Context: an optimization exercise on an open-source flow, tuned for small area. The choices shown serve that exercise and are no tape-out recipe.
The RTL was checked by simulation tests, not by an equivalence proof against the original design.
Not every run is shown, and edits may drop behaviour that the tests do not exercise.
No driver is modelled on the clock port, so clocking that relies on it looks cheaper here than on a real chip.

File: flow/config.mk
export PLATFORM = sky130hd
export DESIGN_NAME = uart_main
export DESIGN_NICKNAME = uart_main
export VERILOG_FILES = /design/flow/design.v
export SDC_FILE = /design/flow/constraint.sdc
export NUM_CORES = 4
export LEC_CHECK = 0
export CAP_MARGIN = 20
export CORE_MARGIN = 2
export CORE_UTILIZATION = 40
export SLEW_MARGIN = 20
export SYNTH_MEMORY_MAX_BITS = 4096
File: flow/constraint.sdc
create_clock -name core_clock -period 10.0 [get_ports {sys_clk}]
set_input_delay 2.0000 -clock core_clock [delete_from_list [all_inputs] [get_ports {sys_clk}]]
set_output_delay 2.0000 -clock core_clock [all_outputs]
set_load 0.01 [all_outputs]
File: flow/run.sh
#!/bin/bash
# synth_recipe.tcl (not shown) runs the flow's synth.tcl, then flattens the netlist and writes it again
# the make line also repeats each setting of config.mk as NAME=value (left out here)
make -C /OpenROAD-flow-scripts/flow DESIGN_CONFIG=/design/flow/config.mk WORK_HOME=/design/flow/orfs CLKGATE_MAP_FILE= SYNTH_SCRIPT=/design/flow/synth_recipe.tcl finish
File: flow/design.v
module chatter_button
(
        input       i_sys_clk,
        input       i_rst,
        input       i_key,
        output wire o_signal
);
reg PB_sync_0;
reg PB_sync_1;
reg PB_state;
reg [11:0] PB_cnt;
wire PB_cnt_max   = &PB_cnt;
assign o_signal = PB_state;
always @(posedge i_sys_clk) PB_sync_0 <= i_rst ? 1'b0 : i_key;
always @(posedge i_sys_clk) PB_sync_1 <= i_rst ? 1'b0 : PB_sync_0;
always @(posedge i_sys_clk)
begin
        if (i_rst)
        begin
                PB_cnt   <= 12'd0;
                PB_state <= 1'b0;
        end
        else
        if (PB_sync_1 == PB_state)
                PB_cnt <= 0;
        else
        begin
                PB_cnt <= PB_cnt + 12'd1;
                if (PB_cnt_max)
                        PB_state <= ~PB_state;
        end
end
endmodule
module seven_seg
(
        input            i_sys_clk,
        input            i_rst,
        input [15:0]     i_digit,
        output wire [3:0] o_scathod,
        output reg [6:0] o_ssegment
);
reg [13:0] cnt;
reg        run;
always @(posedge i_sys_clk)
begin
        if (i_rst)
        begin
                cnt <= 14'h3FFF;
                run <= 1'b0;
        end
        else
        begin
                cnt <= cnt + 14'd1;
                run <= 1'b1;
        end
end
assign o_scathod = {~run | (cnt[13:12] != 2'd0),
                    ~run | (cnt[13:12] != 2'd1),
                    ~run | (cnt[13:12] != 2'd2),
                    ~run | (cnt[13:12] != 2'd3)};
wire [3:0] out_seg = cnt[13] ? (cnt[12] ? i_digit[15:12] : i_digit[11:8])
                             : (cnt[12] ? i_digit[7:4]   : i_digit[3:0]);
always @(*)
begin
        case (out_seg)
        4'h0: o_ssegment = ~7'b0111111;
        4'h1: o_ssegment = ~7'b0000110;
        4'h2: o_ssegment = ~7'b1011011;
        4'h3: o_ssegment = ~7'b1001111;
        4'h4: o_ssegment = ~7'b1100110;
        4'h5: o_ssegment = ~7'b1101101;
        4'h6: o_ssegment = ~7'b1111101;
        4'h7: o_ssegment = ~7'b0000111;
        4'h8: o_ssegment = ~7'b1111111;
        4'h9: o_ssegment = ~7'b1101111;
        4'ha: o_ssegment = ~7'b1110111;
        4'hb: o_ssegment = ~7'b1111100;
        4'hc: o_ssegment = ~7'b0111001;
        4'hd: o_ssegment = ~7'b1011110;
        4'he: o_ssegment = ~7'b1111001;
        default: o_ssegment = ~7'b1110001;
        endcase
end
endmodule
module uart_main(
        input             sys_clk,
        input             rst,
        input [3:0]       key,
        input             UART_RX,
        input             SPI_MISO,
        output wire [3:0] scathod,
        output wire [6:0] ssegment,
        output wire [3:0] led,
        output wire       UART_TX,
        output wire       SPI_SCK,
        output wire       SPI_MOSI,
        output wire       SPI_SS
);
localparam P_CMD  = 5'd0;
localparam P_LEN  = 5'd1;
localparam P_AH   = 5'd2;
localparam P_AL   = 5'd3;
localparam P_PAY  = 5'd4;    
localparam P_CRC2 = 5'd5;
localparam R_CMD  = 5'd8;
localparam R_LEN  = 5'd9;
localparam R_AH   = 5'd10;
localparam R_AL   = 5'd11;
localparam R_DATA = 5'd12;
localparam R_CRCH = 5'd13;
localparam R_CRCL = 5'd14;
localparam R_ERR  = 5'd15;
localparam S_CMD  = 5'd16;   
localparam S_POLL = 5'd17;   
localparam S_SKIP = 5'd18;   
localparam S_DATA = 5'd19;   
reg  [4:0]  ph;
reg  [3:0]  cc;
reg  [3:0]  bc;
reg  [7:0]  sr;
reg  [15:0] crc;
reg  [7:0]  len;
reg  [7:0]  adr;
reg  [7:0]  i;
reg         rd, mem, cok, ahok;
reg         c0, inited;
reg         ss_n, sck, txr;
reg         rx0, rx1;
reg  [3:0]  led_r;
reg  [15:0] dig;
reg  [3:0]  sh_led;
reg  [7:0]  sh_dh, sh_dl;
wire [3:0] kst;
wire is_rx  = (ph[4:3] == 2'b00);
wire is_tx  = (ph[4:3] == 2'b01);
wire is_spi = ph[4];
wire [3:0] ccn = cc + 4'd1;
wire cc15 = (cc == 4'd15);
wire bc_idle = bc[3] & (bc[2:0] != 3'd0) & (bc[2:0] != 3'd7);
wire [7:0] cmp_t = (ph == S_SKIP) ? adr : len;
wire eq = (i == cmp_t);
wire [2:0] offs = {1'b0, adr[1:0]} + {1'b0, i[1:0]};
wire offv = ~|adr[7:2] & ~|i[7:2] & ~offs[2];
reg [7:0] regdata;
always @(*)
begin
        case (offs[1:0])
        2'd0: regdata = {4'b0, led_r};
        2'd1: regdata = dig[15:8];
        2'd2: regdata = dig[7:0];
        default: regdata = {4'b0, ~kst};
        endcase
        if (!offv)
                regdata = 8'h00;
end
wire crc_bad = |crc;
wire aok = ahok & ~&adr;
wire [7:0] errb = {6'b111111, crc_bad, ~crc_bad & aok};
wire [7:0] srr = {sr[0], sr[1], sr[2], sr[3], sr[4], sr[5], sr[6], sr[7]};
reg [7:0] txb;
always @(*)
begin
        case (ph[2:0])
        3'd0: txb = {rd, 6'b0, mem};
        3'd1: txb = len;
        3'd2: txb = 8'h49;
        3'd3: txb = adr;
        3'd4: txb = mem ? srr : regdata;
        3'd5: txb = crc[15:8];
        3'd6: txb = crc[7:0];
        default: txb = errb;
        endcase
end
wire [7:0] bsel = is_rx ? sr : txb;
wire [2:0] bidx = bc[3] ? ~cc[2:0] : bc[2:0];
wire bbit = bsel[bidx];
wire feed = ~cc[3] & bc[3] & (is_rx ? (bc[2:0] == 3'd0)
                                    : (bc[2:0] == 3'd7 && ph[2:0] <= 3'd4 && is_tx));
wire fb = bbit ^ crc[15];
reg [7:0] cmdb;
always @(*)
begin
        case (i[2:0])
        3'd0: cmdb = {3'b010, inited, 3'b000, c0 | inited};
        3'd5: cmdb = (c0 | inited) ? 8'hFF : 8'h95;
        default: cmdb = 8'h00;
        endcase
end
assign SPI_MOSI = (ph == S_CMD) ? cmdb[~bc[2:0]] : 1'b1;
assign SPI_SCK  = sck;
assign SPI_SS   = ss_n;
assign UART_TX  = txr;
assign led      = ~led_r;
wire rdv = cok & rd;    
always @(posedge sys_clk)
begin
        if (rst)
        begin
                ph     <= P_CMD;
                cc     <= 4'd0;
                bc     <= 4'd9;
                sr     <= 8'd0;
                crc    <= 16'hFFFF;
                len    <= 8'd0;
                adr    <= 8'd0;
                i      <= 8'd0;
                rd     <= 1'b0;
                mem    <= 1'b0;
                cok    <= 1'b0;
                ahok   <= 1'b0;
                c0     <= 1'b0;
                inited <= 1'b0;
                ss_n   <= 1'b1;
                sck    <= 1'b0;
                txr    <= 1'b1;
                rx0    <= 1'b1;
                rx1    <= 1'b1;
                led_r  <= 4'd0;
                dig    <= 16'd0;
                sh_led <= 4'd0;
                sh_dh  <= 8'd0;
                sh_dl  <= 8'd0;
        end
        else
        begin
                rx0 <= UART_RX;
                rx1 <= rx0;
                cc  <= ccn;
                sck <= is_spi & ~bc[3] & ccn[3];
                txr <= ~is_tx | (bc[3] ? (bc[2:0] != 3'd7) : bbit);
                if (cc == 4'd7 && !bc[3] && !is_tx)
                        sr <= {is_spi ? SPI_MISO : rx1, sr[7:1]};
                if (feed)
                        crc <= {crc[14:0], 1'b0} ^ (fb ? 16'h1021 : 16'h0000);
                if (is_rx)
                begin
                        if (bc_idle)
                        begin
                                if (!rx1)
                                begin
                                        bc <= 4'd15;
                                        cc <= 4'd0;
                                end
                        end
                        else if (bc == 4'd15 && cc == 4'd7 && rx1)
                                bc <= 4'd9;
                        else if (bc == 4'd8 && cc == 4'd8)
                        begin
                                bc <= 4'd9;
                                case (ph)
                                P_CMD:
                                begin
                                        rd  <= sr[7];
                                        mem <= sr[0];
                                        cok <= ~|sr[6:1];
                                        ph  <= P_LEN;
                                end
                                P_LEN:
                                begin
                                        len <= sr;
                                        ph  <= P_AH;
                                end
                                P_AH:
                                begin
                                        ahok <= (sr == 8'h49);
                                        ph   <= P_AL;
                                end
                                P_AL:
                                begin
                                        adr <= sr;
                                        i   <= 8'd0;
                                        ph  <= P_PAY;
                                end
                                P_PAY:
                                begin
                                        if (rdv || eq)
                                                ph <= P_CRC2;
                                        else
                                        begin
                                                if (offv && offs[1:0] == 2'd0)
                                                        sh_led <= sr[3:0];
                                                if (offv && offs[1:0] == 2'd1)
                                                        sh_dh <= sr;
                                                if (offv && offs[1:0] == 2'd2)
                                                        sh_dl <= sr;
                                                i <= i + 8'd1;
                                        end
                                end
                                default:  
                                begin
                                        if (!crc_bad && aok && cok)
                                        begin
                                                if (!rd && !mem && ~|adr[7:2])
                                                begin
                                                        if (adr[1:0] == 2'd0 && len != 8'd0)
                                                                led_r <= sh_led;
                                                        if ((adr[1:0] == 2'd0 && len > 8'd1) ||
                                                            (adr[1:0] == 2'd1 && len != 8'd0))
                                                                dig[15:8] <= sh_dh;
                                                        if ((adr[1:0] == 2'd0 && len > 8'd2) ||
                                                            (adr[1:0] == 2'd1 && len > 8'd1) ||
                                                            (adr[1:0] == 2'd2 && len != 8'd0))
                                                                dig[7:0] <= sh_dl;
                                                end
                                                crc <= 16'hFFFF;
                                                ph  <= R_CMD;
                                        end
                                        else
                                                ph <= R_ERR;
                                end
                                endcase
                        end
                        else if (cc15)
                                bc <= bc + 4'd1;
                end
                else if (cc15)
                begin
                        bc <= bc + 4'd1;
                        if (bc == 4'd14)
                        begin
                                if (ph == R_DATA && eq)
                                        ph <= R_CRCH;
                                if (ph == S_DATA)
                                begin
                                        if (eq)
                                        begin
                                                ss_n <= 1'b1;
                                                ph   <= R_CRCH;
                                        end
                                        else if (ss_n)
                                        begin
                                                ss_n <= 1'b0;
                                                ph   <= S_CMD;
                                                i    <= 8'd0;
                                        end
                                end
                        end
                        if (bc == 4'd8)
                        begin
                                case (ph)
                                R_CMD:  ph <= R_LEN;
                                R_LEN:  ph <= R_AH;
                                R_AH:   ph <= R_AL;
                                R_AL:   ph <= !rd ? R_CRCH : mem ? S_DATA : R_DATA;
                                R_DATA:
                                begin
                                        i  <= i + 8'd1;
                                        ph <= mem ? S_DATA : R_DATA;
                                end
                                R_CRCH: ph <= R_CRCL;
                                S_CMD:
                                begin
                                        i <= i + 8'd1;
                                        if (i[2:0] == 3'd5)
                                                ph <= S_POLL;
                                end
                                S_POLL:
                                begin
                                        if (inited)
                                        begin
                                                if (sr == 8'h7F)    
                                                begin
                                                        ph <= S_SKIP;
                                                        i  <= 8'd0;
                                                end
                                        end
                                        else if (!sr[0])            
                                        begin
                                                if (!c0)
                                                        c0 <= 1'b1;
                                                else if (sr == 8'h00)
                                                        inited <= 1'b1;
                                                ph <= S_CMD;
                                                i  <= 8'd0;
                                        end
                                end
                                S_SKIP:
                                begin
                                        if (eq)
                                        begin
                                                ph <= R_DATA;
                                                i  <= 8'd0;
                                        end
                                        else
                                                i <= i + 8'd1;
                                end
                                S_DATA: ph <= R_DATA;
                                default:  
                                begin
                                        ph  <= P_CMD;
                                        crc <= 16'hFFFF;
                                end
                                endcase
                        end
                end
        end
end
chatter_button key1(.i_sys_clk(sys_clk), .i_rst(rst), .i_key(key[0]), .o_signal(kst[0]));
chatter_button key2(.i_sys_clk(sys_clk), .i_rst(rst), .i_key(key[1]), .o_signal(kst[1]));
chatter_button key3(.i_sys_clk(sys_clk), .i_rst(rst), .i_key(key[2]), .o_signal(kst[2]));
chatter_button key4(.i_sys_clk(sys_clk), .i_rst(rst), .i_key(key[3]), .o_signal(kst[3]));
seven_seg digit_display(
        .i_sys_clk(sys_clk),
        .i_rst(rst),
        .i_digit(dig),
        .o_scathod(scathod),
        .o_ssegment(ssegment));
endmodule
### Cells colored by class, run 1

Scale: 3 px per µm.
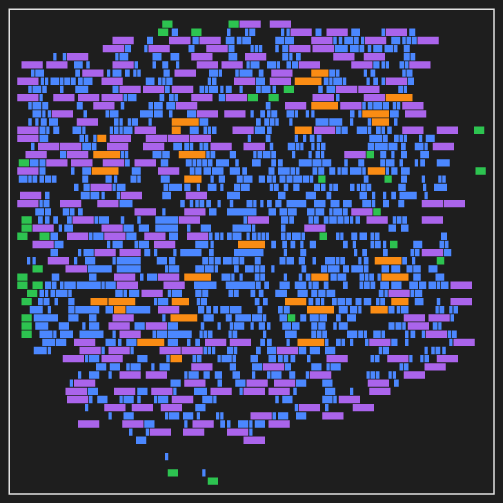
- green: other buffers and delay cells (cells 33; share of their area 3.0%)
- blue: all other logic (cells 919; share of their area 55%)
- orange: clock drivers and dummy loads (cells 32; share of their area 6.2%)
- purple: flip-flops (cells 187; share of their area 36%)
Placeable Area: 24250 µm²
Site Rows: 57

### Selected gate families, run 1

Scale: 2 px per µm.
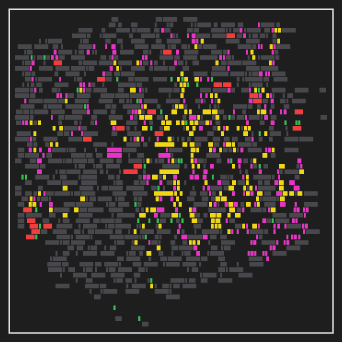
- red: adder and majority cells (cells 22)
- yellow: inverting AOI/OAI gates (cells 177)
- magenta: NAND gates (cells 216)
- green: inverters (cells 44)
most common cell after layout, fill and taps aside: dfxtp_1
final non-filler cell total: 1495
share of cell area taken by multi-input logic gates: 51.72%

==> flow_metrics.env, run 1 <==
export IMPL_status="no timing/DRC/antenna violations"
export IMPL_finClkSkew_ns=0.01337
export IMPL_drive_gt1_share_pct=7.344
export IMPL_rr_endpoint="crc[0]"
export IMPL_reg2reg_depth=10
export IMPL_ys_ff_latch=187
export IMPL_rsz0062_at_grt="no"
export IMPL_cts_buffer_depth=2
export IMPL_synth_fp_nets=1209
export IMPL_path_depth=5
export IMPL_post_cts_buffers=0
export IMPL_ys_seq_area_share_pct=37.92
export IMPL_hpwl_um=17730
export IMPL_initial_core_util_pct=40.72
export IMPL_synth_compound_area_share_pct=13.76
export IMPL_synth_top_family_by_area="simple AND/OR/NAND/NOR gates"
export IMPL_grt_pass1_wl_um=41810
export IMPL_synthMuxAreaShare_pct=9.783
export IMPL_slew_headroom_pct=26.87
export IMPL_n_antenna_cell=0
export IMPL_drtIter0Drc=697
export IMPL_cts_sinks=187
export IMPL_synthAdderAreaFrac_pct=2.864
export IMPL_grt_max_degree=93
export IMPL_cp_slowest_cell="mux4_2"
export IMPL_num_nets_final=1188
export IMPL_worst_slew_pin_slew_ns=1.095
export IMPL_yosysWarnings=3
export IMPL_dp_cells=1463
export IMPL_grt_total_usage_pct=20.09
export IMPL_path_max_fanout=11
export IMPL_place_area_um2=10270
export IMPL_hold_class="flip-flop to flip-flop"
export IMPL_synth_avg_cell_area_um2=8.374
export IMPL_async_reset_ff_share_pct=0
export IMPL_cpLargestDelayFamily="multiplexers"
export IMPL_crit_required_ns=8.00
export IMPL_postCtsHoldBufs=0
export IMPL_timing_hold_ws_ns=0.4153
export IMPL_ios=27
export IMPL_ant_nets=0
export IMPL_first_global_vias=7908
export IMPL_synth_edf_count=0
export IMPL_pre_cts_ws_ns=5.450
export IMPL_wirelength_um=25800
export IMPL_dieArea_um2=25960
export IMPL_critPathLaunch="digit_display.cnt[12]"
export IMPL_max_stage_delay_ns=0.64
export IMPL_fin_tns_setup_ns=0
export IMPL_crit_end="ssegment[3]"
export IMPL_min_period_over_period_pct=50.46
export IMPL_crit_chain="mux4_2 > inv_1 > ha_1 > mux4_2 > clkdlybuf4s50_1"
export IMPL_path_buf_inv=2
export IMPL_drc=0
export IMPL_cpMostUsedCell="mux4_2"
export IMPL_via_count=8394
export IMPL_setup_viol=0
export IMPL_clk_latency_ns=0.45
export IMPL_finalHoldViolCount=0
export IMPL_synthSimpleGateAreaFrac_pct=25.73
export IMPL_worstReg2RegStart="adr[0]"
export IMPL_cp_end_kind="output port"
export IMPL_crit_type="flip-flop to output port"
export IMPL_die_x_um=161.1
export IMPL_synth_ff_type="dfxtp_1"
export IMPL_layout_common_cells="dfxtp_1 (187), nor2_1 (168), nand2_1 (117)"
export IMPL_routed_via_density=5.615
export IMPL_wl_per_cell_um=17.26
export IMPL_multi_input_area_um2=5649
export IMPL_cts_max_level=4
export IMPL_antenna_found_initial=0
export IMPL_cp_data_arrival_time_ns=3.05
export IMPL_synth_cell_types=85
export IMPL_syn_to_final_growth_pct=10.62
export IMPL_worst_slack_ns=4.954
### The clock tree on the layout, run 1

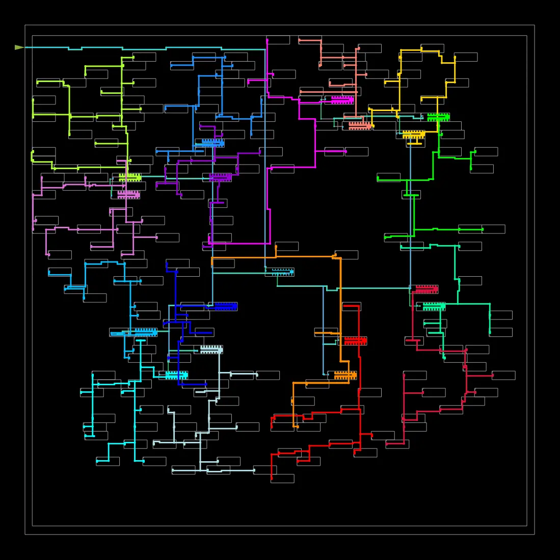
Root Driver: clkbuf_16
Num CTS Buffers: 17
Seq cells: 187

### Where the registers sit, run 1

Scale: 4 px per µm. Other sequential cells in the stronger gray, the rest of the logic in the fainter gray.
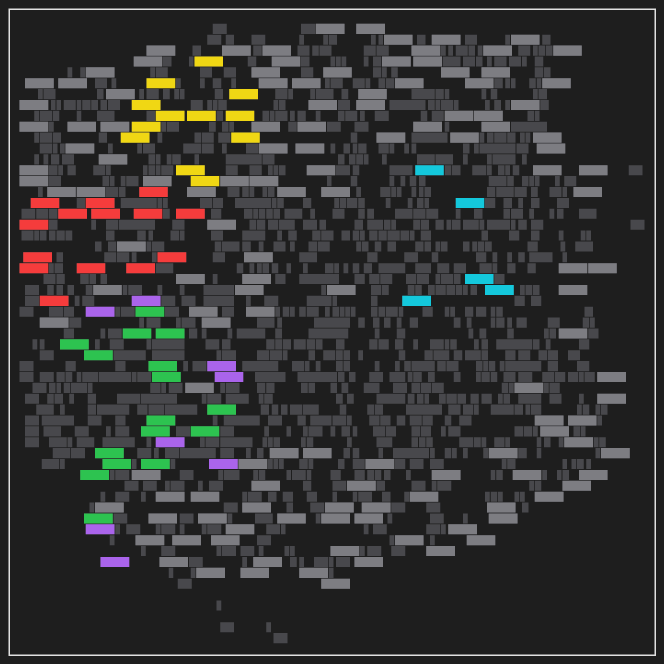
- yellow: key3.PB_cnt (placed flops 12)
- cyan: ph (placed flops 5)
- red: digit_display.cnt (placed flops 14)
- green: dig (placed flops 16)
- purple: sh_dh (placed flops 8)
- not colored: 132
Sequential Area: 3744 µm²
sequential share of cell area: 34.28%
Core Util, Final: 45.04%

## run 1: how the worst min path moves through the flow
stage                                 to  cells after the start
floorplan           digit_display.cnt[0]                      1
global placement    digit_display.cnt[0]                      1
detailed placement  digit_display.cnt[0]                      1
CTS                 digit_display.cnt[0]                      1
global route        digit_display.cnt[0]                      1
finish              digit_display.cnt[0]                      1
## run 1: layout make-up
class,instances,share of cell area (%)
tap,324,3.712
multi-input combinational,875,51.72
timing repair buffer,33,2.841
clock buffer,17,3.895
inverter,44,1.512
clock inverter,15,2.039
sequential,187,34.28
## run 1: routing by layer
| layer | wire, µm | GRT usage, % | up-vias |
|---|---|---|---|
| li1 | - | - | 4096 |
| met1 | 12260 | 27.30 | 4002 |
| met2 | 11450 | 31.84 | 245 |
| met3 | 1403 | 4.135 | 51 |
| met4 | 685 | 6.940 | 0 |
| met5 | 0 | 0 | - |
## run 1: cell usage after synthesis (6+ instances only)
library cell	instances	area share, %
a211oi_1	9	0.68
a21oi_1	55	2.8
a22oi_1	8	0.61
a31oi_1	7	0.44
and3_1	29	1.8
buf_2	8	0.41
clkbuf_1	51	1.9
dfxtp_1	187	38
ha_1	21	2.7
inv_1	44	1.7
mux2_2	6	0.68
mux2i_1	68	6.9
mux4_2	9	2.1
nand2_1	117	4.4
nand2b_1	11	0.70
nand3_1	59	3.0
nand4_1	15	0.95
nor2_1	168	6.4
nor2b_1	17	1.1
nor3_1	24	1.2
nor3b_1	6	0.46
nor4_1	10	0.63
o211ai_1	7	0.53
o21ai_0	47	2.4
o22ai_1	8	0.51
or2_2	9	0.57
or3_1	8	0.51
xnor2_1	24	2.1
xor2_1	32	2.8
## run 1: sequential cells by signal (all words and copies together), names as in the netlist, 5 cells and up
| signal | cells |
|---|---|
| key2.PB_cnt | 12 |
| sh_dh | 8 |
| key1.PB_cnt | 12 |
| adr | 8 |
| sh_dl | 8 |
| key3.PB_cnt | 12 |
| len | 8 |
| crc | 16 |
| sr | 8 |
| dig | 16 |
| ph | 5 |
| i | 8 |
| key4.PB_cnt | 12 |
| digit_display.cnt | 14 |
## run 1: cells by family (layout without fill, tap and decap cells)
kind of cell    Yosys count  in the layout
compound gates          201            201
xor+xnor                 56             56
fa+ha+maj                22             22
buf+inv                 117            109
flops                   187            187
mux                      84             84
simple gates            512            512
==> run 1 -> run 2 <==
--- a/flow/design.v
+++ b/flow/design.v
@@ -9,6 +9,6 @@
 reg PB_sync_1;
 reg PB_state;
-reg [11:0] PB_cnt;
-wire PB_cnt_max   = &PB_cnt;
+reg [12:0] PB_cnt;
+wire PB_cnt_max = (PB_cnt == 13'h1BA4);
 assign o_signal = PB_state;
 always @(posedge i_sys_clk) PB_sync_0 <= i_rst ? 1'b0 : i_key;
@@ -16,18 +16,15 @@
 always @(posedge i_sys_clk)
 begin
+        if (PB_sync_1 == PB_state || PB_cnt_max)
+                PB_cnt <= 13'd0;
+        else
+                PB_cnt <= {PB_cnt[11:0], ~(PB_cnt[12] ^ PB_cnt[11])};
+end
+always @(posedge i_sys_clk)
+begin
         if (i_rst)
-        begin
-                PB_cnt   <= 12'd0;
                 PB_state <= 1'b0;
-        end
-        else
-        if (PB_sync_1 == PB_state)
-                PB_cnt <= 0;
-        else
-        begin
-                PB_cnt <= PB_cnt + 12'd1;
-                if (PB_cnt_max)
-                        PB_state <= ~PB_state;
-        end
+        else if (PB_sync_1 != PB_state && PB_cnt_max)
+                PB_state <= ~PB_state;
 end
 endmodule
@@ -40,17 +37,23 @@
         output reg [6:0] o_ssegment
 );
-reg [13:0] cnt;
+reg [12:0] lf;
+reg [1:0]  dsel;
 reg        run;
+wire       lf_end = (lf == 13'h1BA4);
+wire [13:0] cnt = {dsel, 12'd0};
 always @(posedge i_sys_clk)
 begin
         if (i_rst)
         begin
-                cnt <= 14'h3FFF;
-                run <= 1'b0;
+                lf   <= 13'h1BA4;
+                dsel <= 2'd3;
+                run  <= 1'b0;
         end
         else
         begin
-                cnt <= cnt + 14'd1;
-                run <= 1'b1;
+                lf   <= lf_end ? 13'd0 : {lf[11:0], ~(lf[12] ^ lf[11])};
+                if (lf_end)
+                        dsel <= dsel + 2'd1;
+                run  <= 1'b1;
         end
 end
@@ -138,6 +141,6 @@
 wire cc15 = (cc == 4'd15);
 wire bc_idle = bc[3] & (bc[2:0] != 3'd0) & (bc[2:0] != 3'd7);
-wire [7:0] cmp_t = (ph == S_SKIP) ? adr : len;
-wire eq = (i == cmp_t);
+wire eq  = (i == len);
+wire eqA = (i == adr);
 wire [2:0] offs = {1'b0, adr[1:0]} + {1'b0, i[1:0]};
 wire offv = ~|adr[7:2] & ~|i[7:2] & ~offs[2];
@@ -195,32 +198,4 @@
 always @(posedge sys_clk)
 begin
-        if (rst)
-        begin
-                ph     <= P_CMD;
-                cc     <= 4'd0;
-                bc     <= 4'd9;
-                sr     <= 8'd0;
-                crc    <= 16'hFFFF;
-                len    <= 8'd0;
-                adr    <= 8'd0;
-                i      <= 8'd0;
-                rd     <= 1'b0;
-                mem    <= 1'b0;
-                cok    <= 1'b0;
-                ahok   <= 1'b0;
-                c0     <= 1'b0;
-                inited <= 1'b0;
-                ss_n   <= 1'b1;
-                sck    <= 1'b0;
-                txr    <= 1'b1;
-                rx0    <= 1'b1;
-                rx1    <= 1'b1;
-                led_r  <= 4'd0;
-                dig    <= 16'd0;
-                sh_led <= 4'd0;
-                sh_dh  <= 8'd0;
-                sh_dl  <= 8'd0;
-        end
-        else
         begin
                 rx0 <= UART_RX;
@@ -377,5 +352,5 @@
                                 S_SKIP:
                                 begin
-                                        if (eq)
+                                        if (eqA)
                                         begin
                                                 ph <= R_DATA;
@@ -395,4 +370,19 @@
                 end
         end
+        if (rst)
+        begin
+                ph     <= P_CMD;
+                bc     <= 4'd9;
+                crc    <= 16'hFFFF;
+                c0     <= 1'b0;
+                inited <= 1'b0;
+                ss_n   <= 1'b1;
+                sck    <= 1'b0;
+                txr    <= 1'b1;
+                rx0    <= 1'b1;
+                rx1    <= 1'b1;
+                led_r  <= 4'd0;
+                dig    <= 16'd0;
+        end
 end
 chatter_button key1(.i_sys_clk(sys_clk), .i_rst(rst), .i_key(key[0]), .o_signal(kst[0]));
### Cells colored by class, run 2

Scale: 3 px per µm.
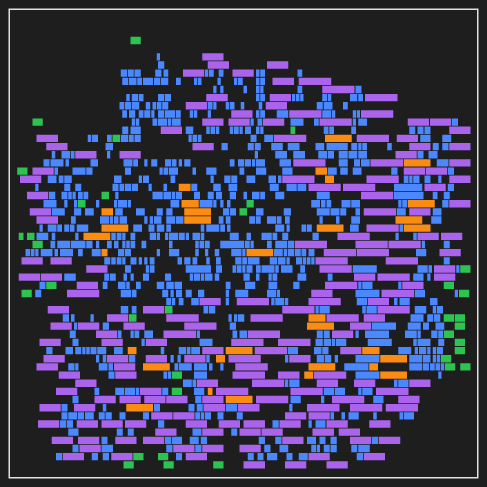
- blue: all other logic (cells 705; share of their area 46%)
- purple: flip-flops (cells 192; share of their area 44%)
- orange: clock drivers and dummy loads (cells 32; share of their area 6.2%)
- green: other buffers and delay cells (cells 35; share of their area 3.2%)

==> run 2 against run 1 <==
- still clean
- clock skew decreased by 0.0035 ns
- clock-buffer cell count increased by 2
- sequential cell count increased by 5
- first-iteration DRC count down 6.6%
==> flow_metrics.env, run 2 <==
export IMPL_synth_avg_cell_area_um2=9.760
export IMPL_cp_data_arrival_time_ns=2.93
export IMPL_grt_max_degree=50
export IMPL_via_count=7037
export IMPL_synth_area_leaders="dfxtp_1 (30%), edfxtp_1 (18%), nand2_1 (3.8%)"
export IMPL_synthAdderAreaFrac_pct=3.072
export IMPL_cp_end_kind="output port"
export IMPL_yosysWarnings=3
export IMPL_synth_fp_nets=973
export IMPL_ys_ff_latch=192
export IMPL_final_util_pct=45.47
export IMPL_drtIter0Drc=651
export IMPL_ios=27
export IMPL_status="no timing/DRC/antenna violations"
export IMPL_cts_buffers=17
export IMPL_synthTopCellsByCount="dfxtp_1 (136), nand2_1 (94), nor2_1 (76), edfxtp_1 (56), and2_1 (45)"
export IMPL_die_x_um=155.7
export IMPL_routed_via_density=5.634
export IMPL_synth_top_cell_area_share_pct=29.58
export IMPL_syn_to_final_growth_pct=11.85
export IMPL_synth_top_family_by_area="simple AND/OR/NAND/NOR gates"
export IMPL_crit_type="flip-flop to output port"
export IMPL_cts_max_level=4
export IMPL_yosysTopAreaCell="dfxtp_1"
export IMPL_slew_headroom_pct=41.48
export IMPL_post_cts_buffers=0
export IMPL_synthMuxAreaShare_pct=6.349
export IMPL_synth_most_common_cell="dfxtp_1"
export IMPL_finalHoldViolCount=0
export IMPL_finClkSkew_ns=0.009849
export IMPL_synthSimpleGateAreaFrac_pct=24.96
export IMPL_coreArea_um2=22640
export IMPL_hpwl_um=16560
export IMPL_cts_root_buf="clkbuf_16"
export IMPL_synth_ff_type="dfxtp_1"
export IMPL_drc=0
export IMPL_ys_seq_area_share_pct=47.85
export IMPL_path_max_fanout=8
export IMPL_final_common_cell="dfxtp_1"
export IMPL_postCtsHoldBufs=0
export IMPL_wl_per_cell_um=18.60
export IMPL_hold_class="flip-flop to flip-flop"
export IMPL_crit_required_ns=8.00
export IMPL_wirelength_um=23230
export IMPL_async_reset_ff_share_pct=0
export IMPL_dieArea_um2=24240
export IMPL_synth_compound_area_share_pct=11.54
export IMPL_worst_slew_pin_slew_ns=0.8557
export IMPL_setup_viol=0
### Selected gate families, run 2

Scale: 2 px per µm.
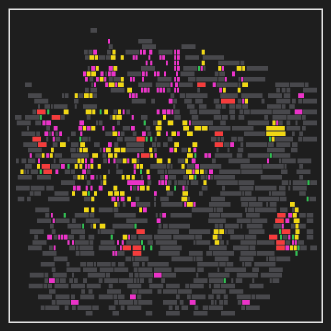
- green: inverters (cells 32)
- yellow: inverting AOI/OAI gates (cells 135)
- red: adder and majority cells (cells 22)
- magenta: NAND gates (cells 177)

-- run 2: changes by cell type in the layout (fill, tap and decap cells not counted), sizes merged, moves of 23 or more --
| cell | before | now |
|---|---|---|
| nor2 | 168 | 76 |
| a21oi | 55 | 30 |
| and2 | 5 | 45 |
| edfxtp | 0 | 56 |
| nand2 | 118 | 95 |
| mux2i | 68 | 28 |
| dfxtp | 187 | 136 |
| nand3 | 60 | 37 |
-- run 2: logic make-up (layout without fill, tap and decap cells) --
kind of cell,after synthesis,in the layout
AOI/OAI and AO/OA,152,152
and+or+nand+nor,424,424
adders and majority gates,22,22
muxes,46,46
buffers and inverters,78,99
xor gates and xnor gates,29,29
DFF,192,192
-- run 2: worst paths after layout --
| check | startpoint | end | depth (start not counted) |
|---|---|---|---|
| worst min register to register | rx0 | rx1 | 1 |
| worst min-delay path | rx0 | rx1 | 1 |
| worst max register to register | i[0] | crc[5] | 9 |
| worst max-delay path | digit_display.dsel[0] | ssegment[3] | 8 |
-- run 2: layout make-up --
cell class              count  area (µm²)  share of cell area [%]
clock inverters            13       137.6                   1.337
inverters                  32       120.1                   1.167
flip-flops and latches    192        4404                   42.78
multi-input cells         673        4481                   43.52
well taps                 285       356.6                   3.464
repair buffers             35       320.3                   3.111
clock buffers              19       475.5                   4.618
-- run 2: critical path: stages (launching register included) --
cell and delay, ns:
dfxtp_1 0.62, mux4_2 0.64, inv_1 0.13, ha_1 0.17, inv_1 0.08, nor2_1 0.10, a211oi_1 0.06, a31oi_1 0.15
clkdlybuf4s50_1 0.55
-- run 2: routing by layer --
metal | track usage [%] | vias up | wire length [µm]
met5 | 0 | - | 0
met4 | 8.170 | 0 | 699
met3 | 4.500 | 57 | 1449
met2 | 30.45 | 233 | 10100
met1 | 27.98 | 3337 | 10990
li1 | - | 3410 | -
-- run 2: stage by stage --
stage | setup WS (ns) | instances | area [µm²]
6_report | 5.066 | 1249 | 10290
5_1_grt | 4.871 | 1249 | 10290
4_1_cts | 5.037 | 1248 | 10290
3_5_place_dp | 5.507 | 1216 | 9677
3_3_place_gp | 5.557 | 1216 | 9677
2_1_floorplan | 6.027 | 943 | 9204
==> run 2 -> run 3 <==
==> flow/flow/run.sh (new file) <==
#!/bin/bash
# Own layout flow: the standard ORFS flow (standard.sh) with three changes.
#  1. Synthesis is synth_recipe.tcl unchanged except that Yosys's abc call uses
#     flow/area.abc, an area-oriented logic mapping script, instead of ORFS's speed
#     script. Registers are mapped before abc, so they keep their names and cells.
#  2. CTS runs without dummy loads (-dont_use_dummy_load), with CTS_BUF_LIST's buffers.
#  3. Ports are buffered (as the standard flow does) with sky130_fd_sc_hd__buf_1.
# Each tool's output goes to the ORFS logs under orfs/logs; make's output to flow.log.
set -euo pipefail
W=$(pwd)
F=$W/flow
{
  printf 'proc abc {args} {\n'
  printf '  set i [lsearch $args -script]\n'
  printf '  set args [lreplace $args $i [expr {$i + 1}] -script %s]\n' "$F/area.abc"
  printf '  yosys abc {*}$args\n'
  printf '}\n'
  cat "$W/synth_recipe.tcl"
} > "$W/area_synth.tcl"
sed "s#$W/synth_recipe.tcl#$W/area_synth.tcl#g" "$W/standard.sh" > "$W/area_standard.sh"
grep -q area_synth.tcl "$W/area_standard.sh"
BUFS=sky130_fd_sc_hd__clkbuf_16
export CTS_ARGS="-sink_clustering_enable -repair_clock_nets -dont_use_dummy_load -buf_list $BUFS"
export BUFFER_PORTS_ARGS="-buffer_cell sky130_fd_sc_hd__buf_1"
bash "$W/area_standard.sh" > "$W/flow.log" 2>&1
==> flow/flow/area.abc (new file) <==
strash; &get -n; &st; &deepsyn -J 20 -S 1; &dch -f; &nf -R 1000; &put
==> flow/standard.sh (new file) <==
#!/bin/bash
# synth_recipe.tcl (not shown) runs the flow's synth.tcl, then flattens the netlist and writes it again
# the make line also repeats each setting of config.mk as NAME=value (left out here)
make -C /OpenROAD-flow-scripts/flow DESIGN_CONFIG=/design/flow/config.mk WORK_HOME=/design/flow/orfs CLKGATE_MAP_FILE= SYNTH_SCRIPT=/design/flow/synth_recipe.tcl "${@:-finish}"
removed: flow/run.sh
### The clock tree on the layout, run 3

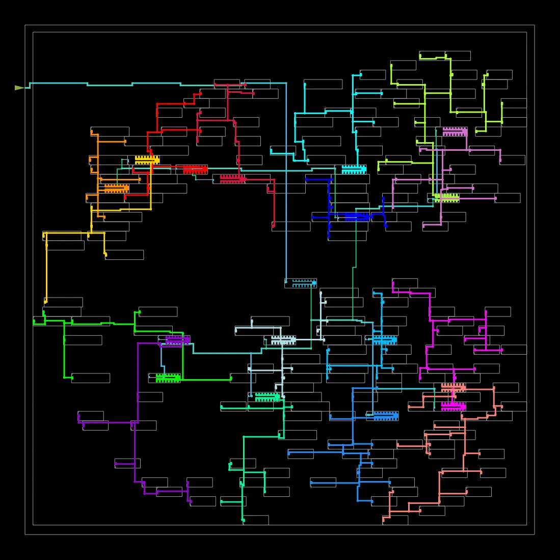
CTS sink cnt: 192
Seq cells: 192
H-tree depth: 4

==> run 3 against run 2 <==
- still clean on timing, DRC and antenna
- clock skew grew 0.014 ns
- global-route usage is 1.3 points lower
- die area is 12% lower
- highest routed layer unchanged
==> flow_metrics.env, run 3 <==
export IMPL_status="no timing/DRC/antenna violations"
export IMPL_worst_setup_path_start_kind="flip-flop"
export IMPL_worstReg2RegStart="adr[0]"
export IMPL_grt_pass1_wl_um=31530
export IMPL_synthCells=775
export IMPL_synth_top_cell_area_share_pct=33.65
export IMPL_rsz0062_at_grt="no"
export IMPL_path_max_fanout=10
export IMPL_synth_edf_count=56
export IMPL_fin_tns_setup_ns=0
export IMPL_routed_via_density=5.575
export IMPL_cp_data_arrival_time_ns=2.82
export IMPL_cp_end_kind="output port"
export IMPL_crit_required_ns=8.00
export IMPL_cpMostUsedCell="nand3_1"
export IMPL_drive_gt1_share_pct=3.410
export IMPL_max_stage_delay_ns=0.57
export IMPL_cp_slowest_cell="dfxtp_1"
export IMPL_rows=52
export IMPL_crit_type="flip-flop to output port"
export IMPL_async_reset_ff_share_pct=0
export IMPL_drtIter0Drc=663
export IMPL_multi_input_area_um2=3601
export IMPL_postCtsHoldBufs=0
export IMPL_hold_end="rx1"
export IMPL_n_fill_cell=1953
export IMPL_drc=0
export IMPL_clk_pin_slew_worst_paths_ns=0.06
export IMPL_synth_ff_type="dfxtp_1"
export IMPL_wirelength_um=19770
export IMPL_synthTopCellsByCount="dfxtp_1 (136), nor2_1 (61), edfxtp_1 (56), nand2_1 (53), nor3_1 (35)"
export IMPL_grt_ovfl_total=0
export IMPL_num_nets_final=853
export IMPL_synth_cell_types=53
export IMPL_ys_ff_latch=192
export IMPL_synth_area_um2=8090
export IMPL_path_buf_inv=3
export IMPL_synth_area_leaders="dfxtp_1 (34%), edfxtp_1 (21%), ha_1 (3.2%)"
export IMPL_layoutNonFillerInstCount=1091
export IMPL_place_area_um2=8567
export IMPL_via_count=6082
export IMPL_hold_class="flip-flop to flip-flop"
export IMPL_min_period_over_period_pct=48.18
export IMPL_period_minus_slack_ns=4.818
export IMPL_gp_congestion=0.9288
export IMPL_dp_cells=1074
export IMPL_dieArea_um2=21380
export IMPL_finClkSkew_ns=0.02383
export IMPL_cpLargestDelayFamily="buffers and inverters"
export IMPL_design_area_um2=8999
export IMPL_hold_start="rx0"
export IMPL_r2r_slack_ns=5.96
export IMPL_rr_endpoint="crc[5]"
export IMPL_crit_chain="clkinv_1 > nand3_1 > nand3_1 > a31oi_1 > clkinv_1 > ha_1 > nand2_1 > nand3_1 > o21ai_0 > buf_1"
export IMPL_die_h_um=146.2
export IMPL_post_cts_resized=0
export IMPL_cts_tree="yes"
export IMPL_synth_most_common_cell="dfxtp_1"
export IMPL_yosysTopAreaCell="dfxtp_1"
export IMPL_cts_buffers=17
export IMPL_wl_per_cell_um=18.12
export IMPL_syn_to_final_growth_pct=11.23
export IMPL_n_antenna_cell=0
export IMPL_initial_core_util_pct=40.37
export IMPL_finalHoldViolCount=0
export IMPL_dr_pass1_iters=5
export IMPL_slew_headroom_pct=26.84
export IMPL_grt_max_degree=33
export IMPL_cts_buffer_depth=2
export IMPL_worst_slew_pin_slew_ns=1.087
export IMPL_final_common_cell="dfxtp_1"
export IMPL_register_area_um2=4404
export IMPL_clk_latency_ns=0.43
export IMPL_first_global_vias=5721
export IMPL_ant_nets=0
export IMPL_yosysWarnings=3
export IMPL_setup_viol=0
export IMPL_synth_avg_cell_area_um2=10.44
export IMPL_max_freq_mhz=207.6
export IMPL_worstHoldPathCells=1
export IMPL_coreArea_um2=20040
export IMPL_synth_fp_nets=805
export IMPL_hpwl_um=13800
export IMPL_reg2reg_depth=13
export IMPL_ys_seq_area_share_pct=54.44
export IMPL_reg_top3="crc: 16 flops, dig: 16 flops"
export IMPL_max_cap_violations=0
export IMPL_die_x_um=146.2
export IMPL_grt_total_usage_pct=18.85
export IMPL_cts_root_buf="clkbuf_16"
export IMPL_antenna_found_initial=0
export IMPL_post_cts_buffers=0
export IMPL_layout_common_cells="dfxtp_1 (136), nor2_1 (61), edfxtp_1 (56)"
export IMPL_timing_hold_ws_ns=0.4063
export IMPL_drv_slew=0
### I/O nets highlighted, run 3

Scale: 4 px per µm.
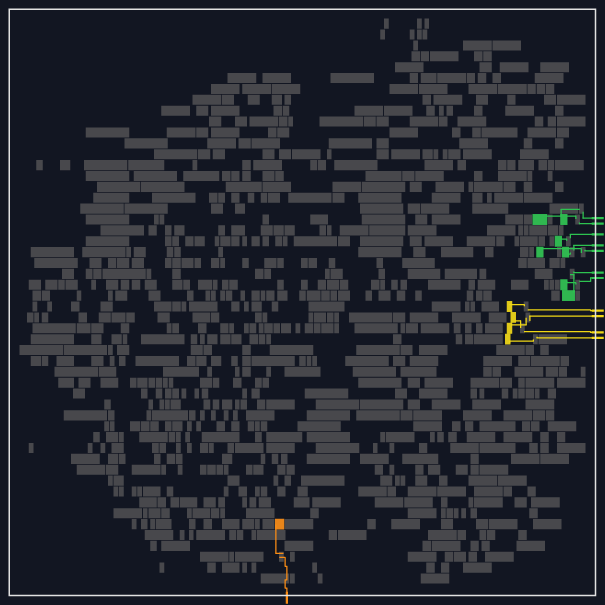
- orange: UART_RX (bits 1; direction input; edge bottom; end cells 1; wire 20.8 µm)
- yellow: scathod (bits 4; direction output; edge right; end cells 4; wire 84.3 µm)
- green: ssegment (bits 7; direction output; edge right; end cells 7; wire 67.5 µm)
# IOs: 27
port buffer count: 26

[run 3: cell count changes in the layout (fill, tap and decap cells not counted), sizes merged, moves of 15 or more]
cell / previous run / this run
nand2: 95 / 53
inv: 38 / 0
mux2i: 28 / 0
clkdlybuf4s50: 25 / 0
a22o: 2 / 24
and3: 11 / 33
clkinv: 7 / 29
buf: 10 / 28
nor2b: 37 / 20
nor3: 19 / 35
nor2: 76 / 61
[run 3: final cells by class]
| class | instances | area share [%] |
|---|---|---|
| clock buffer | 17 | 4.727 |
| inverter | 29 | 1.210 |
| multi-input combinational | 554 | 40.02 |
| sequential | 192 | 48.94 |
| tap | 270 | 3.754 |
| timing repair buffer | 29 | 1.349 |
[run 3: per-layer routing]
| layer | up-vias | part of all wire, % | routed length [µm] | global-route usage, % |
|---|---|---|---|---|
| li1 | 2993 | - | - | - |
| met5 | - | 0 | 0 | 0 |
| met1 | 2872 | 46 | 9189 | 26.05 |
| met3 | 31 | 5.5 | 1084 | 3.875 |
| met2 | 186 | 46 | 9067 | 29.48 |
| met4 | 0 | 2.1 | 424 | 6.699 |
[run 3: through the flow]
step,util (%),setup slack [ns]
3_5_place_dp,42.75,5.625
6_report,44.91,5.182
2_1_floorplan,-,6.057
4_1_cts,44.87,5.151
5_1_grt,44.91,4.894
3_3_place_gp,42.70,5.724
[run 3: worst max path at each step]
stage / startpoint / to / cells after the start
floorplan: digit_display.dsel[0] / ssegment[1] / 9
global placement: digit_display.dsel[0] / ssegment[1] / 10
detailed placement: digit_display.dsel[0] / ssegment[1] / 10
CTS: digit_display.dsel[0] / ssegment[1] / 10
global route: digit_display.dsel[0] / ssegment[1] / 10
finish: digit_display.dsel[0] / ssegment[1] / 10
[run 3: logic make-up (layout without fill, tap and decap cells)]
group | Yosys count | count (layout) | share of synthesized area [%]
simple gates | 337 | 337 | 22.10
compound gates | 166 | 166 | 14.57
flops | 192 | 192 | 54.44
xor+xnor | 22 | 22 | 2.382
mux | 7 | 7 | 1.670
fa+ha+maj | 22 | 22 | 3.495
buf+inv | 29 | 75 | 1.345
==> run 3 -> run 4 <==
--- a/flow/flow/run.sh
+++ b/flow/flow/run.sh
@@ -20,5 +20,5 @@
 sed "s#$W/synth_recipe.tcl#$W/area_synth.tcl#g" "$W/standard.sh" > "$W/area_standard.sh"
 grep -q area_synth.tcl "$W/area_standard.sh"
-BUFS=sky130_fd_sc_hd__clkbuf_16
+BUFS=sky130_fd_sc_hd__clkbuf_8
 export CTS_ARGS="-sink_clustering_enable -repair_clock_nets -dont_use_dummy_load -buf_list $BUFS"
 export BUFFER_PORTS_ARGS="-buffer_cell sky130_fd_sc_hd__buf_1"
### The clock tree on the layout, run 4

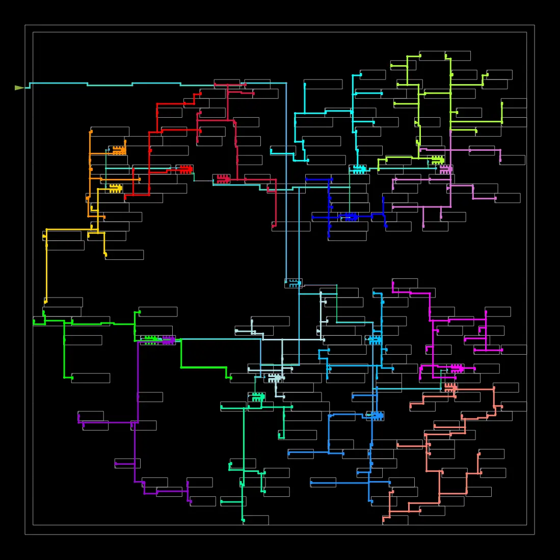
Root Driver: clkbuf_8

==> run 4 against run 3 <==
- register-to-register slack better by 0.03 ns
- critical endpoint unchanged
- utilization down 0.96 points
- synthesized area unchanged
- clock skew up 0.013 ns
- final cell count unchanged
- sequential cell count unchanged
- synthesized cell count unchanged
- highest routed layer unchanged
- global-route usage down 0.19 points
- clock-buffer cell count unchanged
==> flow_metrics.env, run 4 <==
export IMPL_status="no timing/DRC/antenna violations"
export IMPL_fin_tns_setup_ns=0
export IMPL_cp_data_arrival_time_ns=2.86
export IMPL_grt_ovfl_total=0
export IMPL_dieArea_um2=21380
export IMPL_reg2reg_depth=13
export IMPL_ys_seq_area_share_pct=54.44
export IMPL_via_count=6145
export IMPL_routed_via_density=5.632
export IMPL_syn_to_final_growth_pct=8.862
export IMPL_grt_max_degree=33
export IMPL_hpwl_um=13800
export IMPL_wl_per_cell_um=18.09
export IMPL_min_period_over_period_pct=48.60
export IMPL_ant_nets=0
export IMPL_grt_pass1_wl_um=31340
export IMPL_hold_end="rx1"
export IMPL_period_minus_slack_ns=4.860
export IMPL_worst_slew_pin_slew_ns=1.068
export IMPL_r2r_slack_ns=5.99
export IMPL_worstHoldPathCells=1
export IMPL_synth_avg_cell_area_um2=10.44
export IMPL_hold_class="flip-flop to flip-flop"
export IMPL_num_nets_final=853
export IMPL_io_buffers=26
export IMPL_first_global_vias=5715
export IMPL_post_cts_buffers=0
export IMPL_initial_core_util_pct=40.37
export IMPL_rows=52
export IMPL_cts_buffer_depth=2
export IMPL_drc=0
export IMPL_ios=27
export IMPL_synth_ff_type="dfxtp_1"
export IMPL_max_freq_mhz=205.8
export IMPL_finClkSkew_ns=0.03644
export IMPL_async_reset_ff_share_pct=0
export IMPL_worstReg2RegStart="adr[0]"
export IMPL_antenna_found_initial=0
export IMPL_gp_congestion=0.9288
export IMPL_postCtsHoldBufs=0
export IMPL_synth_cell_types=53
export IMPL_clk_latency_ns=0.46
export IMPL_crit_type="flip-flop to output port"
export IMPL_place_area_um2=8567
export IMPL_crit_end="ssegment[1]"
### Cells colored by class, run 4

Scale: 3 px per µm.
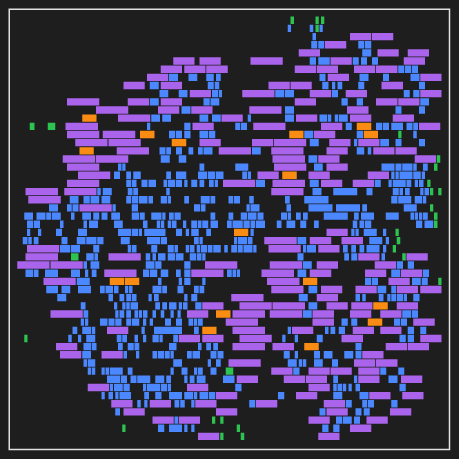
- purple: flip-flops (cells 192; share of their area 52%)
- green: other buffers and delay cells (cells 29; share of their area 1.4%)
- orange: cells driving clock nets (cells 17; share of their area 2.8%)
- blue: all other logic (cells 583; share of their area 44%)
fin area: 8807 µm²
Placeable Area: 20040 µm²

[run 4: cell types whose count changed in the layout (fill, tap and decap cells not counted)]
cell / before / now
clkbuf_16: 17 / 0
clkbuf_8: 0 / 17
[run 4: through the flow]
step           setup WS [ns]  cells  hold slack (ns)
2_1_floorplan          6.057    775           0.3909
3_3_place_gp           5.724   1074           0.4007
3_5_place_dp           5.625   1074           0.4123
4_1_cts                5.105   1091           0.4097
5_1_grt                4.846   1091           0.4466
6_report               5.140   1091           0.4107
[run 4: routing by layer]
layer,GRT usage (%),up-vias,part of all wire (%)
li1,-,2985,-
met1,25.81,2913,46
met2,29.29,211,46
met3,4.000,36,5.9
met4,6.117,0,2.3
met5,0,-,0
[run 4: critical path, stage by stage, from the launching register on]
cell and delay (ns):
dfxtp_1 0.58, clkinv_1 0.24, nand3_1 0.13, nand3_1 0.07
a31oi_1 0.41, clkinv_1 0.23, ha_1 0.32, nand2_1 0.09
nand3_1 0.07, o21ai_0 0.09, buf_1 0.17
[run 4: kinds of logic after synthesis]
group	after synthesis	synth area share, %
buffers and inverters	29	1.345
multiplexers	7	1.670
AND/OR/NAND/NOR	337	22.10
adder cells (fa/ha/maj)	22	3.495
flip-flops	192	54.44
XOR/XNOR	22	2.382
AO/OA/AOI/OAI	166	14.57
[run 4: layout make-up]
cell class	count	area [µm²]	area share [%]
multi-input combinational	554	3601	40.89
tap	270	337.8	3.836
timing repair buffer	29	121.4	1.378
inverter	29	108.9	1.236
clock buffer	17	234.0	2.657
sequential	192	4404	50.01
==> run 4 -> run 5 <==
==> flow/flow/run.sh (replaced) <==
#!/bin/bash
# Own layout flow: the standard ORFS flow (standard.sh) with four changes.
#  1. Synthesis is synth_recipe.tcl unchanged except that Yosys's abc call uses
#     flow/area.abc, an area-oriented logic mapping script, instead of ORFS's speed
#     script. Registers are mapped before abc, so they keep their names and cells.
#  2. CTS runs without dummy loads (-dont_use_dummy_load), with clkbuf_8 buffers.
#  3. Ports are buffered (as the standard flow does) with sky130_fd_sc_hd__buf_1.
#  4. No adder extraction before abc (ADDER_MAP_FILE empty): abc maps the adders
#     together with the rest of the logic.
# Each tool's output goes to the ORFS logs under orfs/logs; make's output to flow.log.
set -euo pipefail
W=$(pwd)
F=$W/flow
{
  printf 'proc abc {args} {\n'
  printf '  set i [lsearch $args -script]\n'
  printf '  set args [lreplace $args $i [expr {$i + 1}] -script %s]\n' "$F/area.abc"
  printf '  yosys abc {*}$args\n'
  printf '}\n'
  cat "$W/synth_recipe.tcl"
} > "$W/area_synth.tcl"
sed -e "s#$W/synth_recipe.tcl#$W/area_synth.tcl#g" -e 's#^make -C \(.*\) "\${@:-finish}"$#make -C \1 ADDER_MAP_FILE= "${@:-finish}"#' "$W/standard.sh" > "$W/area_standard.sh"
grep -q "ADDER_MAP_FILE= " "$W/area_standard.sh"
grep -q area_synth.tcl "$W/area_standard.sh"
export CTS_ARGS="-sink_clustering_enable -repair_clock_nets -dont_use_dummy_load -buf_list sky130_fd_sc_hd__clkbuf_8"
export BUFFER_PORTS_ARGS="-buffer_cell sky130_fd_sc_hd__buf_1"
bash "$W/area_standard.sh" > "$W/flow.log" 2>&1
### Selected gate families, run 5

Scale: 2 px per µm.
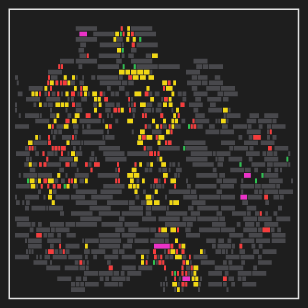
- yellow: inverting AOI/OAI gates (cells 129)
- magenta: multiplexers (cells 5)
- green: inverters (cells 15)
- red: NAND gates (cells 129)
final non-filler cell total: 1089
share of cell area taken by multi-input logic gates: 39.49%

==> run 5 against run 4 <==
- still clean on timing, DRC and antenna
- critical path depth is 2 lower
- synthesized cell count is 0.13% higher
- worst hold slack improved by 0.012 ns
- first-iteration DRC count is 22% higher
- design area is 3.1% lower
- via count increased by 2.6%
- sequential share of layout area up 1.6 points
- register-to-register slack improved by 0.07 ns
- final cell count shrank 0.18%
- non-clock buffer count grew 2
==> flow_metrics.env, run 5 <==
export IMPL_die_x_um=143.9
export IMPL_ys_ff_latch=192
export IMPL_ios=27
export IMPL_cts_tree="yes"
export IMPL_num_nets_final=834
export IMPL_final_util_pct=44.13
export IMPL_cp_data_arrival_time_ns=2.58
export IMPL_worst_setup_path_start_kind="flip-flop"
export IMPL_max_stage_delay_ns=0.48
export IMPL_wirelength_um=19780
export IMPL_min_period_over_period_pct=45.83
export IMPL_pre_cts_ws_ns=5.772
export IMPL_cts_buffers=17
export IMPL_finClkSkew_ns=0.04095
export IMPL_synth_area_um2=7830
export IMPL_synth_cell_types=56
export IMPL_period_minus_slack_ns=4.583
export IMPL_max_cap_violations=0
export IMPL_cp_end_kind="output port"
export IMPL_clk_pin_slew_worst_paths_ns=0.11
export IMPL_grt_pass1_wl_um=31340
export IMPL_cts_max_level=4
export IMPL_grt_ovfl_total=0
export IMPL_setup_viol=0
export IMPL_path_max_fanout=9
export IMPL_grt_max_degree=37
export IMPL_synth_area_leaders="dfxtp_1 (35%), edfxtp_1 (21%), nor2_1 (4.0%)"
export IMPL_yosysWarnings=3
export IMPL_drtIter0Drc=667
export IMPL_post_cts_resized=0
export IMPL_ant_nets=0
export IMPL_gp_congestion=0.9845
export IMPL_timing_hold_ws_ns=0.4227
export IMPL_rows=51
export IMPL_coreArea_um2=19330
export IMPL_dr_pass1_iters=8
export IMPL_cts_buffer_depth=2
export IMPL_n_antenna_cell=0
export IMPL_max_freq_mhz=218.2
export IMPL_worst_slack_ns=5.417
export IMPL_synth_edf_count=56
export IMPL_grt_total_usage_pct=19.62
export IMPL_syn_to_final_growth_pct=8.964
export IMPL_synthTopCellsByCount="dfxtp_1 (136), nor2_1 (84), nand2_1 (77), edfxtp_1 (56), o21ai_0 (36)"
export IMPL_reg_top3="crc: 16 flops, dig: 16 flops"
export IMPL_drc=0
export IMPL_yosysTopAreaCell="dfxtp_1"
export IMPL_fin_tns_setup_ns=0
export IMPL_crit_type="flip-flop to output port"
export IMPL_hold_class="flip-flop to flip-flop"
export IMPL_die_h_um=143.9
export IMPL_crit_chain="nor2_1 > a222oi_1 > nand2_1 > nor2b_1 > mux2_1 > nand2_1 > o21ai_0 > buf_1"
export IMPL_synth_avg_cell_area_um2=10.09
export IMPL_clk_latency_ns=0.48
export IMPL_antenna_found_initial=0
export IMPL_cts_root_buf="clkbuf_8"
export IMPL_post_cts_buffers=0
export IMPL_synthCells=776
export IMPL_synth_fp_nets=784
export IMPL_via_count=6304
export IMPL_worst_slew_pin_slew_ns=0.8736
export IMPL_synth_most_common_cell="dfxtp_1"
export IMPL_crit_required_ns=8.00
export IMPL_cts_sinks=192
export IMPL_synth_ff_type="dfxtp_1"
export IMPL_final_common_cell="dfxtp_1"
export IMPL_ys_seq_area_share_pct=56.25
export IMPL_drive_gt1_share_pct=2.913
export IMPL_rsz0062_at_grt="no"
export IMPL_layout_common_cells="dfxtp_1 (136), nor2_1 (84), nand2_1 (77)"
export IMPL_finalHoldViolCount=0
export IMPL_wl_per_cell_um=18.16
export IMPL_status="no timing/DRC/antenna violations"
export IMPL_slew_headroom_pct=41.55
export IMPL_io_buffers=26
export IMPL_synth_top_cell_area_share_pct=34.77
export IMPL_cpMostUsedCell="nand2_1"
export IMPL_first_global_vias=5865
export IMPL_postCtsHoldBufs=0
export IMPL_drv_slew=0
export IMPL_async_reset_ff_share_pct=0
export IMPL_routed_via_density=5.789
export IMPL_initial_core_util_pct=40.50
export IMPL_hpwl_um=13890
export IMPL_dieArea_um2=20710
export IMPL_cp_slowest_cell="a222oi_1"
### I/O nets highlighted, run 5

Scale: 4 px per µm.
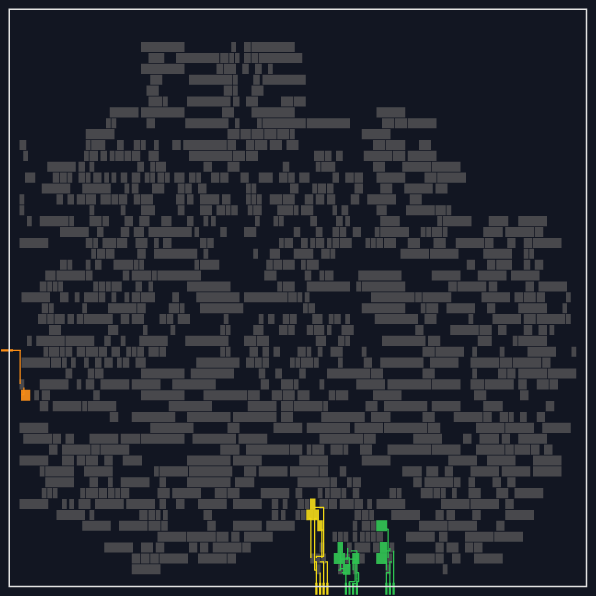
- yellow: scathod (bits 4; direction output; edge bottom; end cells 4; wire 69.6 µm)
- green: ssegment (bits 7; direction output; edge bottom; end cells 7; wire 75.7 µm)
- orange: UART_RX (bits 1; direction input; edge left; end cells 1; wire 12.6 µm)

run 5: worst paths after layout:
path,end,start,cells after the start,slack (ns)
setup / recovery,ssegment[1],digit_display.dsel[1],8,5.42
setup reg to reg,crc[12],i[4],14,6.06
hold / removal,key2.PB_cnt[11],key2.PB_cnt[10],1,0.42
hold reg to reg,key2.PB_cnt[11],key2.PB_cnt[10],1,0.42
run 5: critical path: cells and delay by family (launching register included):
family,cells,cell delay (ns)
flip-flops,1,0.47
multiplexers,1,0.35
AND/OR/NAND/NOR,4,0.60
AO/OA/AOI/OAI,2,0.56
buffers and inverters,1,0.13
run 5: per-stage QoR:
step / cells / instance area [µm²]
after floorplan: 776 / 7830
after global placement: 1072 / 8298
after detailed placement: 1072 / 8298
after CTS: 1089 / 8532
after global routing: 1089 / 8532
final: 1089 / 8532
run 5: cell type report:
| type | count | area [µm²] |
|---|---|---|
| Fill cell | 1865 | 10800 |
| Sequential cell | 192 | 4404 |
| Multi-Input combinational cell | 569 | 3369 |
| Inverter | 15 | 56.30 |
| Tap cell | 265 | 331.6 |
| Clock buffer | 17 | 234.0 |
| Timing Repair Buffer | 31 | 136.4 |
run 5: cells by family (layout without fill, tap and decap cells):
group / count (synthesis) / in the layout / share of synthesized area (%)
AND/OR/NAND/NOR: 365 / 365 / 23.94
flip-flops: 192 / 192 / 56.25
AO/OA/AOI/OAI: 179 / 179 / 16.03
XOR/XNOR: 20 / 20 / 2.237
buffers and inverters: 15 / 63 / 0.7190
multiplexers: 5 / 5 / 0.8309
run 5: per-layer routing:
metal / part of all wire, % / global-route usage (%) / wire (µm)
met3: 6.6 / 3.799 / 1309
met5: 0 / 0 / 0
met1: 47 / 27.64 / 9233
met2: 44 / 29.97 / 8681
met4: 2.8 / 7.172 / 551
==> run 5 -> run 6 <==
--- a/flow/design.v
+++ b/flow/design.v
@@ -9,16 +9,15 @@
 reg PB_sync_1;
 reg PB_state;
-reg [12:0] PB_cnt;
+localparam [12:0] INV = 13'h0AAA;
+reg  [12:0] PB_cnt_q;
+wire [12:0] PB_cnt = PB_cnt_q ^ INV;
 wire PB_cnt_max = (PB_cnt == 13'h1BA4);
+wire PB_clear = (PB_sync_1 == PB_state) || PB_cnt_max;
+wire [12:0] PB_cnt_next = PB_clear ? 13'd0 : {PB_cnt[11:0], ~(PB_cnt[12] ^ PB_cnt[11])};
 assign o_signal = PB_state;
 always @(posedge i_sys_clk) PB_sync_0 <= i_rst ? 1'b0 : i_key;
 always @(posedge i_sys_clk) PB_sync_1 <= i_rst ? 1'b0 : PB_sync_0;
 always @(posedge i_sys_clk)
-begin
-        if (PB_sync_1 == PB_state || PB_cnt_max)
-                PB_cnt <= 13'd0;
-        else
-                PB_cnt <= {PB_cnt[11:0], ~(PB_cnt[12] ^ PB_cnt[11])};
-end
+        PB_cnt_q <= PB_cnt_next ^ INV;
 always @(posedge i_sys_clk)
 begin
@@ -37,5 +36,7 @@
         output reg [6:0] o_ssegment
 );
-reg [12:0] lf;
+localparam [12:0] INV = 13'h0AAA;
+reg [12:0] lf_q;
+wire [12:0] lf = lf_q ^ INV;
 reg [1:0]  dsel;
 reg        run;
@@ -46,5 +47,5 @@
         if (i_rst)
         begin
-                lf   <= 13'h1BA4;
+                lf_q <= 13'h1BA4 ^ INV;
                 dsel <= 2'd3;
                 run  <= 1'b0;
@@ -52,5 +53,5 @@
         else
         begin
-                lf   <= lf_end ? 13'd0 : {lf[11:0], ~(lf[12] ^ lf[11])};
+                lf_q <= (lf_end ? 13'd0 : {lf[11:0], ~(lf[12] ^ lf[11])}) ^ INV;
                 if (lf_end)
                         dsel <= dsel + 2'd1;
--- a/flow/config.mk
+++ b/flow/config.mk
@@ -8,5 +8,5 @@
 export CAP_MARGIN = 20
 export CORE_MARGIN = 2
-export CORE_UTILIZATION = 40
+export CORE_UTILIZATION = 60
 export SLEW_MARGIN = 20
 export SYNTH_MEMORY_MAX_BITS = 4096
### I/O nets highlighted, run 6

Scale: 4 px per µm.
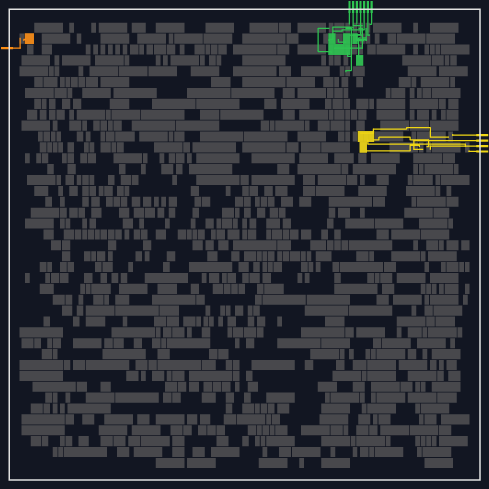
- yellow: scathod (bits 4; direction output; edge right; end cells 4; wire 126 µm)
- orange: UART_RX (bits 1; direction input; edge left; end cells 1; wire 5.40 µm)
- green: ssegment (bits 7; direction output; edge top; end cells 7; wire 116 µm)

==> run 6 against run 5 <==
- fmax down 12%
- register-to-register slack worse by 0.48 ns
- sequential cell count did not move
- critical endpoint is now ssegment[2]
- wire length decreased by 2.4%
==> flow_metrics.env, run 6 <==
export IMPL_yosysTopAreaCell="dfxtp_1"
export IMPL_period_minus_slack_ns=5.201
export IMPL_use_met1_pct=38.06
export IMPL_drc=0
export IMPL_worst_slew_pin_slew_ns=0.9971
export IMPL_drive_gt1_share_pct=3.121
export IMPL_syn_to_final_growth_pct=7.829
export IMPL_grtUsageMet3_pct=6.031
export IMPL_cts_root_buf="clkbuf_8"
export IMPL_clk_latency_ns=0.45
export IMPL_cts_buffer_depth=2
export IMPL_reg_top3="crc: 16 flops, dig: 16 flops"
export IMPL_first_global_vias=5990
export IMPL_antenna_found_initial=0
export IMPL_hpwl_um=13770
export IMPL_num_nets_final=843
export IMPL_synth_area_leaders="dfxtp_1 (35%), edfxtp_1 (22%), nor2_1 (4.9%)"
export IMPL_synth_most_common_cell="dfxtp_1"
export IMPL_path_max_fanout=11
export IMPL_status="no timing/DRC/antenna violations"
export IMPL_grt_ovfl_total=0
export IMPL_layout_common_cells="dfxtp_1 (136), nor2_1 (101), nand2_1 (99)"
export IMPL_min_period_over_period_pct=52.01
export IMPL_via_count=6294
export IMPL_post_cts_resized=0
export IMPL_ys_seq_area_share_pct=57.17
export IMPL_synth_top_cell_area_share_pct=35.34
export IMPL_synth_area_um2=7704
export IMPL_final_common_cell="dfxtp_1"
export IMPL_setup_viol=0
export IMPL_cts_tree="yes"
export IMPL_slew_headroom_pct=33.02
export IMPL_grt_pass1_wl_um=31200
export IMPL_dieArea_um2=13760
export IMPL_max_freq_mhz=192.3
export IMPL_finalHoldViolCount=0
export IMPL_rsz0062_at_grt="no"
export IMPL_die_h_um=117.3
export IMPL_worst_slack_ns=4.799
export IMPL_gp_congestion=0.9918
export IMPL_synth_fp_nets=792
export IMPL_synth_ff_type="dfxtp_1"
export IMPL_synthCells=784
export IMPL_grt_total_usage_pct=28.60
export IMPL_crit_required_ns=8.00
export IMPL_grt_most_used_layer="met2"
export IMPL_async_reset_ff_share_pct=0
export IMPL_n_antenna_cell=0
export IMPL_wirelength_um=19300
export IMPL_postCtsHoldBufs=0
export IMPL_grt_max_degree=42
export IMPL_clk_pin_slew_worst_paths_ns=0.09
export IMPL_cp_end_kind="output port"
export IMPL_worst_setup_path_start_kind="flip-flop"
export IMPL_synth_avg_cell_area_um2=9.826
export IMPL_initial_core_util_pct=61.29
export IMPL_max_cap_violations=0
export IMPL_drtIter0Drc=563
export IMPL_post_cts_buffers=0
export IMPL_synth_cell_types=49
export IMPL_n_fill_cell=1060
export IMPL_timing_hold_ws_ns=0.3782
export IMPL_wl_per_cell_um=19.21
export IMPL_hold_class="flip-flop to flip-flop"
export IMPL_dp_cells=988
export IMPL_synth_edf_count=56
export IMPL_routed_via_density=6.263
export IMPL_cts_buffers=17
export IMPL_use_met2_pct=45.21
export IMPL_cts_max_level=4
export IMPL_dr_pass1_iters=5
export IMPL_pre_cts_ws_ns=5.404
export IMPL_ant_nets=0
export IMPL_synthTopCellsByCount="dfxtp_1 (136), nor2_1 (101), nand2_1 (99), edfxtp_1 (56), o21ai_0 (42)"
export IMPL_finClkSkew_ns=0.02903
export IMPL_io_buffers=26
export IMPL_ios=27
export IMPL_die_x_um=117.3
export IMPL_drv_slew=0
### Cells colored by class, run 6

Scale: 4 px per µm.
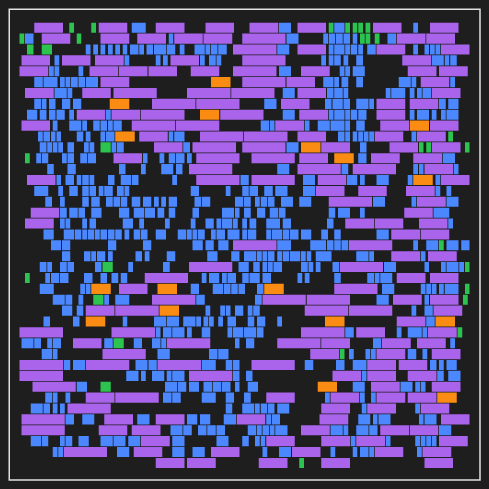
- orange: cells driving clock nets (cells 17; share of their area 2.9%)
- green: other buffers and delay cells (cells 32; share of their area 1.8%)
- blue: all other logic (cells 592; share of their area 41%)
- purple: flip-flops (cells 192; share of their area 54%)
sequential share of cell area: 53.02%
Placeable Area: 12570 µm²
Core Util, Final: 66.09%
Site Rows: 41
fin area: 8307 µm²

## run 6: cell types whose count changed after synthesis, sizes merged, moves of 9 or more
cell | previous run | this run
and3 | 32 | 7
nor2 | 84 | 101
clkinv | 15 | 24
nand2 | 77 | 99
and2 | 31 | 14
## run 6: cell families after synthesis
kind of cell    share of synthesized area [%]
compound gates                          14.86
simple gates                            23.19
mux                                    0.6497
flops                                   57.17
xor+xnor                                2.956
buf+inv                                 1.169
## run 6: critical path, stage by stage (launching register included)
cell	delay, ns
dfxtp_1	0.55
nor2b_1	0.44
clkinv_1	0.15
o22ai_1	0.18
a211o_1	0.21
nor2_1	0.11
nand3b_1	0.20
o21ai_0	0.14
nor2_1	0.10
nand2_1	0.09
nand3_1	0.09
o21ai_0	0.25
a21oi_1	0.11
buf_1	0.14
## run 6: final cells by class
class                   count  area, µm²  area share [%]
flip-flops and latches    192       4404           53.02
multi-input cells         568       3219           38.76
clock buffers              17      234.0           2.817
well taps                 172      215.2           2.591
repair buffers             32      143.9           1.732
inverters                  24      90.09           1.085
## run 6: stage by stage
step / area (µm²) / utilization (%)
finish: 8307 / 66.09
global route: 8307 / 66.09
CTS: 8297 / 66.01
detailed placement: 8063 / 64.15
global placement: 8063 / 64.15
floorplan: 7704 / -
## run 6: path summary, 6_finish.rpt
path	from	end	slack, ns	cells after the start
worst min register to register	key4.PB_cnt_q[0]	key4.PB_cnt_q[1]	0.38	1
worst max register to register	i[1]	crc[5]	5.58	12
worst min-delay path	key4.PB_cnt_q[0]	key4.PB_cnt_q[1]	0.38	1
worst max-delay path	digit_display.dsel[0]	ssegment[2]	4.80	13
## run 6: metal layers
metal  share of wire, %  vias up
li1                   -     2970
met1                 43     3013
met2                 47      266
met3                7.3       45
met4                3.2        0
met5                  0        -
==> run 6 -> run 7 <==
--- a/flow/config.mk
+++ b/flow/config.mk
@@ -8,5 +8,5 @@
 export CAP_MARGIN = 20
 export CORE_MARGIN = 2
-export CORE_UTILIZATION = 60
+export CORE_UTILIZATION = 40
 export SLEW_MARGIN = 20
 export SYNTH_MEMORY_MAX_BITS = 4096
### Met2 routing, run 7

Scale: 2 px per µm.
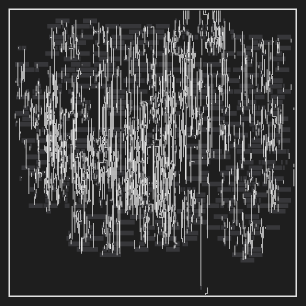
- main direction: vertical
- share of all routed wire: 45%

==> run 7 against run 6 <==
- design area grew 1.4%
- final cell count grew 8.9%
- highest routed layer unchanged
- fmax grew 5.0%
- clock skew grew 0.0058 ns
- worst setup slack gained 0.25 ns
- via count shrank 3.4%
- die area grew 48%
- sequential share of layout area shrank 0.71 points
- critical path type unchanged
==> flow_metrics.env, run 7 <==
export IMPL_dieArea_um2=20380
export IMPL_drive_gt1_share_pct=3.118
export IMPL_synth_cell_types=49
export IMPL_hold_class="flip-flop to flip-flop"
export IMPL_synthMuxAreaShare_pct=0.6497
export IMPL_synth_top_family_by_area="simple AND/OR/NAND/NOR gates"
export IMPL_cts_max_level=4
export IMPL_worst_setup_path_start_kind="flip-flop"
export IMPL_drc=0
export IMPL_dr_max_layer_used="met4"
export IMPL_pre_cts_ws_ns=5.547
export IMPL_syn_to_final_growth_pct=9.290
export IMPL_fin_tns_setup_ns=0
export IMPL_status="no timing/DRC/antenna violations"
export IMPL_via_count=6080
export IMPL_worstReg2RegStart="i[1]"
export IMPL_synth_xor_area_share_pct=2.956
export IMPL_ys_seq_area_share_pct=57.17
export IMPL_max_cap_violations=0
export IMPL_hold_start="key3.PB_cnt_q[2]"
export IMPL_ant_nets=0
export IMPL_ys_ff_latch=192
export IMPL_synthCells=784
export IMPL_wl_per_cell_um=17.47
export IMPL_cts_sinks=192
export IMPL_synthSimpleGateAreaFrac_pct=23.19
export IMPL_r2r_slack_ns=5.55
export IMPL_grt_total_usage_pct=19.54
export IMPL_dr_pass1_iters=5
export IMPL_clk_pin_slew_worst_paths_ns=0.09
export IMPL_n_fill_cell=1871
export IMPL_rsz0062_at_grt="no"
export IMPL_cts_root_buf="clkbuf_8"
export IMPL_initial_core_util_pct=40.91
export IMPL_clk_latency_ns=0.45
export IMPL_post_cts_buffers=0
export IMPL_crit_required_ns=8.00
export IMPL_grt_max_degree=42
export IMPL_final_common_cell="dfxtp_1"
export IMPL_cts_tree="yes"
export IMPL_antenna_found_initial=0
export IMPL_cp_end_kind="output port"
export IMPL_final_util_pct=44.71
export IMPL_die_x_um=142.8
export IMPL_synth_area_um2=7704
export IMPL_slew_headroom_pct=30.06
export IMPL_worstHoldPathCells=1
export IMPL_synth_fp_nets=792
export IMPL_multi_input_area_um2=3214
export IMPL_layoutNonFillerInstCount=1094
export IMPL_first_global_vias=5770
export IMPL_period_minus_slack_ns=4.956
export IMPL_synth_top_cell_area_share_pct=35.34
export IMPL_wl_met1_um=8946
export IMPL_post_cts_resized=0
export IMPL_wl_met2_um=8558
export IMPL_wl_met3_um=1069
export IMPL_synthTopCellsByCount="dfxtp_1 (136), nor2_1 (101), nand2_1 (99), edfxtp_1 (56), o21ai_0 (42)"
export IMPL_cp_data_arrival_time_ns=2.96
export IMPL_ios=27
export IMPL_gp_congestion=0.9614
export IMPL_synth_most_common_cell="dfxtp_1"
export IMPL_grt_pass1_wl_um=31020
export IMPL_drv_slew=0
export IMPL_dp_cells=1077
export IMPL_n_antenna_cell=0
export IMPL_yosysTopAreaCell="dfxtp_1"
export IMPL_synth_area_leaders="dfxtp_1 (35%), edfxtp_1 (22%), nor2_1 (4.9%)"
export IMPL_async_reset_ff_share_pct=0
export IMPL_routed_via_density=5.558
export IMPL_worst_slack_ns=5.044
export IMPL_synth_avg_cell_area_um2=9.826
export IMPL_yosysWarnings=3
export IMPL_register_area_um2=4404
export IMPL_layout_common_cells="dfxtp_1 (136), nor2_1 (101), nand2_1 (99)"
export IMPL_finClkSkew_ns=0.03483
export IMPL_synth_compound_area_share_pct=14.86
export IMPL_postCtsHoldBufs=0
export IMPL_coreArea_um2=18830
export IMPL_cts_buffers=17
export IMPL_worst_slew_pin_slew_ns=1.041
export IMPL_synth_edf_count=56
export IMPL_grt_ovfl_total=0
export IMPL_crit_type="flip-flop to output port"
export IMPL_io_buffers=26
export IMPL_setup_viol=0
export IMPL_rows=50
export IMPL_num_nets_final=844
export IMPL_die_h_um=142.8
export IMPL_hpwl_um=13530
export IMPL_min_period_over_period_pct=49.56
export IMPL_finalHoldViolCount=0
export IMPL_reg2reg_depth=12
### The clock tree on the layout, run 7

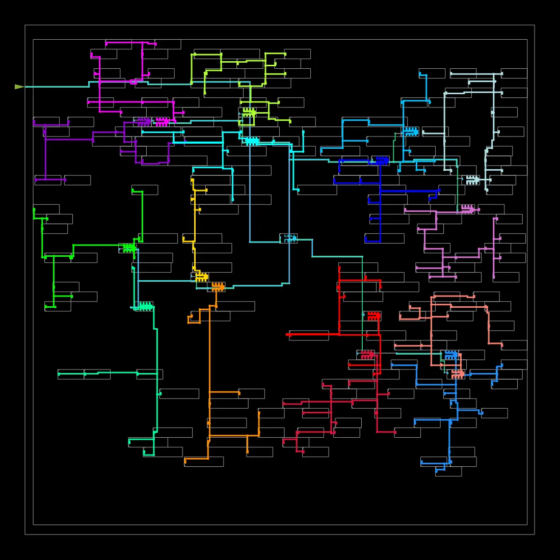

==> run 7: changes by cell type in the layout (fill, tap and decap cells not counted) <==
cell / previous run / this run
nor3_2: 2 / 1
buf_4: 6 / 7
nor3_1: 32 / 33
==> run 7: kinds of logic (layout without fill, tap and decap cells) <==
kind of cell / Yosys count / count (layout)
and+or+nand+nor: 368 / 368
muxes: 5 / 5
DFF: 192 / 192
AOI/OAI and AO/OA: 169 / 169
xor gates and xnor gates: 26 / 26
buffers and inverters: 24 / 74
==> run 7: critical path, cell delays in order (launching register included) <==
cell,delay [ns]
dfxtp_1,0.53
nor2b_1,0.39
clkinv_1,0.12
o22ai_1,0.15
a211o_1,0.21
nor2_1,0.10
nand3b_1,0.17
o21ai_0,0.13
nor2_1,0.09
nand2_1,0.08
nand3_1,0.08
o21ai_0,0.23
a21oi_1,0.10
buf_1,0.13
==> run 7: metrics by stage <==
| step | cell area (µm²) | hold slack [ns] |
|---|---|---|
| 2_1_floorplan | 7704 | 0.3527 |
| 3_3_place_gp | 8180 | 0.3618 |
| 3_5_place_dp | 8180 | 0.3617 |
| 4_1_cts | 8414 | 0.3821 |
| 5_1_grt | 8419 | 0.3962 |
| 6_report | 8419 | 0.3791 |
==> run 7: worst max path at each step <==
stage / from / to / slack, ns
2_1_floorplan: digit_display.dsel[0] / ssegment[2] / 5.75
3_3_place_gp: digit_display.dsel[0] / ssegment[5] / 5.64
3_5_place_dp: digit_display.dsel[0] / ssegment[2] / 5.55
4_1_cts: digit_display.dsel[0] / ssegment[2] / 5.02
5_1_grt: digit_display.dsel[0] / ssegment[2] / 4.62
6_report: digit_display.dsel[0] / ssegment[2] / 5.04
==> run 7: area by class of cell <==
class                           count  share of cell area [%]
Sequential cell                   192                   52.31
Tap cell                          260                   3.864
Timing Repair Buffer               33                   1.798
Clock buffer                       17                   2.779
Multi-Input combinational cell    568                   38.18
Inverter                           24                   1.070
==> run 7: per-layer routing <==
layer | GRT usage (%) | vias to the layer above
met5 | 0 | -
met4 | 7.712 | 0
met3 | 4.259 | 44
met2 | 30.21 | 200
met1 | 26.76 | 2872
li1 | - | 2964
==> run 7 -> run 8 <==
--- a/flow/design.v
+++ b/flow/design.v
@@ -6,5 +6,4 @@
         output wire o_signal
 );
-reg PB_sync_0;
 reg PB_sync_1;
 reg PB_state;
@@ -16,6 +15,7 @@
 wire [12:0] PB_cnt_next = PB_clear ? 13'd0 : {PB_cnt[11:0], ~(PB_cnt[12] ^ PB_cnt[11])};
 assign o_signal = PB_state;
-always @(posedge i_sys_clk) PB_sync_0 <= i_rst ? 1'b0 : i_key;
-always @(posedge i_sys_clk) PB_sync_1 <= i_rst ? 1'b0 : PB_sync_0;
+reg PB_sync_0_n;
+always @(posedge i_sys_clk) PB_sync_0_n <= ~(i_rst ? 1'b0 : i_key);
+always @(posedge i_sys_clk) PB_sync_1 <= i_rst ? 1'b0 : ~PB_sync_0_n;
 always @(posedge i_sys_clk)
         PB_cnt_q <= PB_cnt_next ^ INV;
@@ -130,5 +130,5 @@
 reg         c0, inited;
 reg         ss_n, sck, txr;
-reg         rx0, rx1;
+reg         rx0_n, rx1;    
 reg  [3:0]  led_r;
 reg  [15:0] dig;
@@ -200,6 +200,6 @@
 begin
         begin
-                rx0 <= UART_RX;
-                rx1 <= rx0;
+                rx0_n <= ~UART_RX;
+                rx1   <= ~rx0_n;
                 cc  <= ccn;
                 sck <= is_spi & ~bc[3] & ccn[3];
@@ -381,5 +381,5 @@
                 sck    <= 1'b0;
                 txr    <= 1'b1;
-                rx0    <= 1'b1;
+                rx0_n  <= 1'b0;
                 rx1    <= 1'b1;
                 led_r  <= 4'd0;
--- a/flow/config.mk
+++ b/flow/config.mk
@@ -8,5 +8,5 @@
 export CAP_MARGIN = 20
 export CORE_MARGIN = 2
-export CORE_UTILIZATION = 40
+export CORE_UTILIZATION = 60
 export SLEW_MARGIN = 20
 export SYNTH_MEMORY_MAX_BITS = 4096
### The clock tree on the layout, run 8

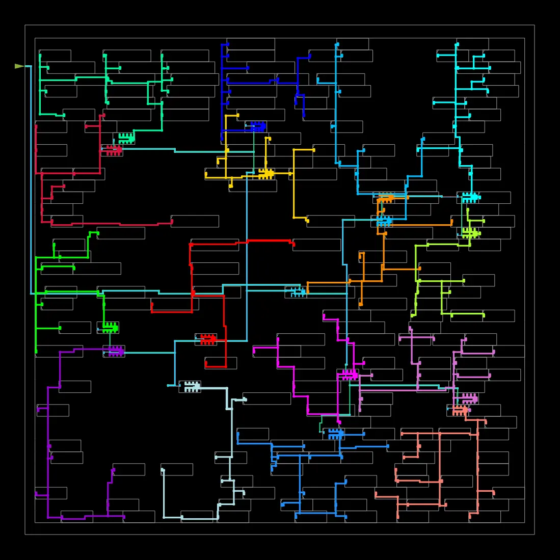

==> run 8 against run 7 <==
- largest cell class unchanged
- design area decreased by 1.7%
- clock-buffer cell count unchanged
- register-to-register slack improved by 0.48 ns
- non-clock buffer count decreased by 4
==> flow_metrics.env, run 8 <==
export IMPL_status="no timing/DRC/antenna violations"
export IMPL_syn_to_final_growth_pct=7.477
export IMPL_postCtsHoldBufs=0
export IMPL_async_reset_ff_share_pct=0
export IMPL_cts_buffers=17
export IMPL_cts_root_buf="clkbuf_8"
export IMPL_drc=0
export IMPL_rows=41
export IMPL_reg_top3="crc: 16 flops, dig: 16 flops"
export IMPL_max_cap_violations=0
export IMPL_worst_setup_path_start_kind="flip-flop"
export IMPL_drive_gt1_share_pct=2.549
export IMPL_via_count=6294
export IMPL_path_max_fanout=13
export IMPL_synthCells=778
export IMPL_grt_max_degree=31
export IMPL_synth_avg_cell_area_um2=9.894
export IMPL_ios=27
export IMPL_synthTopCellsByCount="dfxtp_1 (136), nor2_1 (106), nand2_1 (97), edfxtp_1 (56), a21oi_1 (37)"
export IMPL_hold_class="flip-flop to flip-flop"
export IMPL_yosysTopAreaCell="dfxtp_1"
export IMPL_grt_pass1_wl_um=30130
export IMPL_synth_ff_type="dfxtp_1"
export IMPL_initial_core_util_pct=61.24
export IMPL_io_buffers=26
export IMPL_max_freq_mhz=198.7
export IMPL_hpwl_um=13900
export IMPL_setup_viol=0
export IMPL_worst_slew_pin_slew_ns=0.9811
export IMPL_finClkSkew_ns=0.02802
export IMPL_ant_nets=0
export IMPL_wl_per_cell_um=19.30
export IMPL_crit_chain="nor2_1 > a221o_1 > a21oi_1 > nand2_1 > o311ai_0 > o21ai_0 > buf_1"
export IMPL_grt_ovfl_total=0
export IMPL_crit_required_ns=8.00
export IMPL_pre_cts_ws_ns=5.515
export IMPL_ys_seq_area_share_pct=57.22
export IMPL_worst_slack_ns=4.968
### Cells colored by class, run 8

Scale: 4 px per µm.
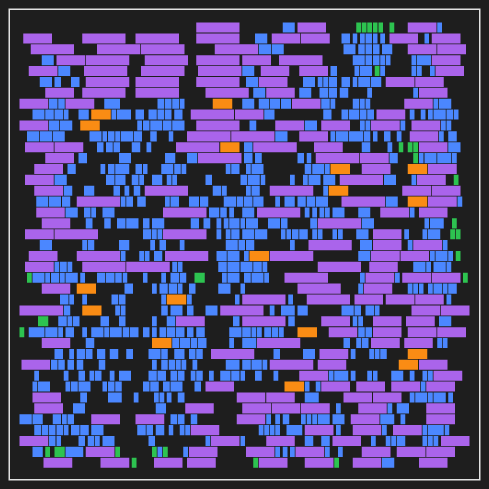
- purple: flip-flops (cells 192; share of their area 55%)
- blue: all other logic (cells 586; share of their area 41%)
- green: other buffers and delay cells (cells 29; share of their area 1.5%)
- orange: cells driving clock nets (cells 17; share of their area 2.9%)

[run 8: kinds of logic (layout without fill, tap and decap cells)]
kind of cell / after synthesis / in the layout / synth area share [%]
compound gates: 179 / 179 / 16.13
xor+xnor: 25 / 25 / 2.845
simple gates: 349 / 349 / 21.78
flops: 192 / 192 / 57.22
mux: 5 / 5 / 0.6665
buf+inv: 28 / 74 / 1.365
[run 8: worst paths after layout]
check	start	cells after the start	endpoint	slack (ns)
worst max-delay path	digit_display.dsel[0]	7	ssegment[4]	4.97
worst min register to register	key4.PB_sync_0_n	1	key4.PB_sync_1	0.36
worst max register to register	ph[2]	8	crc[5]	6.03
worst min-delay path	key4.PB_sync_0_n	1	key4.PB_sync_1	0.36
[run 8: per-layer routing]
metal	wire length (µm)	track usage, %	part of all wire, %
met1	8213	37.33	43
met2	9164	47.93	48
met3	1375	5.716	7.2
met4	469	10.59	2.4
met5	0	0	0
[run 8: area by class of cell]
class	count	area [µm²]
fillers	1044	4295
inverters	28	105.1
clock buffers	17	234.0
flip-flops and latches	192	4404
multi-input cells	558	3194
well taps	172	215.2
repair buffers	29	120.1
[run 8: worst reg2reg max path: stages (launching register included)]
cell      delay, ns
dfxtp_1        0.79
clkinv_1       0.45
nor2_1         0.60
o21ai_0        0.44
o21ai_0        0.40
or2_0          0.69
nand2b_1       0.24
o22ai_1        0.09
a21oi_1        0.17
[run 8: metrics by stage]
step	util, %	instance area [µm²]	hold slack [ns]	instances
6_report	65.82	8273	0.3555	996
5_1_grt	65.82	8273	0.3536	996
3_5_place_dp	63.91	8033	0.3609	979
3_3_place_gp	63.91	8033	0.3562	979
4_1_cts	65.77	8267	0.3553	996
2_1_floorplan	-	7697	0.3517	778
==> run 8 -> run 9 <==
--- a/flow/design.v
+++ b/flow/design.v
@@ -128,5 +128,6 @@
 reg  [7:0]  i;
 reg         rd, mem, cok, ahok;
-reg         c0, inited;
+reg         inited;
+wire        c0 = i[7];   
 reg         ss_n, sck, txr;
 reg         rx0_n, rx1;    
@@ -196,5 +197,5 @@
 assign UART_TX  = txr;
 assign led      = ~led_r;
-wire rdv = cok & rd;    
+wire rdv = rd;          
 always @(posedge sys_clk)
 begin
@@ -227,5 +228,5 @@
                                 P_CMD:
                                 begin
-                                        rd  <= sr[7];
+                                        rd  <= sr[7] & ~|sr[6:1];
                                         mem <= sr[0];
                                         cok <= ~|sr[6:1];
@@ -343,10 +344,8 @@
                                         else if (!sr[0])            
                                         begin
-                                                if (!c0)
-                                                        c0 <= 1'b1;
-                                                else if (sr == 8'h00)
+                                                if (c0 && sr == 8'h00)
                                                         inited <= 1'b1;
                                                 ph <= S_CMD;
-                                                i  <= 8'd0;
+                                                i  <= 8'h80;
                                         end
                                 end
@@ -376,8 +375,6 @@
                 bc     <= 4'd9;
                 crc    <= 16'hFFFF;
-                c0     <= 1'b0;
                 inited <= 1'b0;
                 ss_n   <= 1'b1;
-                sck    <= 1'b0;
                 txr    <= 1'b1;
                 rx0_n  <= 1'b0;
--- a/flow/flow/run.sh
+++ b/flow/flow/run.sh
@@ -1,4 +1,4 @@
 #!/bin/bash
-# Own layout flow: the standard ORFS flow (standard.sh) with four changes.
+# Own layout flow: the standard ORFS flow (standard.sh) with five changes.
 #  1. Synthesis is synth_recipe.tcl unchanged except that Yosys's abc call uses
 #     flow/area.abc, an area-oriented logic mapping script, instead of ORFS's speed
@@ -8,4 +8,7 @@
 #  4. No adder extraction before abc (ADDER_MAP_FILE empty): abc maps the adders
 #     together with the rest of the logic.
+#  5. After CTS, flow/leafsize.tcl downsizes clock buffers (smallest fanout first)
+#     as long as every flip-flop clock pin keeps a slew of at most 115 ps
+#     (placement parasitics); the flow then goes on from the resized CTS result.
 # Each tool's output goes to the ORFS logs under orfs/logs; make's output to flow.log.
 set -euo pipefail
@@ -25,3 +28,8 @@
 export CTS_ARGS="-sink_clustering_enable -repair_clock_nets -dont_use_dummy_load -buf_list sky130_fd_sc_hd__clkbuf_8"
 export BUFFER_PORTS_ARGS="-buffer_cell sky130_fd_sc_hd__buf_1"
+bash "$W/area_standard.sh" cts > "$W/flow_to_cts.log" 2>&1
+R=$W/orfs/results/sky130hd/uart_main/base
+CTS_RESULTS=$R openroad -no_init -no_splash -exit "$F/leafsize.tcl" > "$W/leafsize.log" 2>&1
+cp "$R/4_1_cts.odb" "$R/4_cts.odb"
+touch "$R/4_cts.sdc"
 bash "$W/area_standard.sh" > "$W/flow.log" 2>&1
==> flow/flow/area.abc (replaced) <==
strash; &get -n; &st; &deepsyn -I 5 -J 20 -S 1; &dch -f; &nf -R 1000; &put
==> flow/flow/leafsize.tcl (new file) <==
# Downsize clock-tree buffers after CTS while every flip-flop clock pin keeps a slew
# (placement parasitics) at or below SLEW_CAP. Reads and rewrites the CTS result.
set P $::env(FLOW_HOME)/platforms/sky130hd
set R $::env(CTS_RESULTS)
read_lef $P/lef/sky130_fd_sc_hd.tlef
read_lef $P/lef/sky130_fd_sc_hd_merged.lef
read_liberty $P/lib/sky130_fd_sc_hd__tt_025C_1v80.lib
read_db $R/4_1_cts.odb
read_sdc $R/4_cts.sdc
source $P/setRC.tcl
set slew_cap 0.115
proc worst_ck {} {
  estimate_parasitics -placement
  set worst 0
  foreach p [get_pins -hierarchical */CLK] {
    set s [get_property $p slew_max]
    if {$s > $worst} {set worst $s}
  }
  return $worst
}
set w0 [worst_ck]
puts "leafsize: start worst clock-pin slew $w0"
set cands {}
foreach inst [get_cells clkbuf_*_sys_clk] {
  set out [get_pins -of_objects $inst -filter "direction==output"]
  set n [llength [get_pins -of_objects [get_nets -of_objects $out] -filter "direction==input"]]
  lappend cands [list $n [get_full_name $inst]]
}
set cands [lsort -integer -index 0 $cands]
set saved 0
foreach c $cands {
  set name [lindex $c 1]
  set inst [get_cells $name]
  set orig [get_property $inst ref_name]
  foreach size {sky130_fd_sc_hd__clkbuf_2 sky130_fd_sc_hd__clkbuf_4} {
    if {$size eq $orig} break
    replace_cell $inst $size
    set w [worst_ck]
    if {$w <= $slew_cap} {
      puts "leafsize: $name fanout [lindex $c 0] $orig -> $size (worst $w)"
      break
    }
    replace_cell $inst $orig
  }
}
puts "leafsize: end worst clock-pin slew [worst_ck]"
report_design_area
write_db $R/4_1_cts.odb
--- a/flow/config.mk
+++ b/flow/config.mk
@@ -8,5 +8,5 @@
 export CAP_MARGIN = 20
 export CORE_MARGIN = 2
-export CORE_UTILIZATION = 60
+export CORE_UTILIZATION = 75
 export SLEW_MARGIN = 20
 export SYNTH_MEMORY_MAX_BITS = 4096
### The clock tree on the layout, run 9

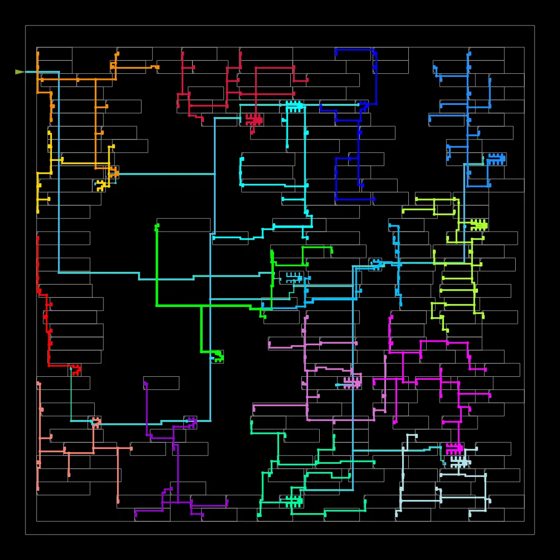
Seq cells: 191
CTS sink cnt: 191

==> run 9 against run 8 <==
- worst setup slack better by 0.45 ns
- design area is 1.7% lower
- fmax is 9.9% higher
- die area is 20% lower
- clock skew is 0.0049 ns higher
- global-route usage is 7.7 points higher
- clock-buffer cell count stayed put
==> flow_metrics.env, run 9 <==
export IMPL_worst_slew_pin_slew_ns=1.063
export IMPL_io_buffers=26
export IMPL_grt_ovfl_total=0
export IMPL_yosysWarnings=3
export IMPL_setup_viol=0
export IMPL_initial_core_util_pct=77.78
export IMPL_layoutNonFillerInstCount=959
export IMPL_final_util_pct=82.47
export IMPL_post_cts_resized=0
export IMPL_synth_avg_cell_area_um2=9.824
export IMPL_hold_class="flip-flop to flip-flop"
export IMPL_n_antenna_cell=0
export IMPL_dieArea_um2=11050
export IMPL_synth_most_common_cell="dfxtp_1"
export IMPL_rsz0062_at_grt="no"
export IMPL_grt_total_usage_pct=36.43
export IMPL_clk_pin_slew_worst_paths_ns=0.10
export IMPL_cp_data_arrival_time_ns=2.58
export IMPL_gp_congestion=1.013
export IMPL_ios=27
export IMPL_die_x_um=105.1
export IMPL_first_global_vias=6092
export IMPL_cp_end_kind="output port"
export IMPL_finClkSkew_ns=0.03295
export IMPL_max_cap_violations=0
export IMPL_slew_headroom_pct=28.97
export IMPL_use_met1_pct=45.05
export IMPL_cts_root_buf="clkbuf_8"
export IMPL_fin_tns_setup_ns=0
export IMPL_rows=36
export IMPL_drc=0
export IMPL_drive_gt1_share_pct=2.300
export IMPL_yosysTopAreaCell="dfxtp_1"
export IMPL_drtIter0Drc=836
export IMPL_synth_fp_nets=789
export IMPL_ant_nets=0
export IMPL_syn_to_final_growth_pct=6.034
export IMPL_dr_pass1_iters=6
export IMPL_grt_max_degree=26
export IMPL_cts_tree="yes"
export IMPL_status="no timing/DRC/antenna violations"
export IMPL_antenna_found_initial=0
export IMPL_die_h_um=105.1
export IMPL_synth_area_um2=7672
export IMPL_wl_per_cell_um=20.34
export IMPL_coreArea_um2=9864
export IMPL_cts_max_level=4
export IMPL_dp_cells=942
export IMPL_hpwl_um=14150
export IMPL_grt_pass1_wl_um=31110
export IMPL_cts_buffers=17
export IMPL_place_area_um2=7951
export IMPL_use_met2_pct=60.58
export IMPL_final_common_cell="dfxtp_1"
export IMPL_dr_max_layer_used="met4"
export IMPL_worst_setup_path_start_kind="flip-flop"
export IMPL_synth_cell_types=47
export IMPL_async_reset_ff_share_pct=0
export IMPL_synth_edf_count=56
export IMPL_wl_met3_um=1864
export IMPL_wl_met1_um=7285
export IMPL_postCtsHoldBufs=0
export IMPL_num_nets_final=836
export IMPL_path_max_fanout=13
export IMPL_via_count=6438
export IMPL_crit_type="flip-flop to output port"
export IMPL_cp_slowest_cell="dfxtp_1"
export IMPL_max_freq_mhz=218.5
export IMPL_synthTopCellsByCount="dfxtp_1 (135), nor2_1 (118), nand2_1 (108), edfxtp_1 (56), o21ai_0 (34)"
export IMPL_wirelength_um=19500
export IMPL_routed_via_density=6.713
export IMPL_reg_top3="crc: 16 flops, dig: 16 flops"
export IMPL_crit_required_ns=8.00
export IMPL_layout_common_cells="dfxtp_1 (135), nor2_1 (118), nand2_1 (108)"
export IMPL_n_fill_cell=543
export IMPL_ys_ff_latch=191
export IMPL_ys_seq_area_share_pct=57.14
export IMPL_period_minus_slack_ns=4.577
export IMPL_wl_met2_um=9615
export IMPL_crit_chain="nor2_1 > a222oi_1 > nand2_1 > nand2b_1 > o22ai_1 > nand2b_1 > o22ai_1 > buf_1"
export IMPL_post_cts_buffers=0
export IMPL_synth_ff_type="dfxtp_1"
export IMPL_clk_latency_ns=0.46
export IMPL_finalHoldViolCount=0
export IMPL_synthCells=781
export IMPL_max_stage_delay_ns=0.55
export IMPL_synth_top_cell_area_share_pct=35.23
export IMPL_cts_buffer_depth=2
export IMPL_min_period_over_period_pct=45.77
export IMPL_grtUsageMet3_pct=8.484
export IMPL_synth_area_leaders="dfxtp_1 (35%), edfxtp_1 (22%), nor2_1 (5.8%)"
export IMPL_drv_slew=0
export IMPL_grt_most_used_layer="met2"
export IMPL_design_area_um2=8135
### I/O nets highlighted, run 9

Scale: 6 px per µm.
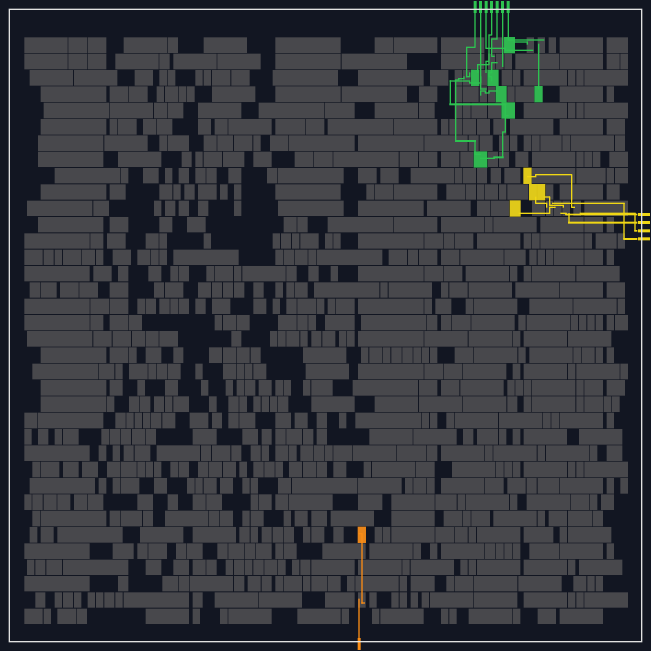
- yellow: scathod (bits 4; direction output; edge right; end cells 4; wire 87.0 µm)
- orange: UART_RX (bits 1; direction input; edge bottom; end cells 1; wire 19.1 µm)
- green: ssegment (bits 7; direction output; edge top; end cells 7; wire 156 µm)

-- run 9: cell types whose count changed after synthesis, sizes merged, moves of 7 or more --
cell / change
clkinv: -15
nor2: +12
nand2: +11
a21oi: -10
nand2b: +10
and3: -8
nand4: +7
-- run 9: area by class of cell --
| cell class | instances | area [µm²] | share of cell area, % |
|---|---|---|---|
| inverters | 13 | 48.80 | 0.5998 |
| flip-flops and latches | 191 | 4384 | 53.89 |
| repair buffers | 28 | 112.6 | 1.384 |
| multi-input cells | 577 | 3239 | 39.82 |
| well taps | 133 | 166.4 | 2.046 |
| clock buffers | 17 | 183.9 | 2.261 |
-- run 9: cell families (layout without fill, tap and decap cells) --
| kind of cell | count (synthesis) | after routing | synth area share (%) |
|---|---|---|---|
| AOI/OAI and AO/OA | 155 | 155 | 14.06 |
| DFF | 191 | 191 | 57.14 |
| xor gates and xnor gates | 28 | 28 | 3.196 |
| and+or+nand+nor | 387 | 387 | 24.02 |
| muxes | 7 | 7 | 0.9459 |
| buffers and inverters | 13 | 58 | 0.6360 |
-- run 9: path summary, 6_finish.rpt --
check / startpoint / to / slack, ns / cells past startpoint
min reg2reg: key3.PB_sync_0_n / key3.PB_sync_1 / 0.38 / 1
min: key3.PB_sync_0_n / key3.PB_sync_1 / 0.38 / 1
max reg2reg: i[1] / crc[5] / 5.99 / 14
max: digit_display.dsel[0] / ssegment[1] / 5.42 / 8
-- run 9: worst max-delay path: cells and delay by family (launching register included) --
family	cells	cell delay [ns]
AOI/OAI and AO/OA	3	0.71
buffers and inverters	1	0.18
DFF	1	0.55
and+or+nand+nor	4	0.68
-- run 9: through the flow --
stage | worst slack (ns) | hold slack, ns
2_1_floorplan | 6.255 | 0.3517
3_3_place_gp | 6.146 | 0.3576
3_5_place_dp | 5.984 | 0.3598
4_1_cts | 5.458 | 0.3801
5_1_grt | 5.193 | 0.3926
6_report | 5.423 | 0.3818
==> run 9 -> run 10 <==
--- a/flow/config.mk
+++ b/flow/config.mk
@@ -8,5 +8,5 @@
 export CAP_MARGIN = 20
 export CORE_MARGIN = 2
-export CORE_UTILIZATION = 75
+export CORE_UTILIZATION = 60
 export SLEW_MARGIN = 20
 export SYNTH_MEMORY_MAX_BITS = 4096
### Cells colored by class, run 10

Scale: 4 px per µm.
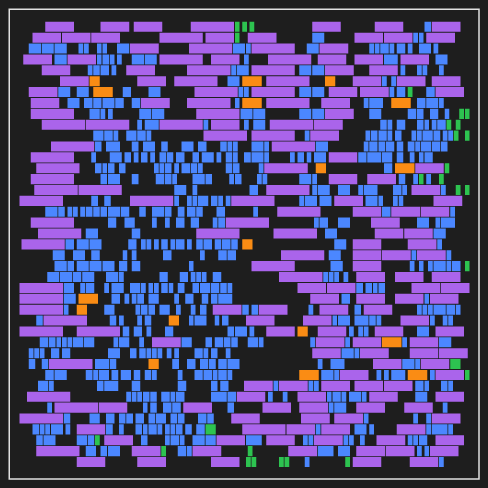
- blue: all other logic (cells 590; share of their area 41%)
- green: other buffers and delay cells (cells 28; share of their area 1.4%)
- purple: flip-flops (cells 191; share of their area 55%)
- orange: cells driving clock nets (cells 17; share of their area 2.3%)

==> run 10 against run 9 <==
- still clean
- clock skew increased by 0.0053 ns
- sequential cell count is the same
- sequential share of layout area is 0.34 points lower
- worst hold slack hardly changed
- die area increased by 24%
- critical path type unchanged
==> flow_metrics.env, run 10 <==
export IMPL_cp_data_arrival_time_ns=2.64
export IMPL_path_buf_inv=1
export IMPL_gp_congestion=1.022
export IMPL_path_depth=9
export IMPL_yosysWarnings=3
export IMPL_finClkSkew_ns=0.03824
export IMPL_cts_buffers=17
export IMPL_grt_pass1_wl_um=29530
export IMPL_post_cts_resized=0
export IMPL_reg2reg_depth=15
export IMPL_cts_root_buf="clkbuf_8"
export IMPL_dr_pass1_iters=6
export IMPL_synth_ff_type="dfxtp_1"
export IMPL_cts_max_level=4
export IMPL_cpMostUsedCell="nand2_1"
export IMPL_die_h_um=117.1
export IMPL_reg_top3="crc: 16 flops, dig: 16 flops"
export IMPL_path_max_fanout=13
export IMPL_async_reset_ff_share_pct=0
export IMPL_post_cts_buffers=0
export IMPL_first_global_vias=5662
export IMPL_postCtsHoldBufs=0
export IMPL_clk_latency_ns=0.58
export IMPL_finalHoldViolCount=0
export IMPL_cp_end_kind="output port"
export IMPL_crit_type="flip-flop to output port"
export IMPL_grt_ovfl_total=0
export IMPL_wirelength_um=18830
export IMPL_ant_nets=0
export IMPL_ys_ff_latch=191
export IMPL_initial_core_util_pct=61.05
export IMPL_fin_tns_setup_ns=0
export IMPL_clk_pin_slew_worst_paths_ns=0.11
export IMPL_num_nets_final=836
export IMPL_synth_most_common_cell="dfxtp_1"
export IMPL_period_minus_slack_ns=4.644
export IMPL_drtIter0Drc=856
export IMPL_cpLargestDelayFamily="simple AND/OR/NAND/NOR gates"
export IMPL_synth_cell_types=47
export IMPL_synthCells=781
export IMPL_r2r_slack_ns=6.05
export IMPL_yosysTopAreaCell="dfxtp_1"
export IMPL_wl_per_cell_um=18.85
export IMPL_min_period_over_period_pct=46.44
export IMPL_routed_via_density=6.183
export IMPL_rows=41
export IMPL_worst_setup_path_start_kind="flip-flop"
export IMPL_setup_viol=0
export IMPL_io_buffers=26
export IMPL_antenna_found_initial=0
export IMPL_place_area_um2=8000
export IMPL_crit_chain="nor2_1 > a222oi_1 > nand2_1 > nand2b_1 > nand2b_1 > nand2_1 > nand2_1 > nand3_1 > buf_1"
export IMPL_cts_tree="yes"
export IMPL_synthTopCellsByCount="dfxtp_1 (135), nor2_1 (118), nand2_1 (108), edfxtp_1 (56), o21ai_0 (34)"
export IMPL_ys_seq_area_share_pct=57.14
export IMPL_rsz0062_at_grt="no"
export IMPL_max_stage_delay_ns=0.58
export IMPL_cts_sinks=191
export IMPL_critPathLaunch="digit_display.dsel[0]"
export IMPL_drc=0
export IMPL_ios=27
export IMPL_synth_fp_nets=789
export IMPL_rr_endpoint="crc[5]"
export IMPL_syn_to_final_growth_pct=6.703
export IMPL_max_freq_mhz=215.3
export IMPL_synth_top_cell_area_share_pct=35.23
export IMPL_grt_total_usage_pct=28.59
export IMPL_final_common_cell="dfxtp_1"
export IMPL_cts_buffer_depth=2
export IMPL_final_util_pct=65.14
export IMPL_grt_max_degree=26
export IMPL_hold_class="flip-flop to flip-flop"
export IMPL_die_x_um=117.1
export IMPL_dieArea_um2=13710
export IMPL_layout_common_cells="dfxtp_1 (135), nor2_1 (118), nand2_1 (108)"
export IMPL_cp_slowest_cell="dfxtp_1"
export IMPL_hpwl_um=13780
export IMPL_status="no timing/DRC/antenna violations"
export IMPL_n_fill_cell=1048
export IMPL_via_count=6177
export IMPL_synth_edf_count=56
export IMPL_crit_end="ssegment[4]"
export IMPL_design_area_um2=8187
export IMPL_worstReg2RegStart="i[1]"
export IMPL_synth_area_leaders="dfxtp_1 (35%), edfxtp_1 (22%), nor2_1 (5.8%)"
export IMPL_synth_area_um2=7672
export IMPL_slew_headroom_pct=32.84
export IMPL_drive_gt1_share_pct=2.300
export IMPL_drv_slew=0
export IMPL_worst_slew_pin_slew_ns=0.9982
export IMPL_crit_required_ns=8.00
export IMPL_max_cap_violations=0
export IMPL_coreArea_um2=12570
export IMPL_synth_avg_cell_area_um2=9.824
### Met2 routing, run 10

Scale: 3 px per µm.
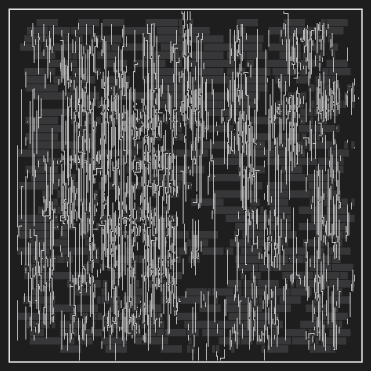
- main direction: vertical
- longest straight run: 45.7 µm

-- run 10: cells by family (layout without fill, tap and decap cells) --
kind of cell              Yosys count  count (layout)  synth area share, %
muxes                               7               7               0.9459
AOI/OAI and AO/OA                 155             155                14.06
buffers and inverters              13              58               0.6360
and+or+nand+nor                   387             387                24.02
DFF                               191             191                57.14
xor gates and xnor gates           28              28                3.196
other                               0               1                    0
-- run 10: layout make-up --
cell class              count  area [µm²]  share of cell area, %
clock buffers              17       183.9                  2.247
diodes                      1       2.502                0.03057
flip-flops and latches    191        4384                  53.55
well taps                 172       215.2                  2.629
inverters                  13       48.80                 0.5961
multi-input cells         577        3239                  39.57
repair buffers             28       112.6                  1.376
-- run 10: worst min path at each step --
stage | from | to | cells past startpoint
after CTS | digit_display.lf_q[0] | digit_display.lf_q[1] | 1
after detailed placement | rx0_n | rx1 | 1
final | rx0_n | rx1 | 1
after floorplan | rx0_n | rx1 | 1
after global routing | key2.PB_cnt_q[6] | key2.PB_cnt_q[7] | 1
after global placement | key1.PB_cnt_q[4] | key1.PB_cnt_q[5] | 1
-- run 10: through the flow --
stage	std cells	setup slack (ns)	hold slack [ns]
finish	999	5.356	0.3822
global route	998	5.066	0.3940
CTS	998	5.476	0.3638
detailed placement	981	5.994	0.3636
global placement	981	6.135	0.3591
floorplan	781	6.255	0.3517
-- run 10: layer usage --
layer  vias up  routed length (µm)  GRT usage [%]
met2       290                8681          46.13
met3        55                1418          6.076
met1      2872                8046          38.16
met4         0                 684          10.90
met5         -                   0              0
li1       2960                   -              -
==> run 10 -> run 11 <==
--- a/flow/design.v
+++ b/flow/design.v
@@ -171,5 +171,5 @@
         3'd2: txb = 8'h49;
         3'd3: txb = adr;
-        3'd4: txb = mem ? srr : regdata;
+        3'd4: txb = regdata;
         3'd5: txb = crc[15:8];
         3'd6: txb = crc[7:0];
@@ -177,6 +177,7 @@
         endcase
 end
-wire [7:0] bsel = is_rx ? sr : txb;
-wire [2:0] bidx = bc[3] ? ~cc[2:0] : bc[2:0];
+wire use_sr = is_rx | (ph[2:0] == 3'd4 && mem);
+wire [7:0] bsel = use_sr ? srr : txb;
+wire [2:0] bidx = bc[3] ? (is_rx ? cc[2:0] : ~cc[2:0]) : bc[2:0];
 wire bbit = bsel[bidx];
 wire feed = ~cc[3] & bc[3] & (is_rx ? (bc[2:0] == 3'd0)
### The clock tree on the layout, run 11

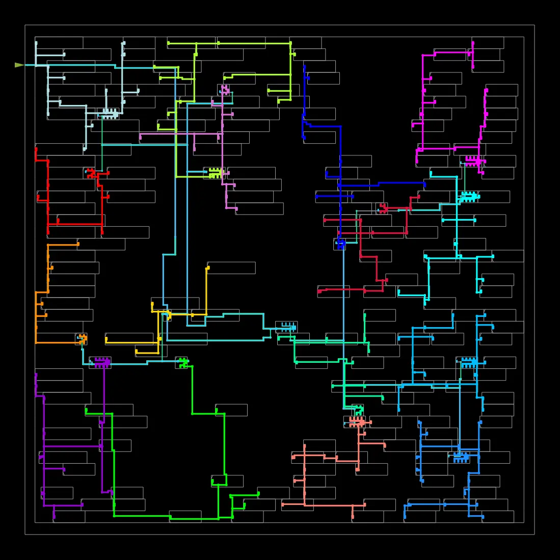

==> run 11 against run 10 <==
- clock skew is 0.0013 ns lower
- clock-buffer cell count stayed put
- design area is 0.15% lower
- still clean
- via count is 0.24% lower
- worst hold slack worse by 0.022 ns
- sequential share of layout area is 0.082 points higher
- global-route usage is 0.76 points lower
- die area is 0.19% lower
==> flow_metrics.env, run 11 <==
export IMPL_fin_tns_setup_ns=0
export IMPL_rsz0062_at_grt="no"
export IMPL_first_global_vias=5660
export IMPL_finalHoldViolCount=0
export IMPL_cp_end_kind="output port"
export IMPL_ios=27
export IMPL_path_buf_inv=2
export IMPL_cts_root_buf="clkbuf_8"
export IMPL_die_x_um=117.0
export IMPL_final_common_cell="dfxtp_1"
export IMPL_drtIter0Drc=710
export IMPL_worst_slew_pin_slew_ns=0.9388
export IMPL_cp_slowest_cell="dfxtp_1"
export IMPL_synth_cell_types=54
export IMPL_dieArea_um2=13680
export IMPL_crit_chain="nor2b_1 > a222oi_1 > nand2_1 > clkinv_1 > nor3_1 > a21o_1 > nor2_1 > nand2_1 > nand2_1 > a21oi_1 > nor2_1 > nor2_1 > nand2_1 > buf_1"
export IMPL_hold_class="flip-flop to flip-flop"
export IMPL_dr_pass1_iters=6
export IMPL_clk_latency_ns=0.46
export IMPL_gp_congestion=1.012
export IMPL_synth_top_cell_area_share_pct=35.29
export IMPL_ant_nets=0
export IMPL_hpwl_um=13360
export IMPL_grt_max_degree=33
export IMPL_antenna_found_initial=0
export IMPL_reg_top3="crc: 16 flops, dig: 16 flops"
export IMPL_grt_total_usage_pct=27.83
export IMPL_via_count=6162
export IMPL_num_nets_final=826
export IMPL_ys_ff_latch=191
export IMPL_async_reset_ff_share_pct=0
export IMPL_synth_area_leaders="dfxtp_1 (35%), edfxtp_1 (22%), nand2_1 (5.0%)"
export IMPL_min_period_over_period_pct=51.61
export IMPL_yosysTopAreaCell="dfxtp_1"
export IMPL_max_freq_mhz=193.8
export IMPL_rows=41
export IMPL_cts_buffers=17
export IMPL_grt_pass1_wl_um=28950
export IMPL_die_h_um=117.0
export IMPL_initial_core_util_pct=61.18
export IMPL_drv_slew=0
export IMPL_cts_tree="yes"
export IMPL_routed_via_density=6.237
export IMPL_worst_setup_path_start_kind="flip-flop"
export IMPL_setup_viol=0
export IMPL_synth_edf_count=56
export IMPL_layout_common_cells="dfxtp_1 (135), nand2_1 (103), nor2_1 (103)"
export IMPL_postCtsHoldBufs=0
export IMPL_cpLargestDelayFamily="simple AND/OR/NAND/NOR gates"
export IMPL_crit_type="flip-flop to output port"
export IMPL_slew_headroom_pct=36.84
export IMPL_max_cap_violations=0
export IMPL_io_buffers=26
export IMPL_post_cts_buffers=0
export IMPL_cts_max_level=4
export IMPL_synth_avg_cell_area_um2=9.945
export IMPL_post_cts_resized=0
export IMPL_period_minus_slack_ns=5.161
export IMPL_coreArea_um2=12520
export IMPL_finClkSkew_ns=0.03699
export IMPL_synthTopCellsByCount="dfxtp_1 (135), nand2_1 (103), nor2_1 (103), edfxtp_1 (56), a21oi_1 (43)"
export IMPL_synthCells=770
export IMPL_cpMostUsedCell="nand2_1"
export IMPL_status="no timing/DRC/antenna violations"
export IMPL_cts_sinks=191
export IMPL_path_max_fanout=10
export IMPL_drive_gt1_share_pct=2.451
export IMPL_max_stage_delay_ns=0.52
export IMPL_grt_ovfl_total=0
export IMPL_cp_data_arrival_time_ns=3.16
export IMPL_wirelength_um=18370
export IMPL_n_antenna_cell=0
export IMPL_syn_to_final_growth_pct=6.748
export IMPL_wl_per_cell_um=18.59
export IMPL_ys_seq_area_share_pct=57.25
### Selected gate families, run 11

Scale: 3 px per µm.
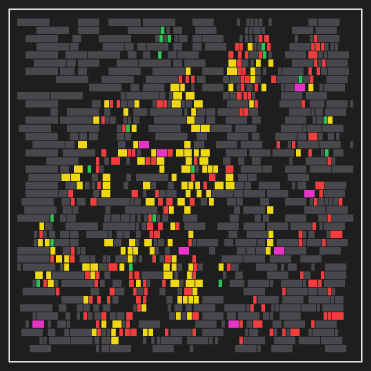
- green: inverters (cells 18; where spread over the die)
- red: NAND gates (cells 151; where spread over the die)
- yellow: inverting AOI/OAI gates (cells 126)
- magenta: multiplexers (cells 8)
share of cell area taken by multi-input logic gates: 39.22%
final non-filler cell total: 988

==> run 11: changes by cell type after synthesis, moves of 8 or more <==
| cell | change |
|---|---|
| a21oi_1 | +16 |
| nand2b_1 | -10 |
| nor2_1 | -15 |
| and3_1 | +9 |
| nand4_1 | -8 |
==> run 11: routing by layer <==
metal  GRT usage, %  vias to the layer above  part of all wire [%]
li1               -                     2941                     -
met1          37.77                     2900                    44
met2          43.70                      270                    46
met3          5.561                       51                   6.1
met4          12.08                        0                   3.2
met5              0                        -                     0
==> run 11: layout make-up <==
class,count,area [µm²]
Sequential cell,191,4384
Fill cell,1045,4343
Multi-Input combinational cell,561,3206
Tap cell,172,215.2
Clock buffer,17,181.4
Timing Repair Buffer,29,120.1
Inverter,18,67.56
==> run 11: final timing paths <==
path,startpoint,endpoint,slack [ns],depth (start not counted)
worst min-delay path,key1.PB_sync_0_n,key1.PB_sync_1,0.36,1
worst min register to register,key1.PB_sync_0_n,key1.PB_sync_1,0.36,1
worst max-delay path,digit_display.dsel[0],ssegment[3],4.84,14
worst max register to register,i[1],crc[12],6.18,14
==> run 11: stage by stage <==
stage | hold WS (ns) | area (µm²) | cells | worst slack, ns
floorplan | 0.3517 | 7657 | 770 | 5.770
global placement | 0.3549 | 7993 | 971 | 5.745
detailed placement | 0.3651 | 7993 | 971 | 5.453
CTS | 0.3630 | 8227 | 988 | 4.949
global route | 0.3724 | 8174 | 988 | 4.463
finish | 0.3605 | 8174 | 988 | 4.839
==> run 11: kinds of logic after synthesis <==
kind of cell	synth area share [%]
xor+xnor	3.088
simple gates	22.06
flops	57.25
mux	1.062
buf+inv	0.8823
compound gates	15.65
==> run 11 -> run 12 <==
--- a/flow/design.v
+++ b/flow/design.v
@@ -132,5 +132,6 @@
 reg         ss_n, sck, txr;
 reg         rx0_n, rx1;    
-reg  [3:0]  led_r;
+reg  [3:0]  led_n;    
+wire [3:0]  led_r = ~led_n;
 reg  [15:0] dig;
 reg  [3:0]  sh_led;
@@ -197,5 +198,5 @@
 assign SPI_SS   = ss_n;
 assign UART_TX  = txr;
-assign led      = ~led_r;
+assign led      = led_n;
 wire rdv = rd;          
 always @(posedge sys_clk)
@@ -272,5 +273,5 @@
                                                 begin
                                                         if (adr[1:0] == 2'd0 && len != 8'd0)
-                                                                led_r <= sh_led;
+                                                                led_n <= ~sh_led;
                                                         if ((adr[1:0] == 2'd0 && len > 8'd1) ||
                                                             (adr[1:0] == 2'd1 && len != 8'd0))
@@ -381,5 +382,5 @@
                 rx0_n  <= 1'b0;
                 rx1    <= 1'b1;
-                led_r  <= 4'd0;
+                led_n  <= 4'hF;
                 dig    <= 16'd0;
         end
### Selected gate families, run 12

Scale: 3 px per µm.
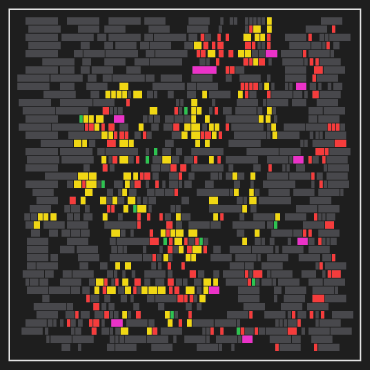
- green: inverters (cells 12)
- red: NAND gates (cells 149; where spread over the die)
- magenta: multiplexers (cells 9)
- yellow: inverting AOI/OAI gates (cells 119)
final non-filler cell total: 978
share of cell area taken by multi-input logic gates: 38.99%

==> run 12 against run 11 <==
- still clean
- highest routed layer unchanged
- critical endpoint is now ssegment[1]
- worst setup slack improved by 0.44 ns
- final cell count decreased by 1.0%
==> flow_metrics.env, run 12 <==
export IMPL_status="no timing/DRC/antenna violations"
export IMPL_crit_required_ns=8.00
export IMPL_grt_max_degree=31
export IMPL_async_reset_ff_share_pct=0
export IMPL_cts_sinks=191
export IMPL_grt_ovfl_total=0
export IMPL_synth_most_common_cell="dfxtp_1"
export IMPL_finClkSkew_ns=0.04765
export IMPL_path_max_fanout=10
export IMPL_dp_cells=960
export IMPL_ios=27
export IMPL_gp_congestion=0.9465
export IMPL_min_period_over_period_pct=47.17
export IMPL_synth_fp_nets=766
export IMPL_syn_to_final_growth_pct=7.012
export IMPL_final_util_pct=64.98
export IMPL_drv_slew=0
export IMPL_synthTopCellsByCount="dfxtp_1 (135), nand2_1 (101), nor2_1 (97), edfxtp_1 (56), a21oi_1 (39)"
export IMPL_timing_hold_ws_ns=0.3667
export IMPL_place_area_um2=7944
export IMPL_synth_area_um2=7601
export IMPL_io_buffers=26
export IMPL_worst_setup_path_start_kind="flip-flop"
export IMPL_cp_data_arrival_time_ns=2.72
export IMPL_finalHoldViolCount=0
export IMPL_die_h_um=116.6
export IMPL_wirelength_um=18450
export IMPL_coreArea_um2=12520
export IMPL_dieArea_um2=13590
export IMPL_synth_edf_count=56
export IMPL_num_nets_final=815
export IMPL_synth_area_leaders="dfxtp_1 (36%), edfxtp_1 (22%), nand2_1 (5.0%)"
export IMPL_cts_tree="yes"
export IMPL_layout_common_cells="dfxtp_1 (135), nand2_1 (101), nor2_1 (97)"
export IMPL_post_cts_buffers=0
export IMPL_first_global_vias=5706
export IMPL_reg_top3="crc: 16 flops, dig: 16 flops"
export IMPL_cts_buffer_depth=2
export IMPL_cts_max_level=4
export IMPL_hold_class="flip-flop to flip-flop"
export IMPL_drc=0
export IMPL_max_cap_violations=0
export IMPL_crit_type="flip-flop to output port"
export IMPL_cts_root_buf="clkbuf_8"
export IMPL_dr_pass1_iters=6
export IMPL_initial_core_util_pct=60.73
export IMPL_hpwl_um=13510
export IMPL_ys_seq_area_share_pct=57.68
export IMPL_worst_slew_pin_slew_ns=0.9164
export IMPL_grt_pass1_wl_um=28990
export IMPL_fin_tns_setup_ns=0
export IMPL_period_minus_slack_ns=4.717
export IMPL_pre_cts_ws_ns=5.566
export IMPL_synth_ff_type="dfxtp_1"
export IMPL_post_cts_resized=0
export IMPL_postCtsHoldBufs=0
export IMPL_drive_gt1_share_pct=2.733
export IMPL_rsz0062_at_grt="no"
export IMPL_setup_viol=0
export IMPL_design_area_um2=8134
export IMPL_synthCells=758
export IMPL_drtIter0Drc=610
export IMPL_cp_end_kind="output port"
export IMPL_antenna_found_initial=0
export IMPL_synth_top_cell_area_share_pct=35.56
export IMPL_max_freq_mhz=212.0
export IMPL_routed_via_density=6.284
export IMPL_rows=41
export IMPL_cts_buffers=17
export IMPL_clk_pin_slew_worst_paths_ns=0.11
export IMPL_ys_ff_latch=191
export IMPL_ant_nets=0
export IMPL_grt_total_usage_pct=28.04
export IMPL_clk_latency_ns=0.58
export IMPL_slew_headroom_pct=38.70
export IMPL_worst_slack_ns=5.283
export IMPL_via_count=6146
export IMPL_synth_avg_cell_area_um2=10.03
export IMPL_n_fill_cell=1098
export IMPL_wl_per_cell_um=18.86
export IMPL_yosysTopAreaCell="dfxtp_1"
export IMPL_synth_cell_types=52
export IMPL_final_common_cell="dfxtp_1"
export IMPL_yosysWarnings=3
### Cells colored by class, run 12

Scale: 4 px per µm.
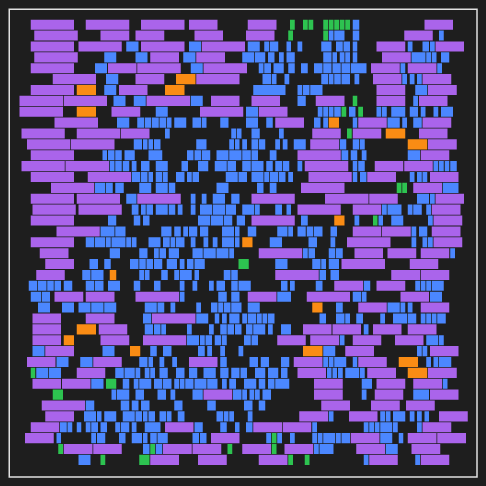
- green: other buffers and delay cells (cells 30; share of their area 1.6%)
- purple: flip-flops (cells 191; share of their area 55%)
- blue: all other logic (cells 567; share of their area 41%)
- orange: cells driving clock nets (cells 17; share of their area 2.4%)

## run 12: critical path, cell delays in order, from the launching register on
cell and delay, ns:
dfxtp_1 0.54, nor2_1 0.16, a22oi_1 0.21, nand3_1 0.22
a31oi_1 0.29, mux2_1 0.38, nand2_1 0.10, o21ai_0 0.10
buf_1 0.15
## run 12: path summary, 6_finish.rpt
| path | from | end | depth (start not counted) | slack, ns |
|---|---|---|---|---|
| max | digit_display.dsel[0] | ssegment[1] | 8 | 5.28 |
| min reg2reg | digit_display.lf_q[3] | digit_display.lf_q[4] | 1 | 0.37 |
| min | digit_display.lf_q[3] | digit_display.lf_q[4] | 1 | 0.37 |
| max reg2reg | ph[2] | crc[12] | 13 | 5.95 |
## run 12: final cells by class
class                           count  area, µm²  area share [%]
Antenna cell                        1      2.502         0.03076
Clock buffer                       17      187.7           2.307
Inverter                           12      45.04          0.5538
Multi-Input combinational cell    555       3172           38.99
Sequential cell                   191       4384           53.90
Tap cell                          172      215.2           2.646
Timing Repair Buffer               30      127.6           1.569
## run 12: cell families after synthesis
logic type	synth area share [%]
AO/OA/AOI/OAI	14.54
XOR/XNOR	3.457
buffers and inverters	0.5926
flip-flops	57.68
multiplexers	1.383
AND/OR/NAND/NOR	22.35
## run 12: metal layers
layer | GRT usage, % | part of all wire [%] | vias to the layer above | wire length (µm)
met5 | 0 | 0 | - | 0
met4 | 12.55 | 3.5 | 0 | 639
met3 | 5.553 | 6.7 | 60 | 1238
met2 | 44.34 | 46 | 255 | 8543
met1 | 37.67 | 44 | 2931 | 8025
li1 | - | - | 2900 | -

==> port drivers added, routing unchanged <==
How much do the figures lean on ideal ports? The routed layouts below were timed once more, with nothing changed but the port constraints. Step 1 assumes that a clkbuf_16 drives the clock port and a buf_2 every other input. Step 2, shift: input delay + t, output delay - t, t = (earliest + latest rising clock arrival at the registers) / 2. This alone moves slack from input paths to output paths. Three values: no drivers, after step 1, after step 2; two values: the first two.
run	t (ns)	setup WS [ns]	worst hold slack (ns)	cell pins on the clock port's net
run 1	0.492	4.954 / 4.907 / 5.399	0.415 / 0.415 / 0.415	1
run 2	0.479	5.066 / 5.024 / 5.503	0.412 / 0.412 / 0.412	1
run 3	0.467	5.182 / 5.140 / 5.606	0.406 / 0.406 / 0.406	1
run 4	0.492	5.140 / 5.103 / 5.594	0.411 / 0.411 / 0.411	1
run 5	0.495	5.417 / 5.379 / 5.778	0.423 / 0.423 / 0.423	1
run 6	0.483	4.799 / 4.755 / 5.238	0.378 / 0.378 / 0.378	1
run 7	0.475	5.044 / 5.005 / 5.480	0.379 / 0.379 / 0.379	1
run 8	0.479	4.968 / 4.930 / 5.409	0.355 / 0.355 / 0.355	1
run 9	0.480	5.423 / 5.385 / 5.865	0.382 / 0.382 / 0.382	1
run 10	0.600	5.356 / 5.320 / 5.920	0.382 / 0.382 / 0.382	1
run 11	0.483	4.839 / 4.797 / 5.280	0.360 / 0.360 / 0.360	1
run 12	0.598	5.283 / 5.245 / 5.540	0.367 / 0.367 / 0.367	1
After both steps setup and hold are still met in every run listed.
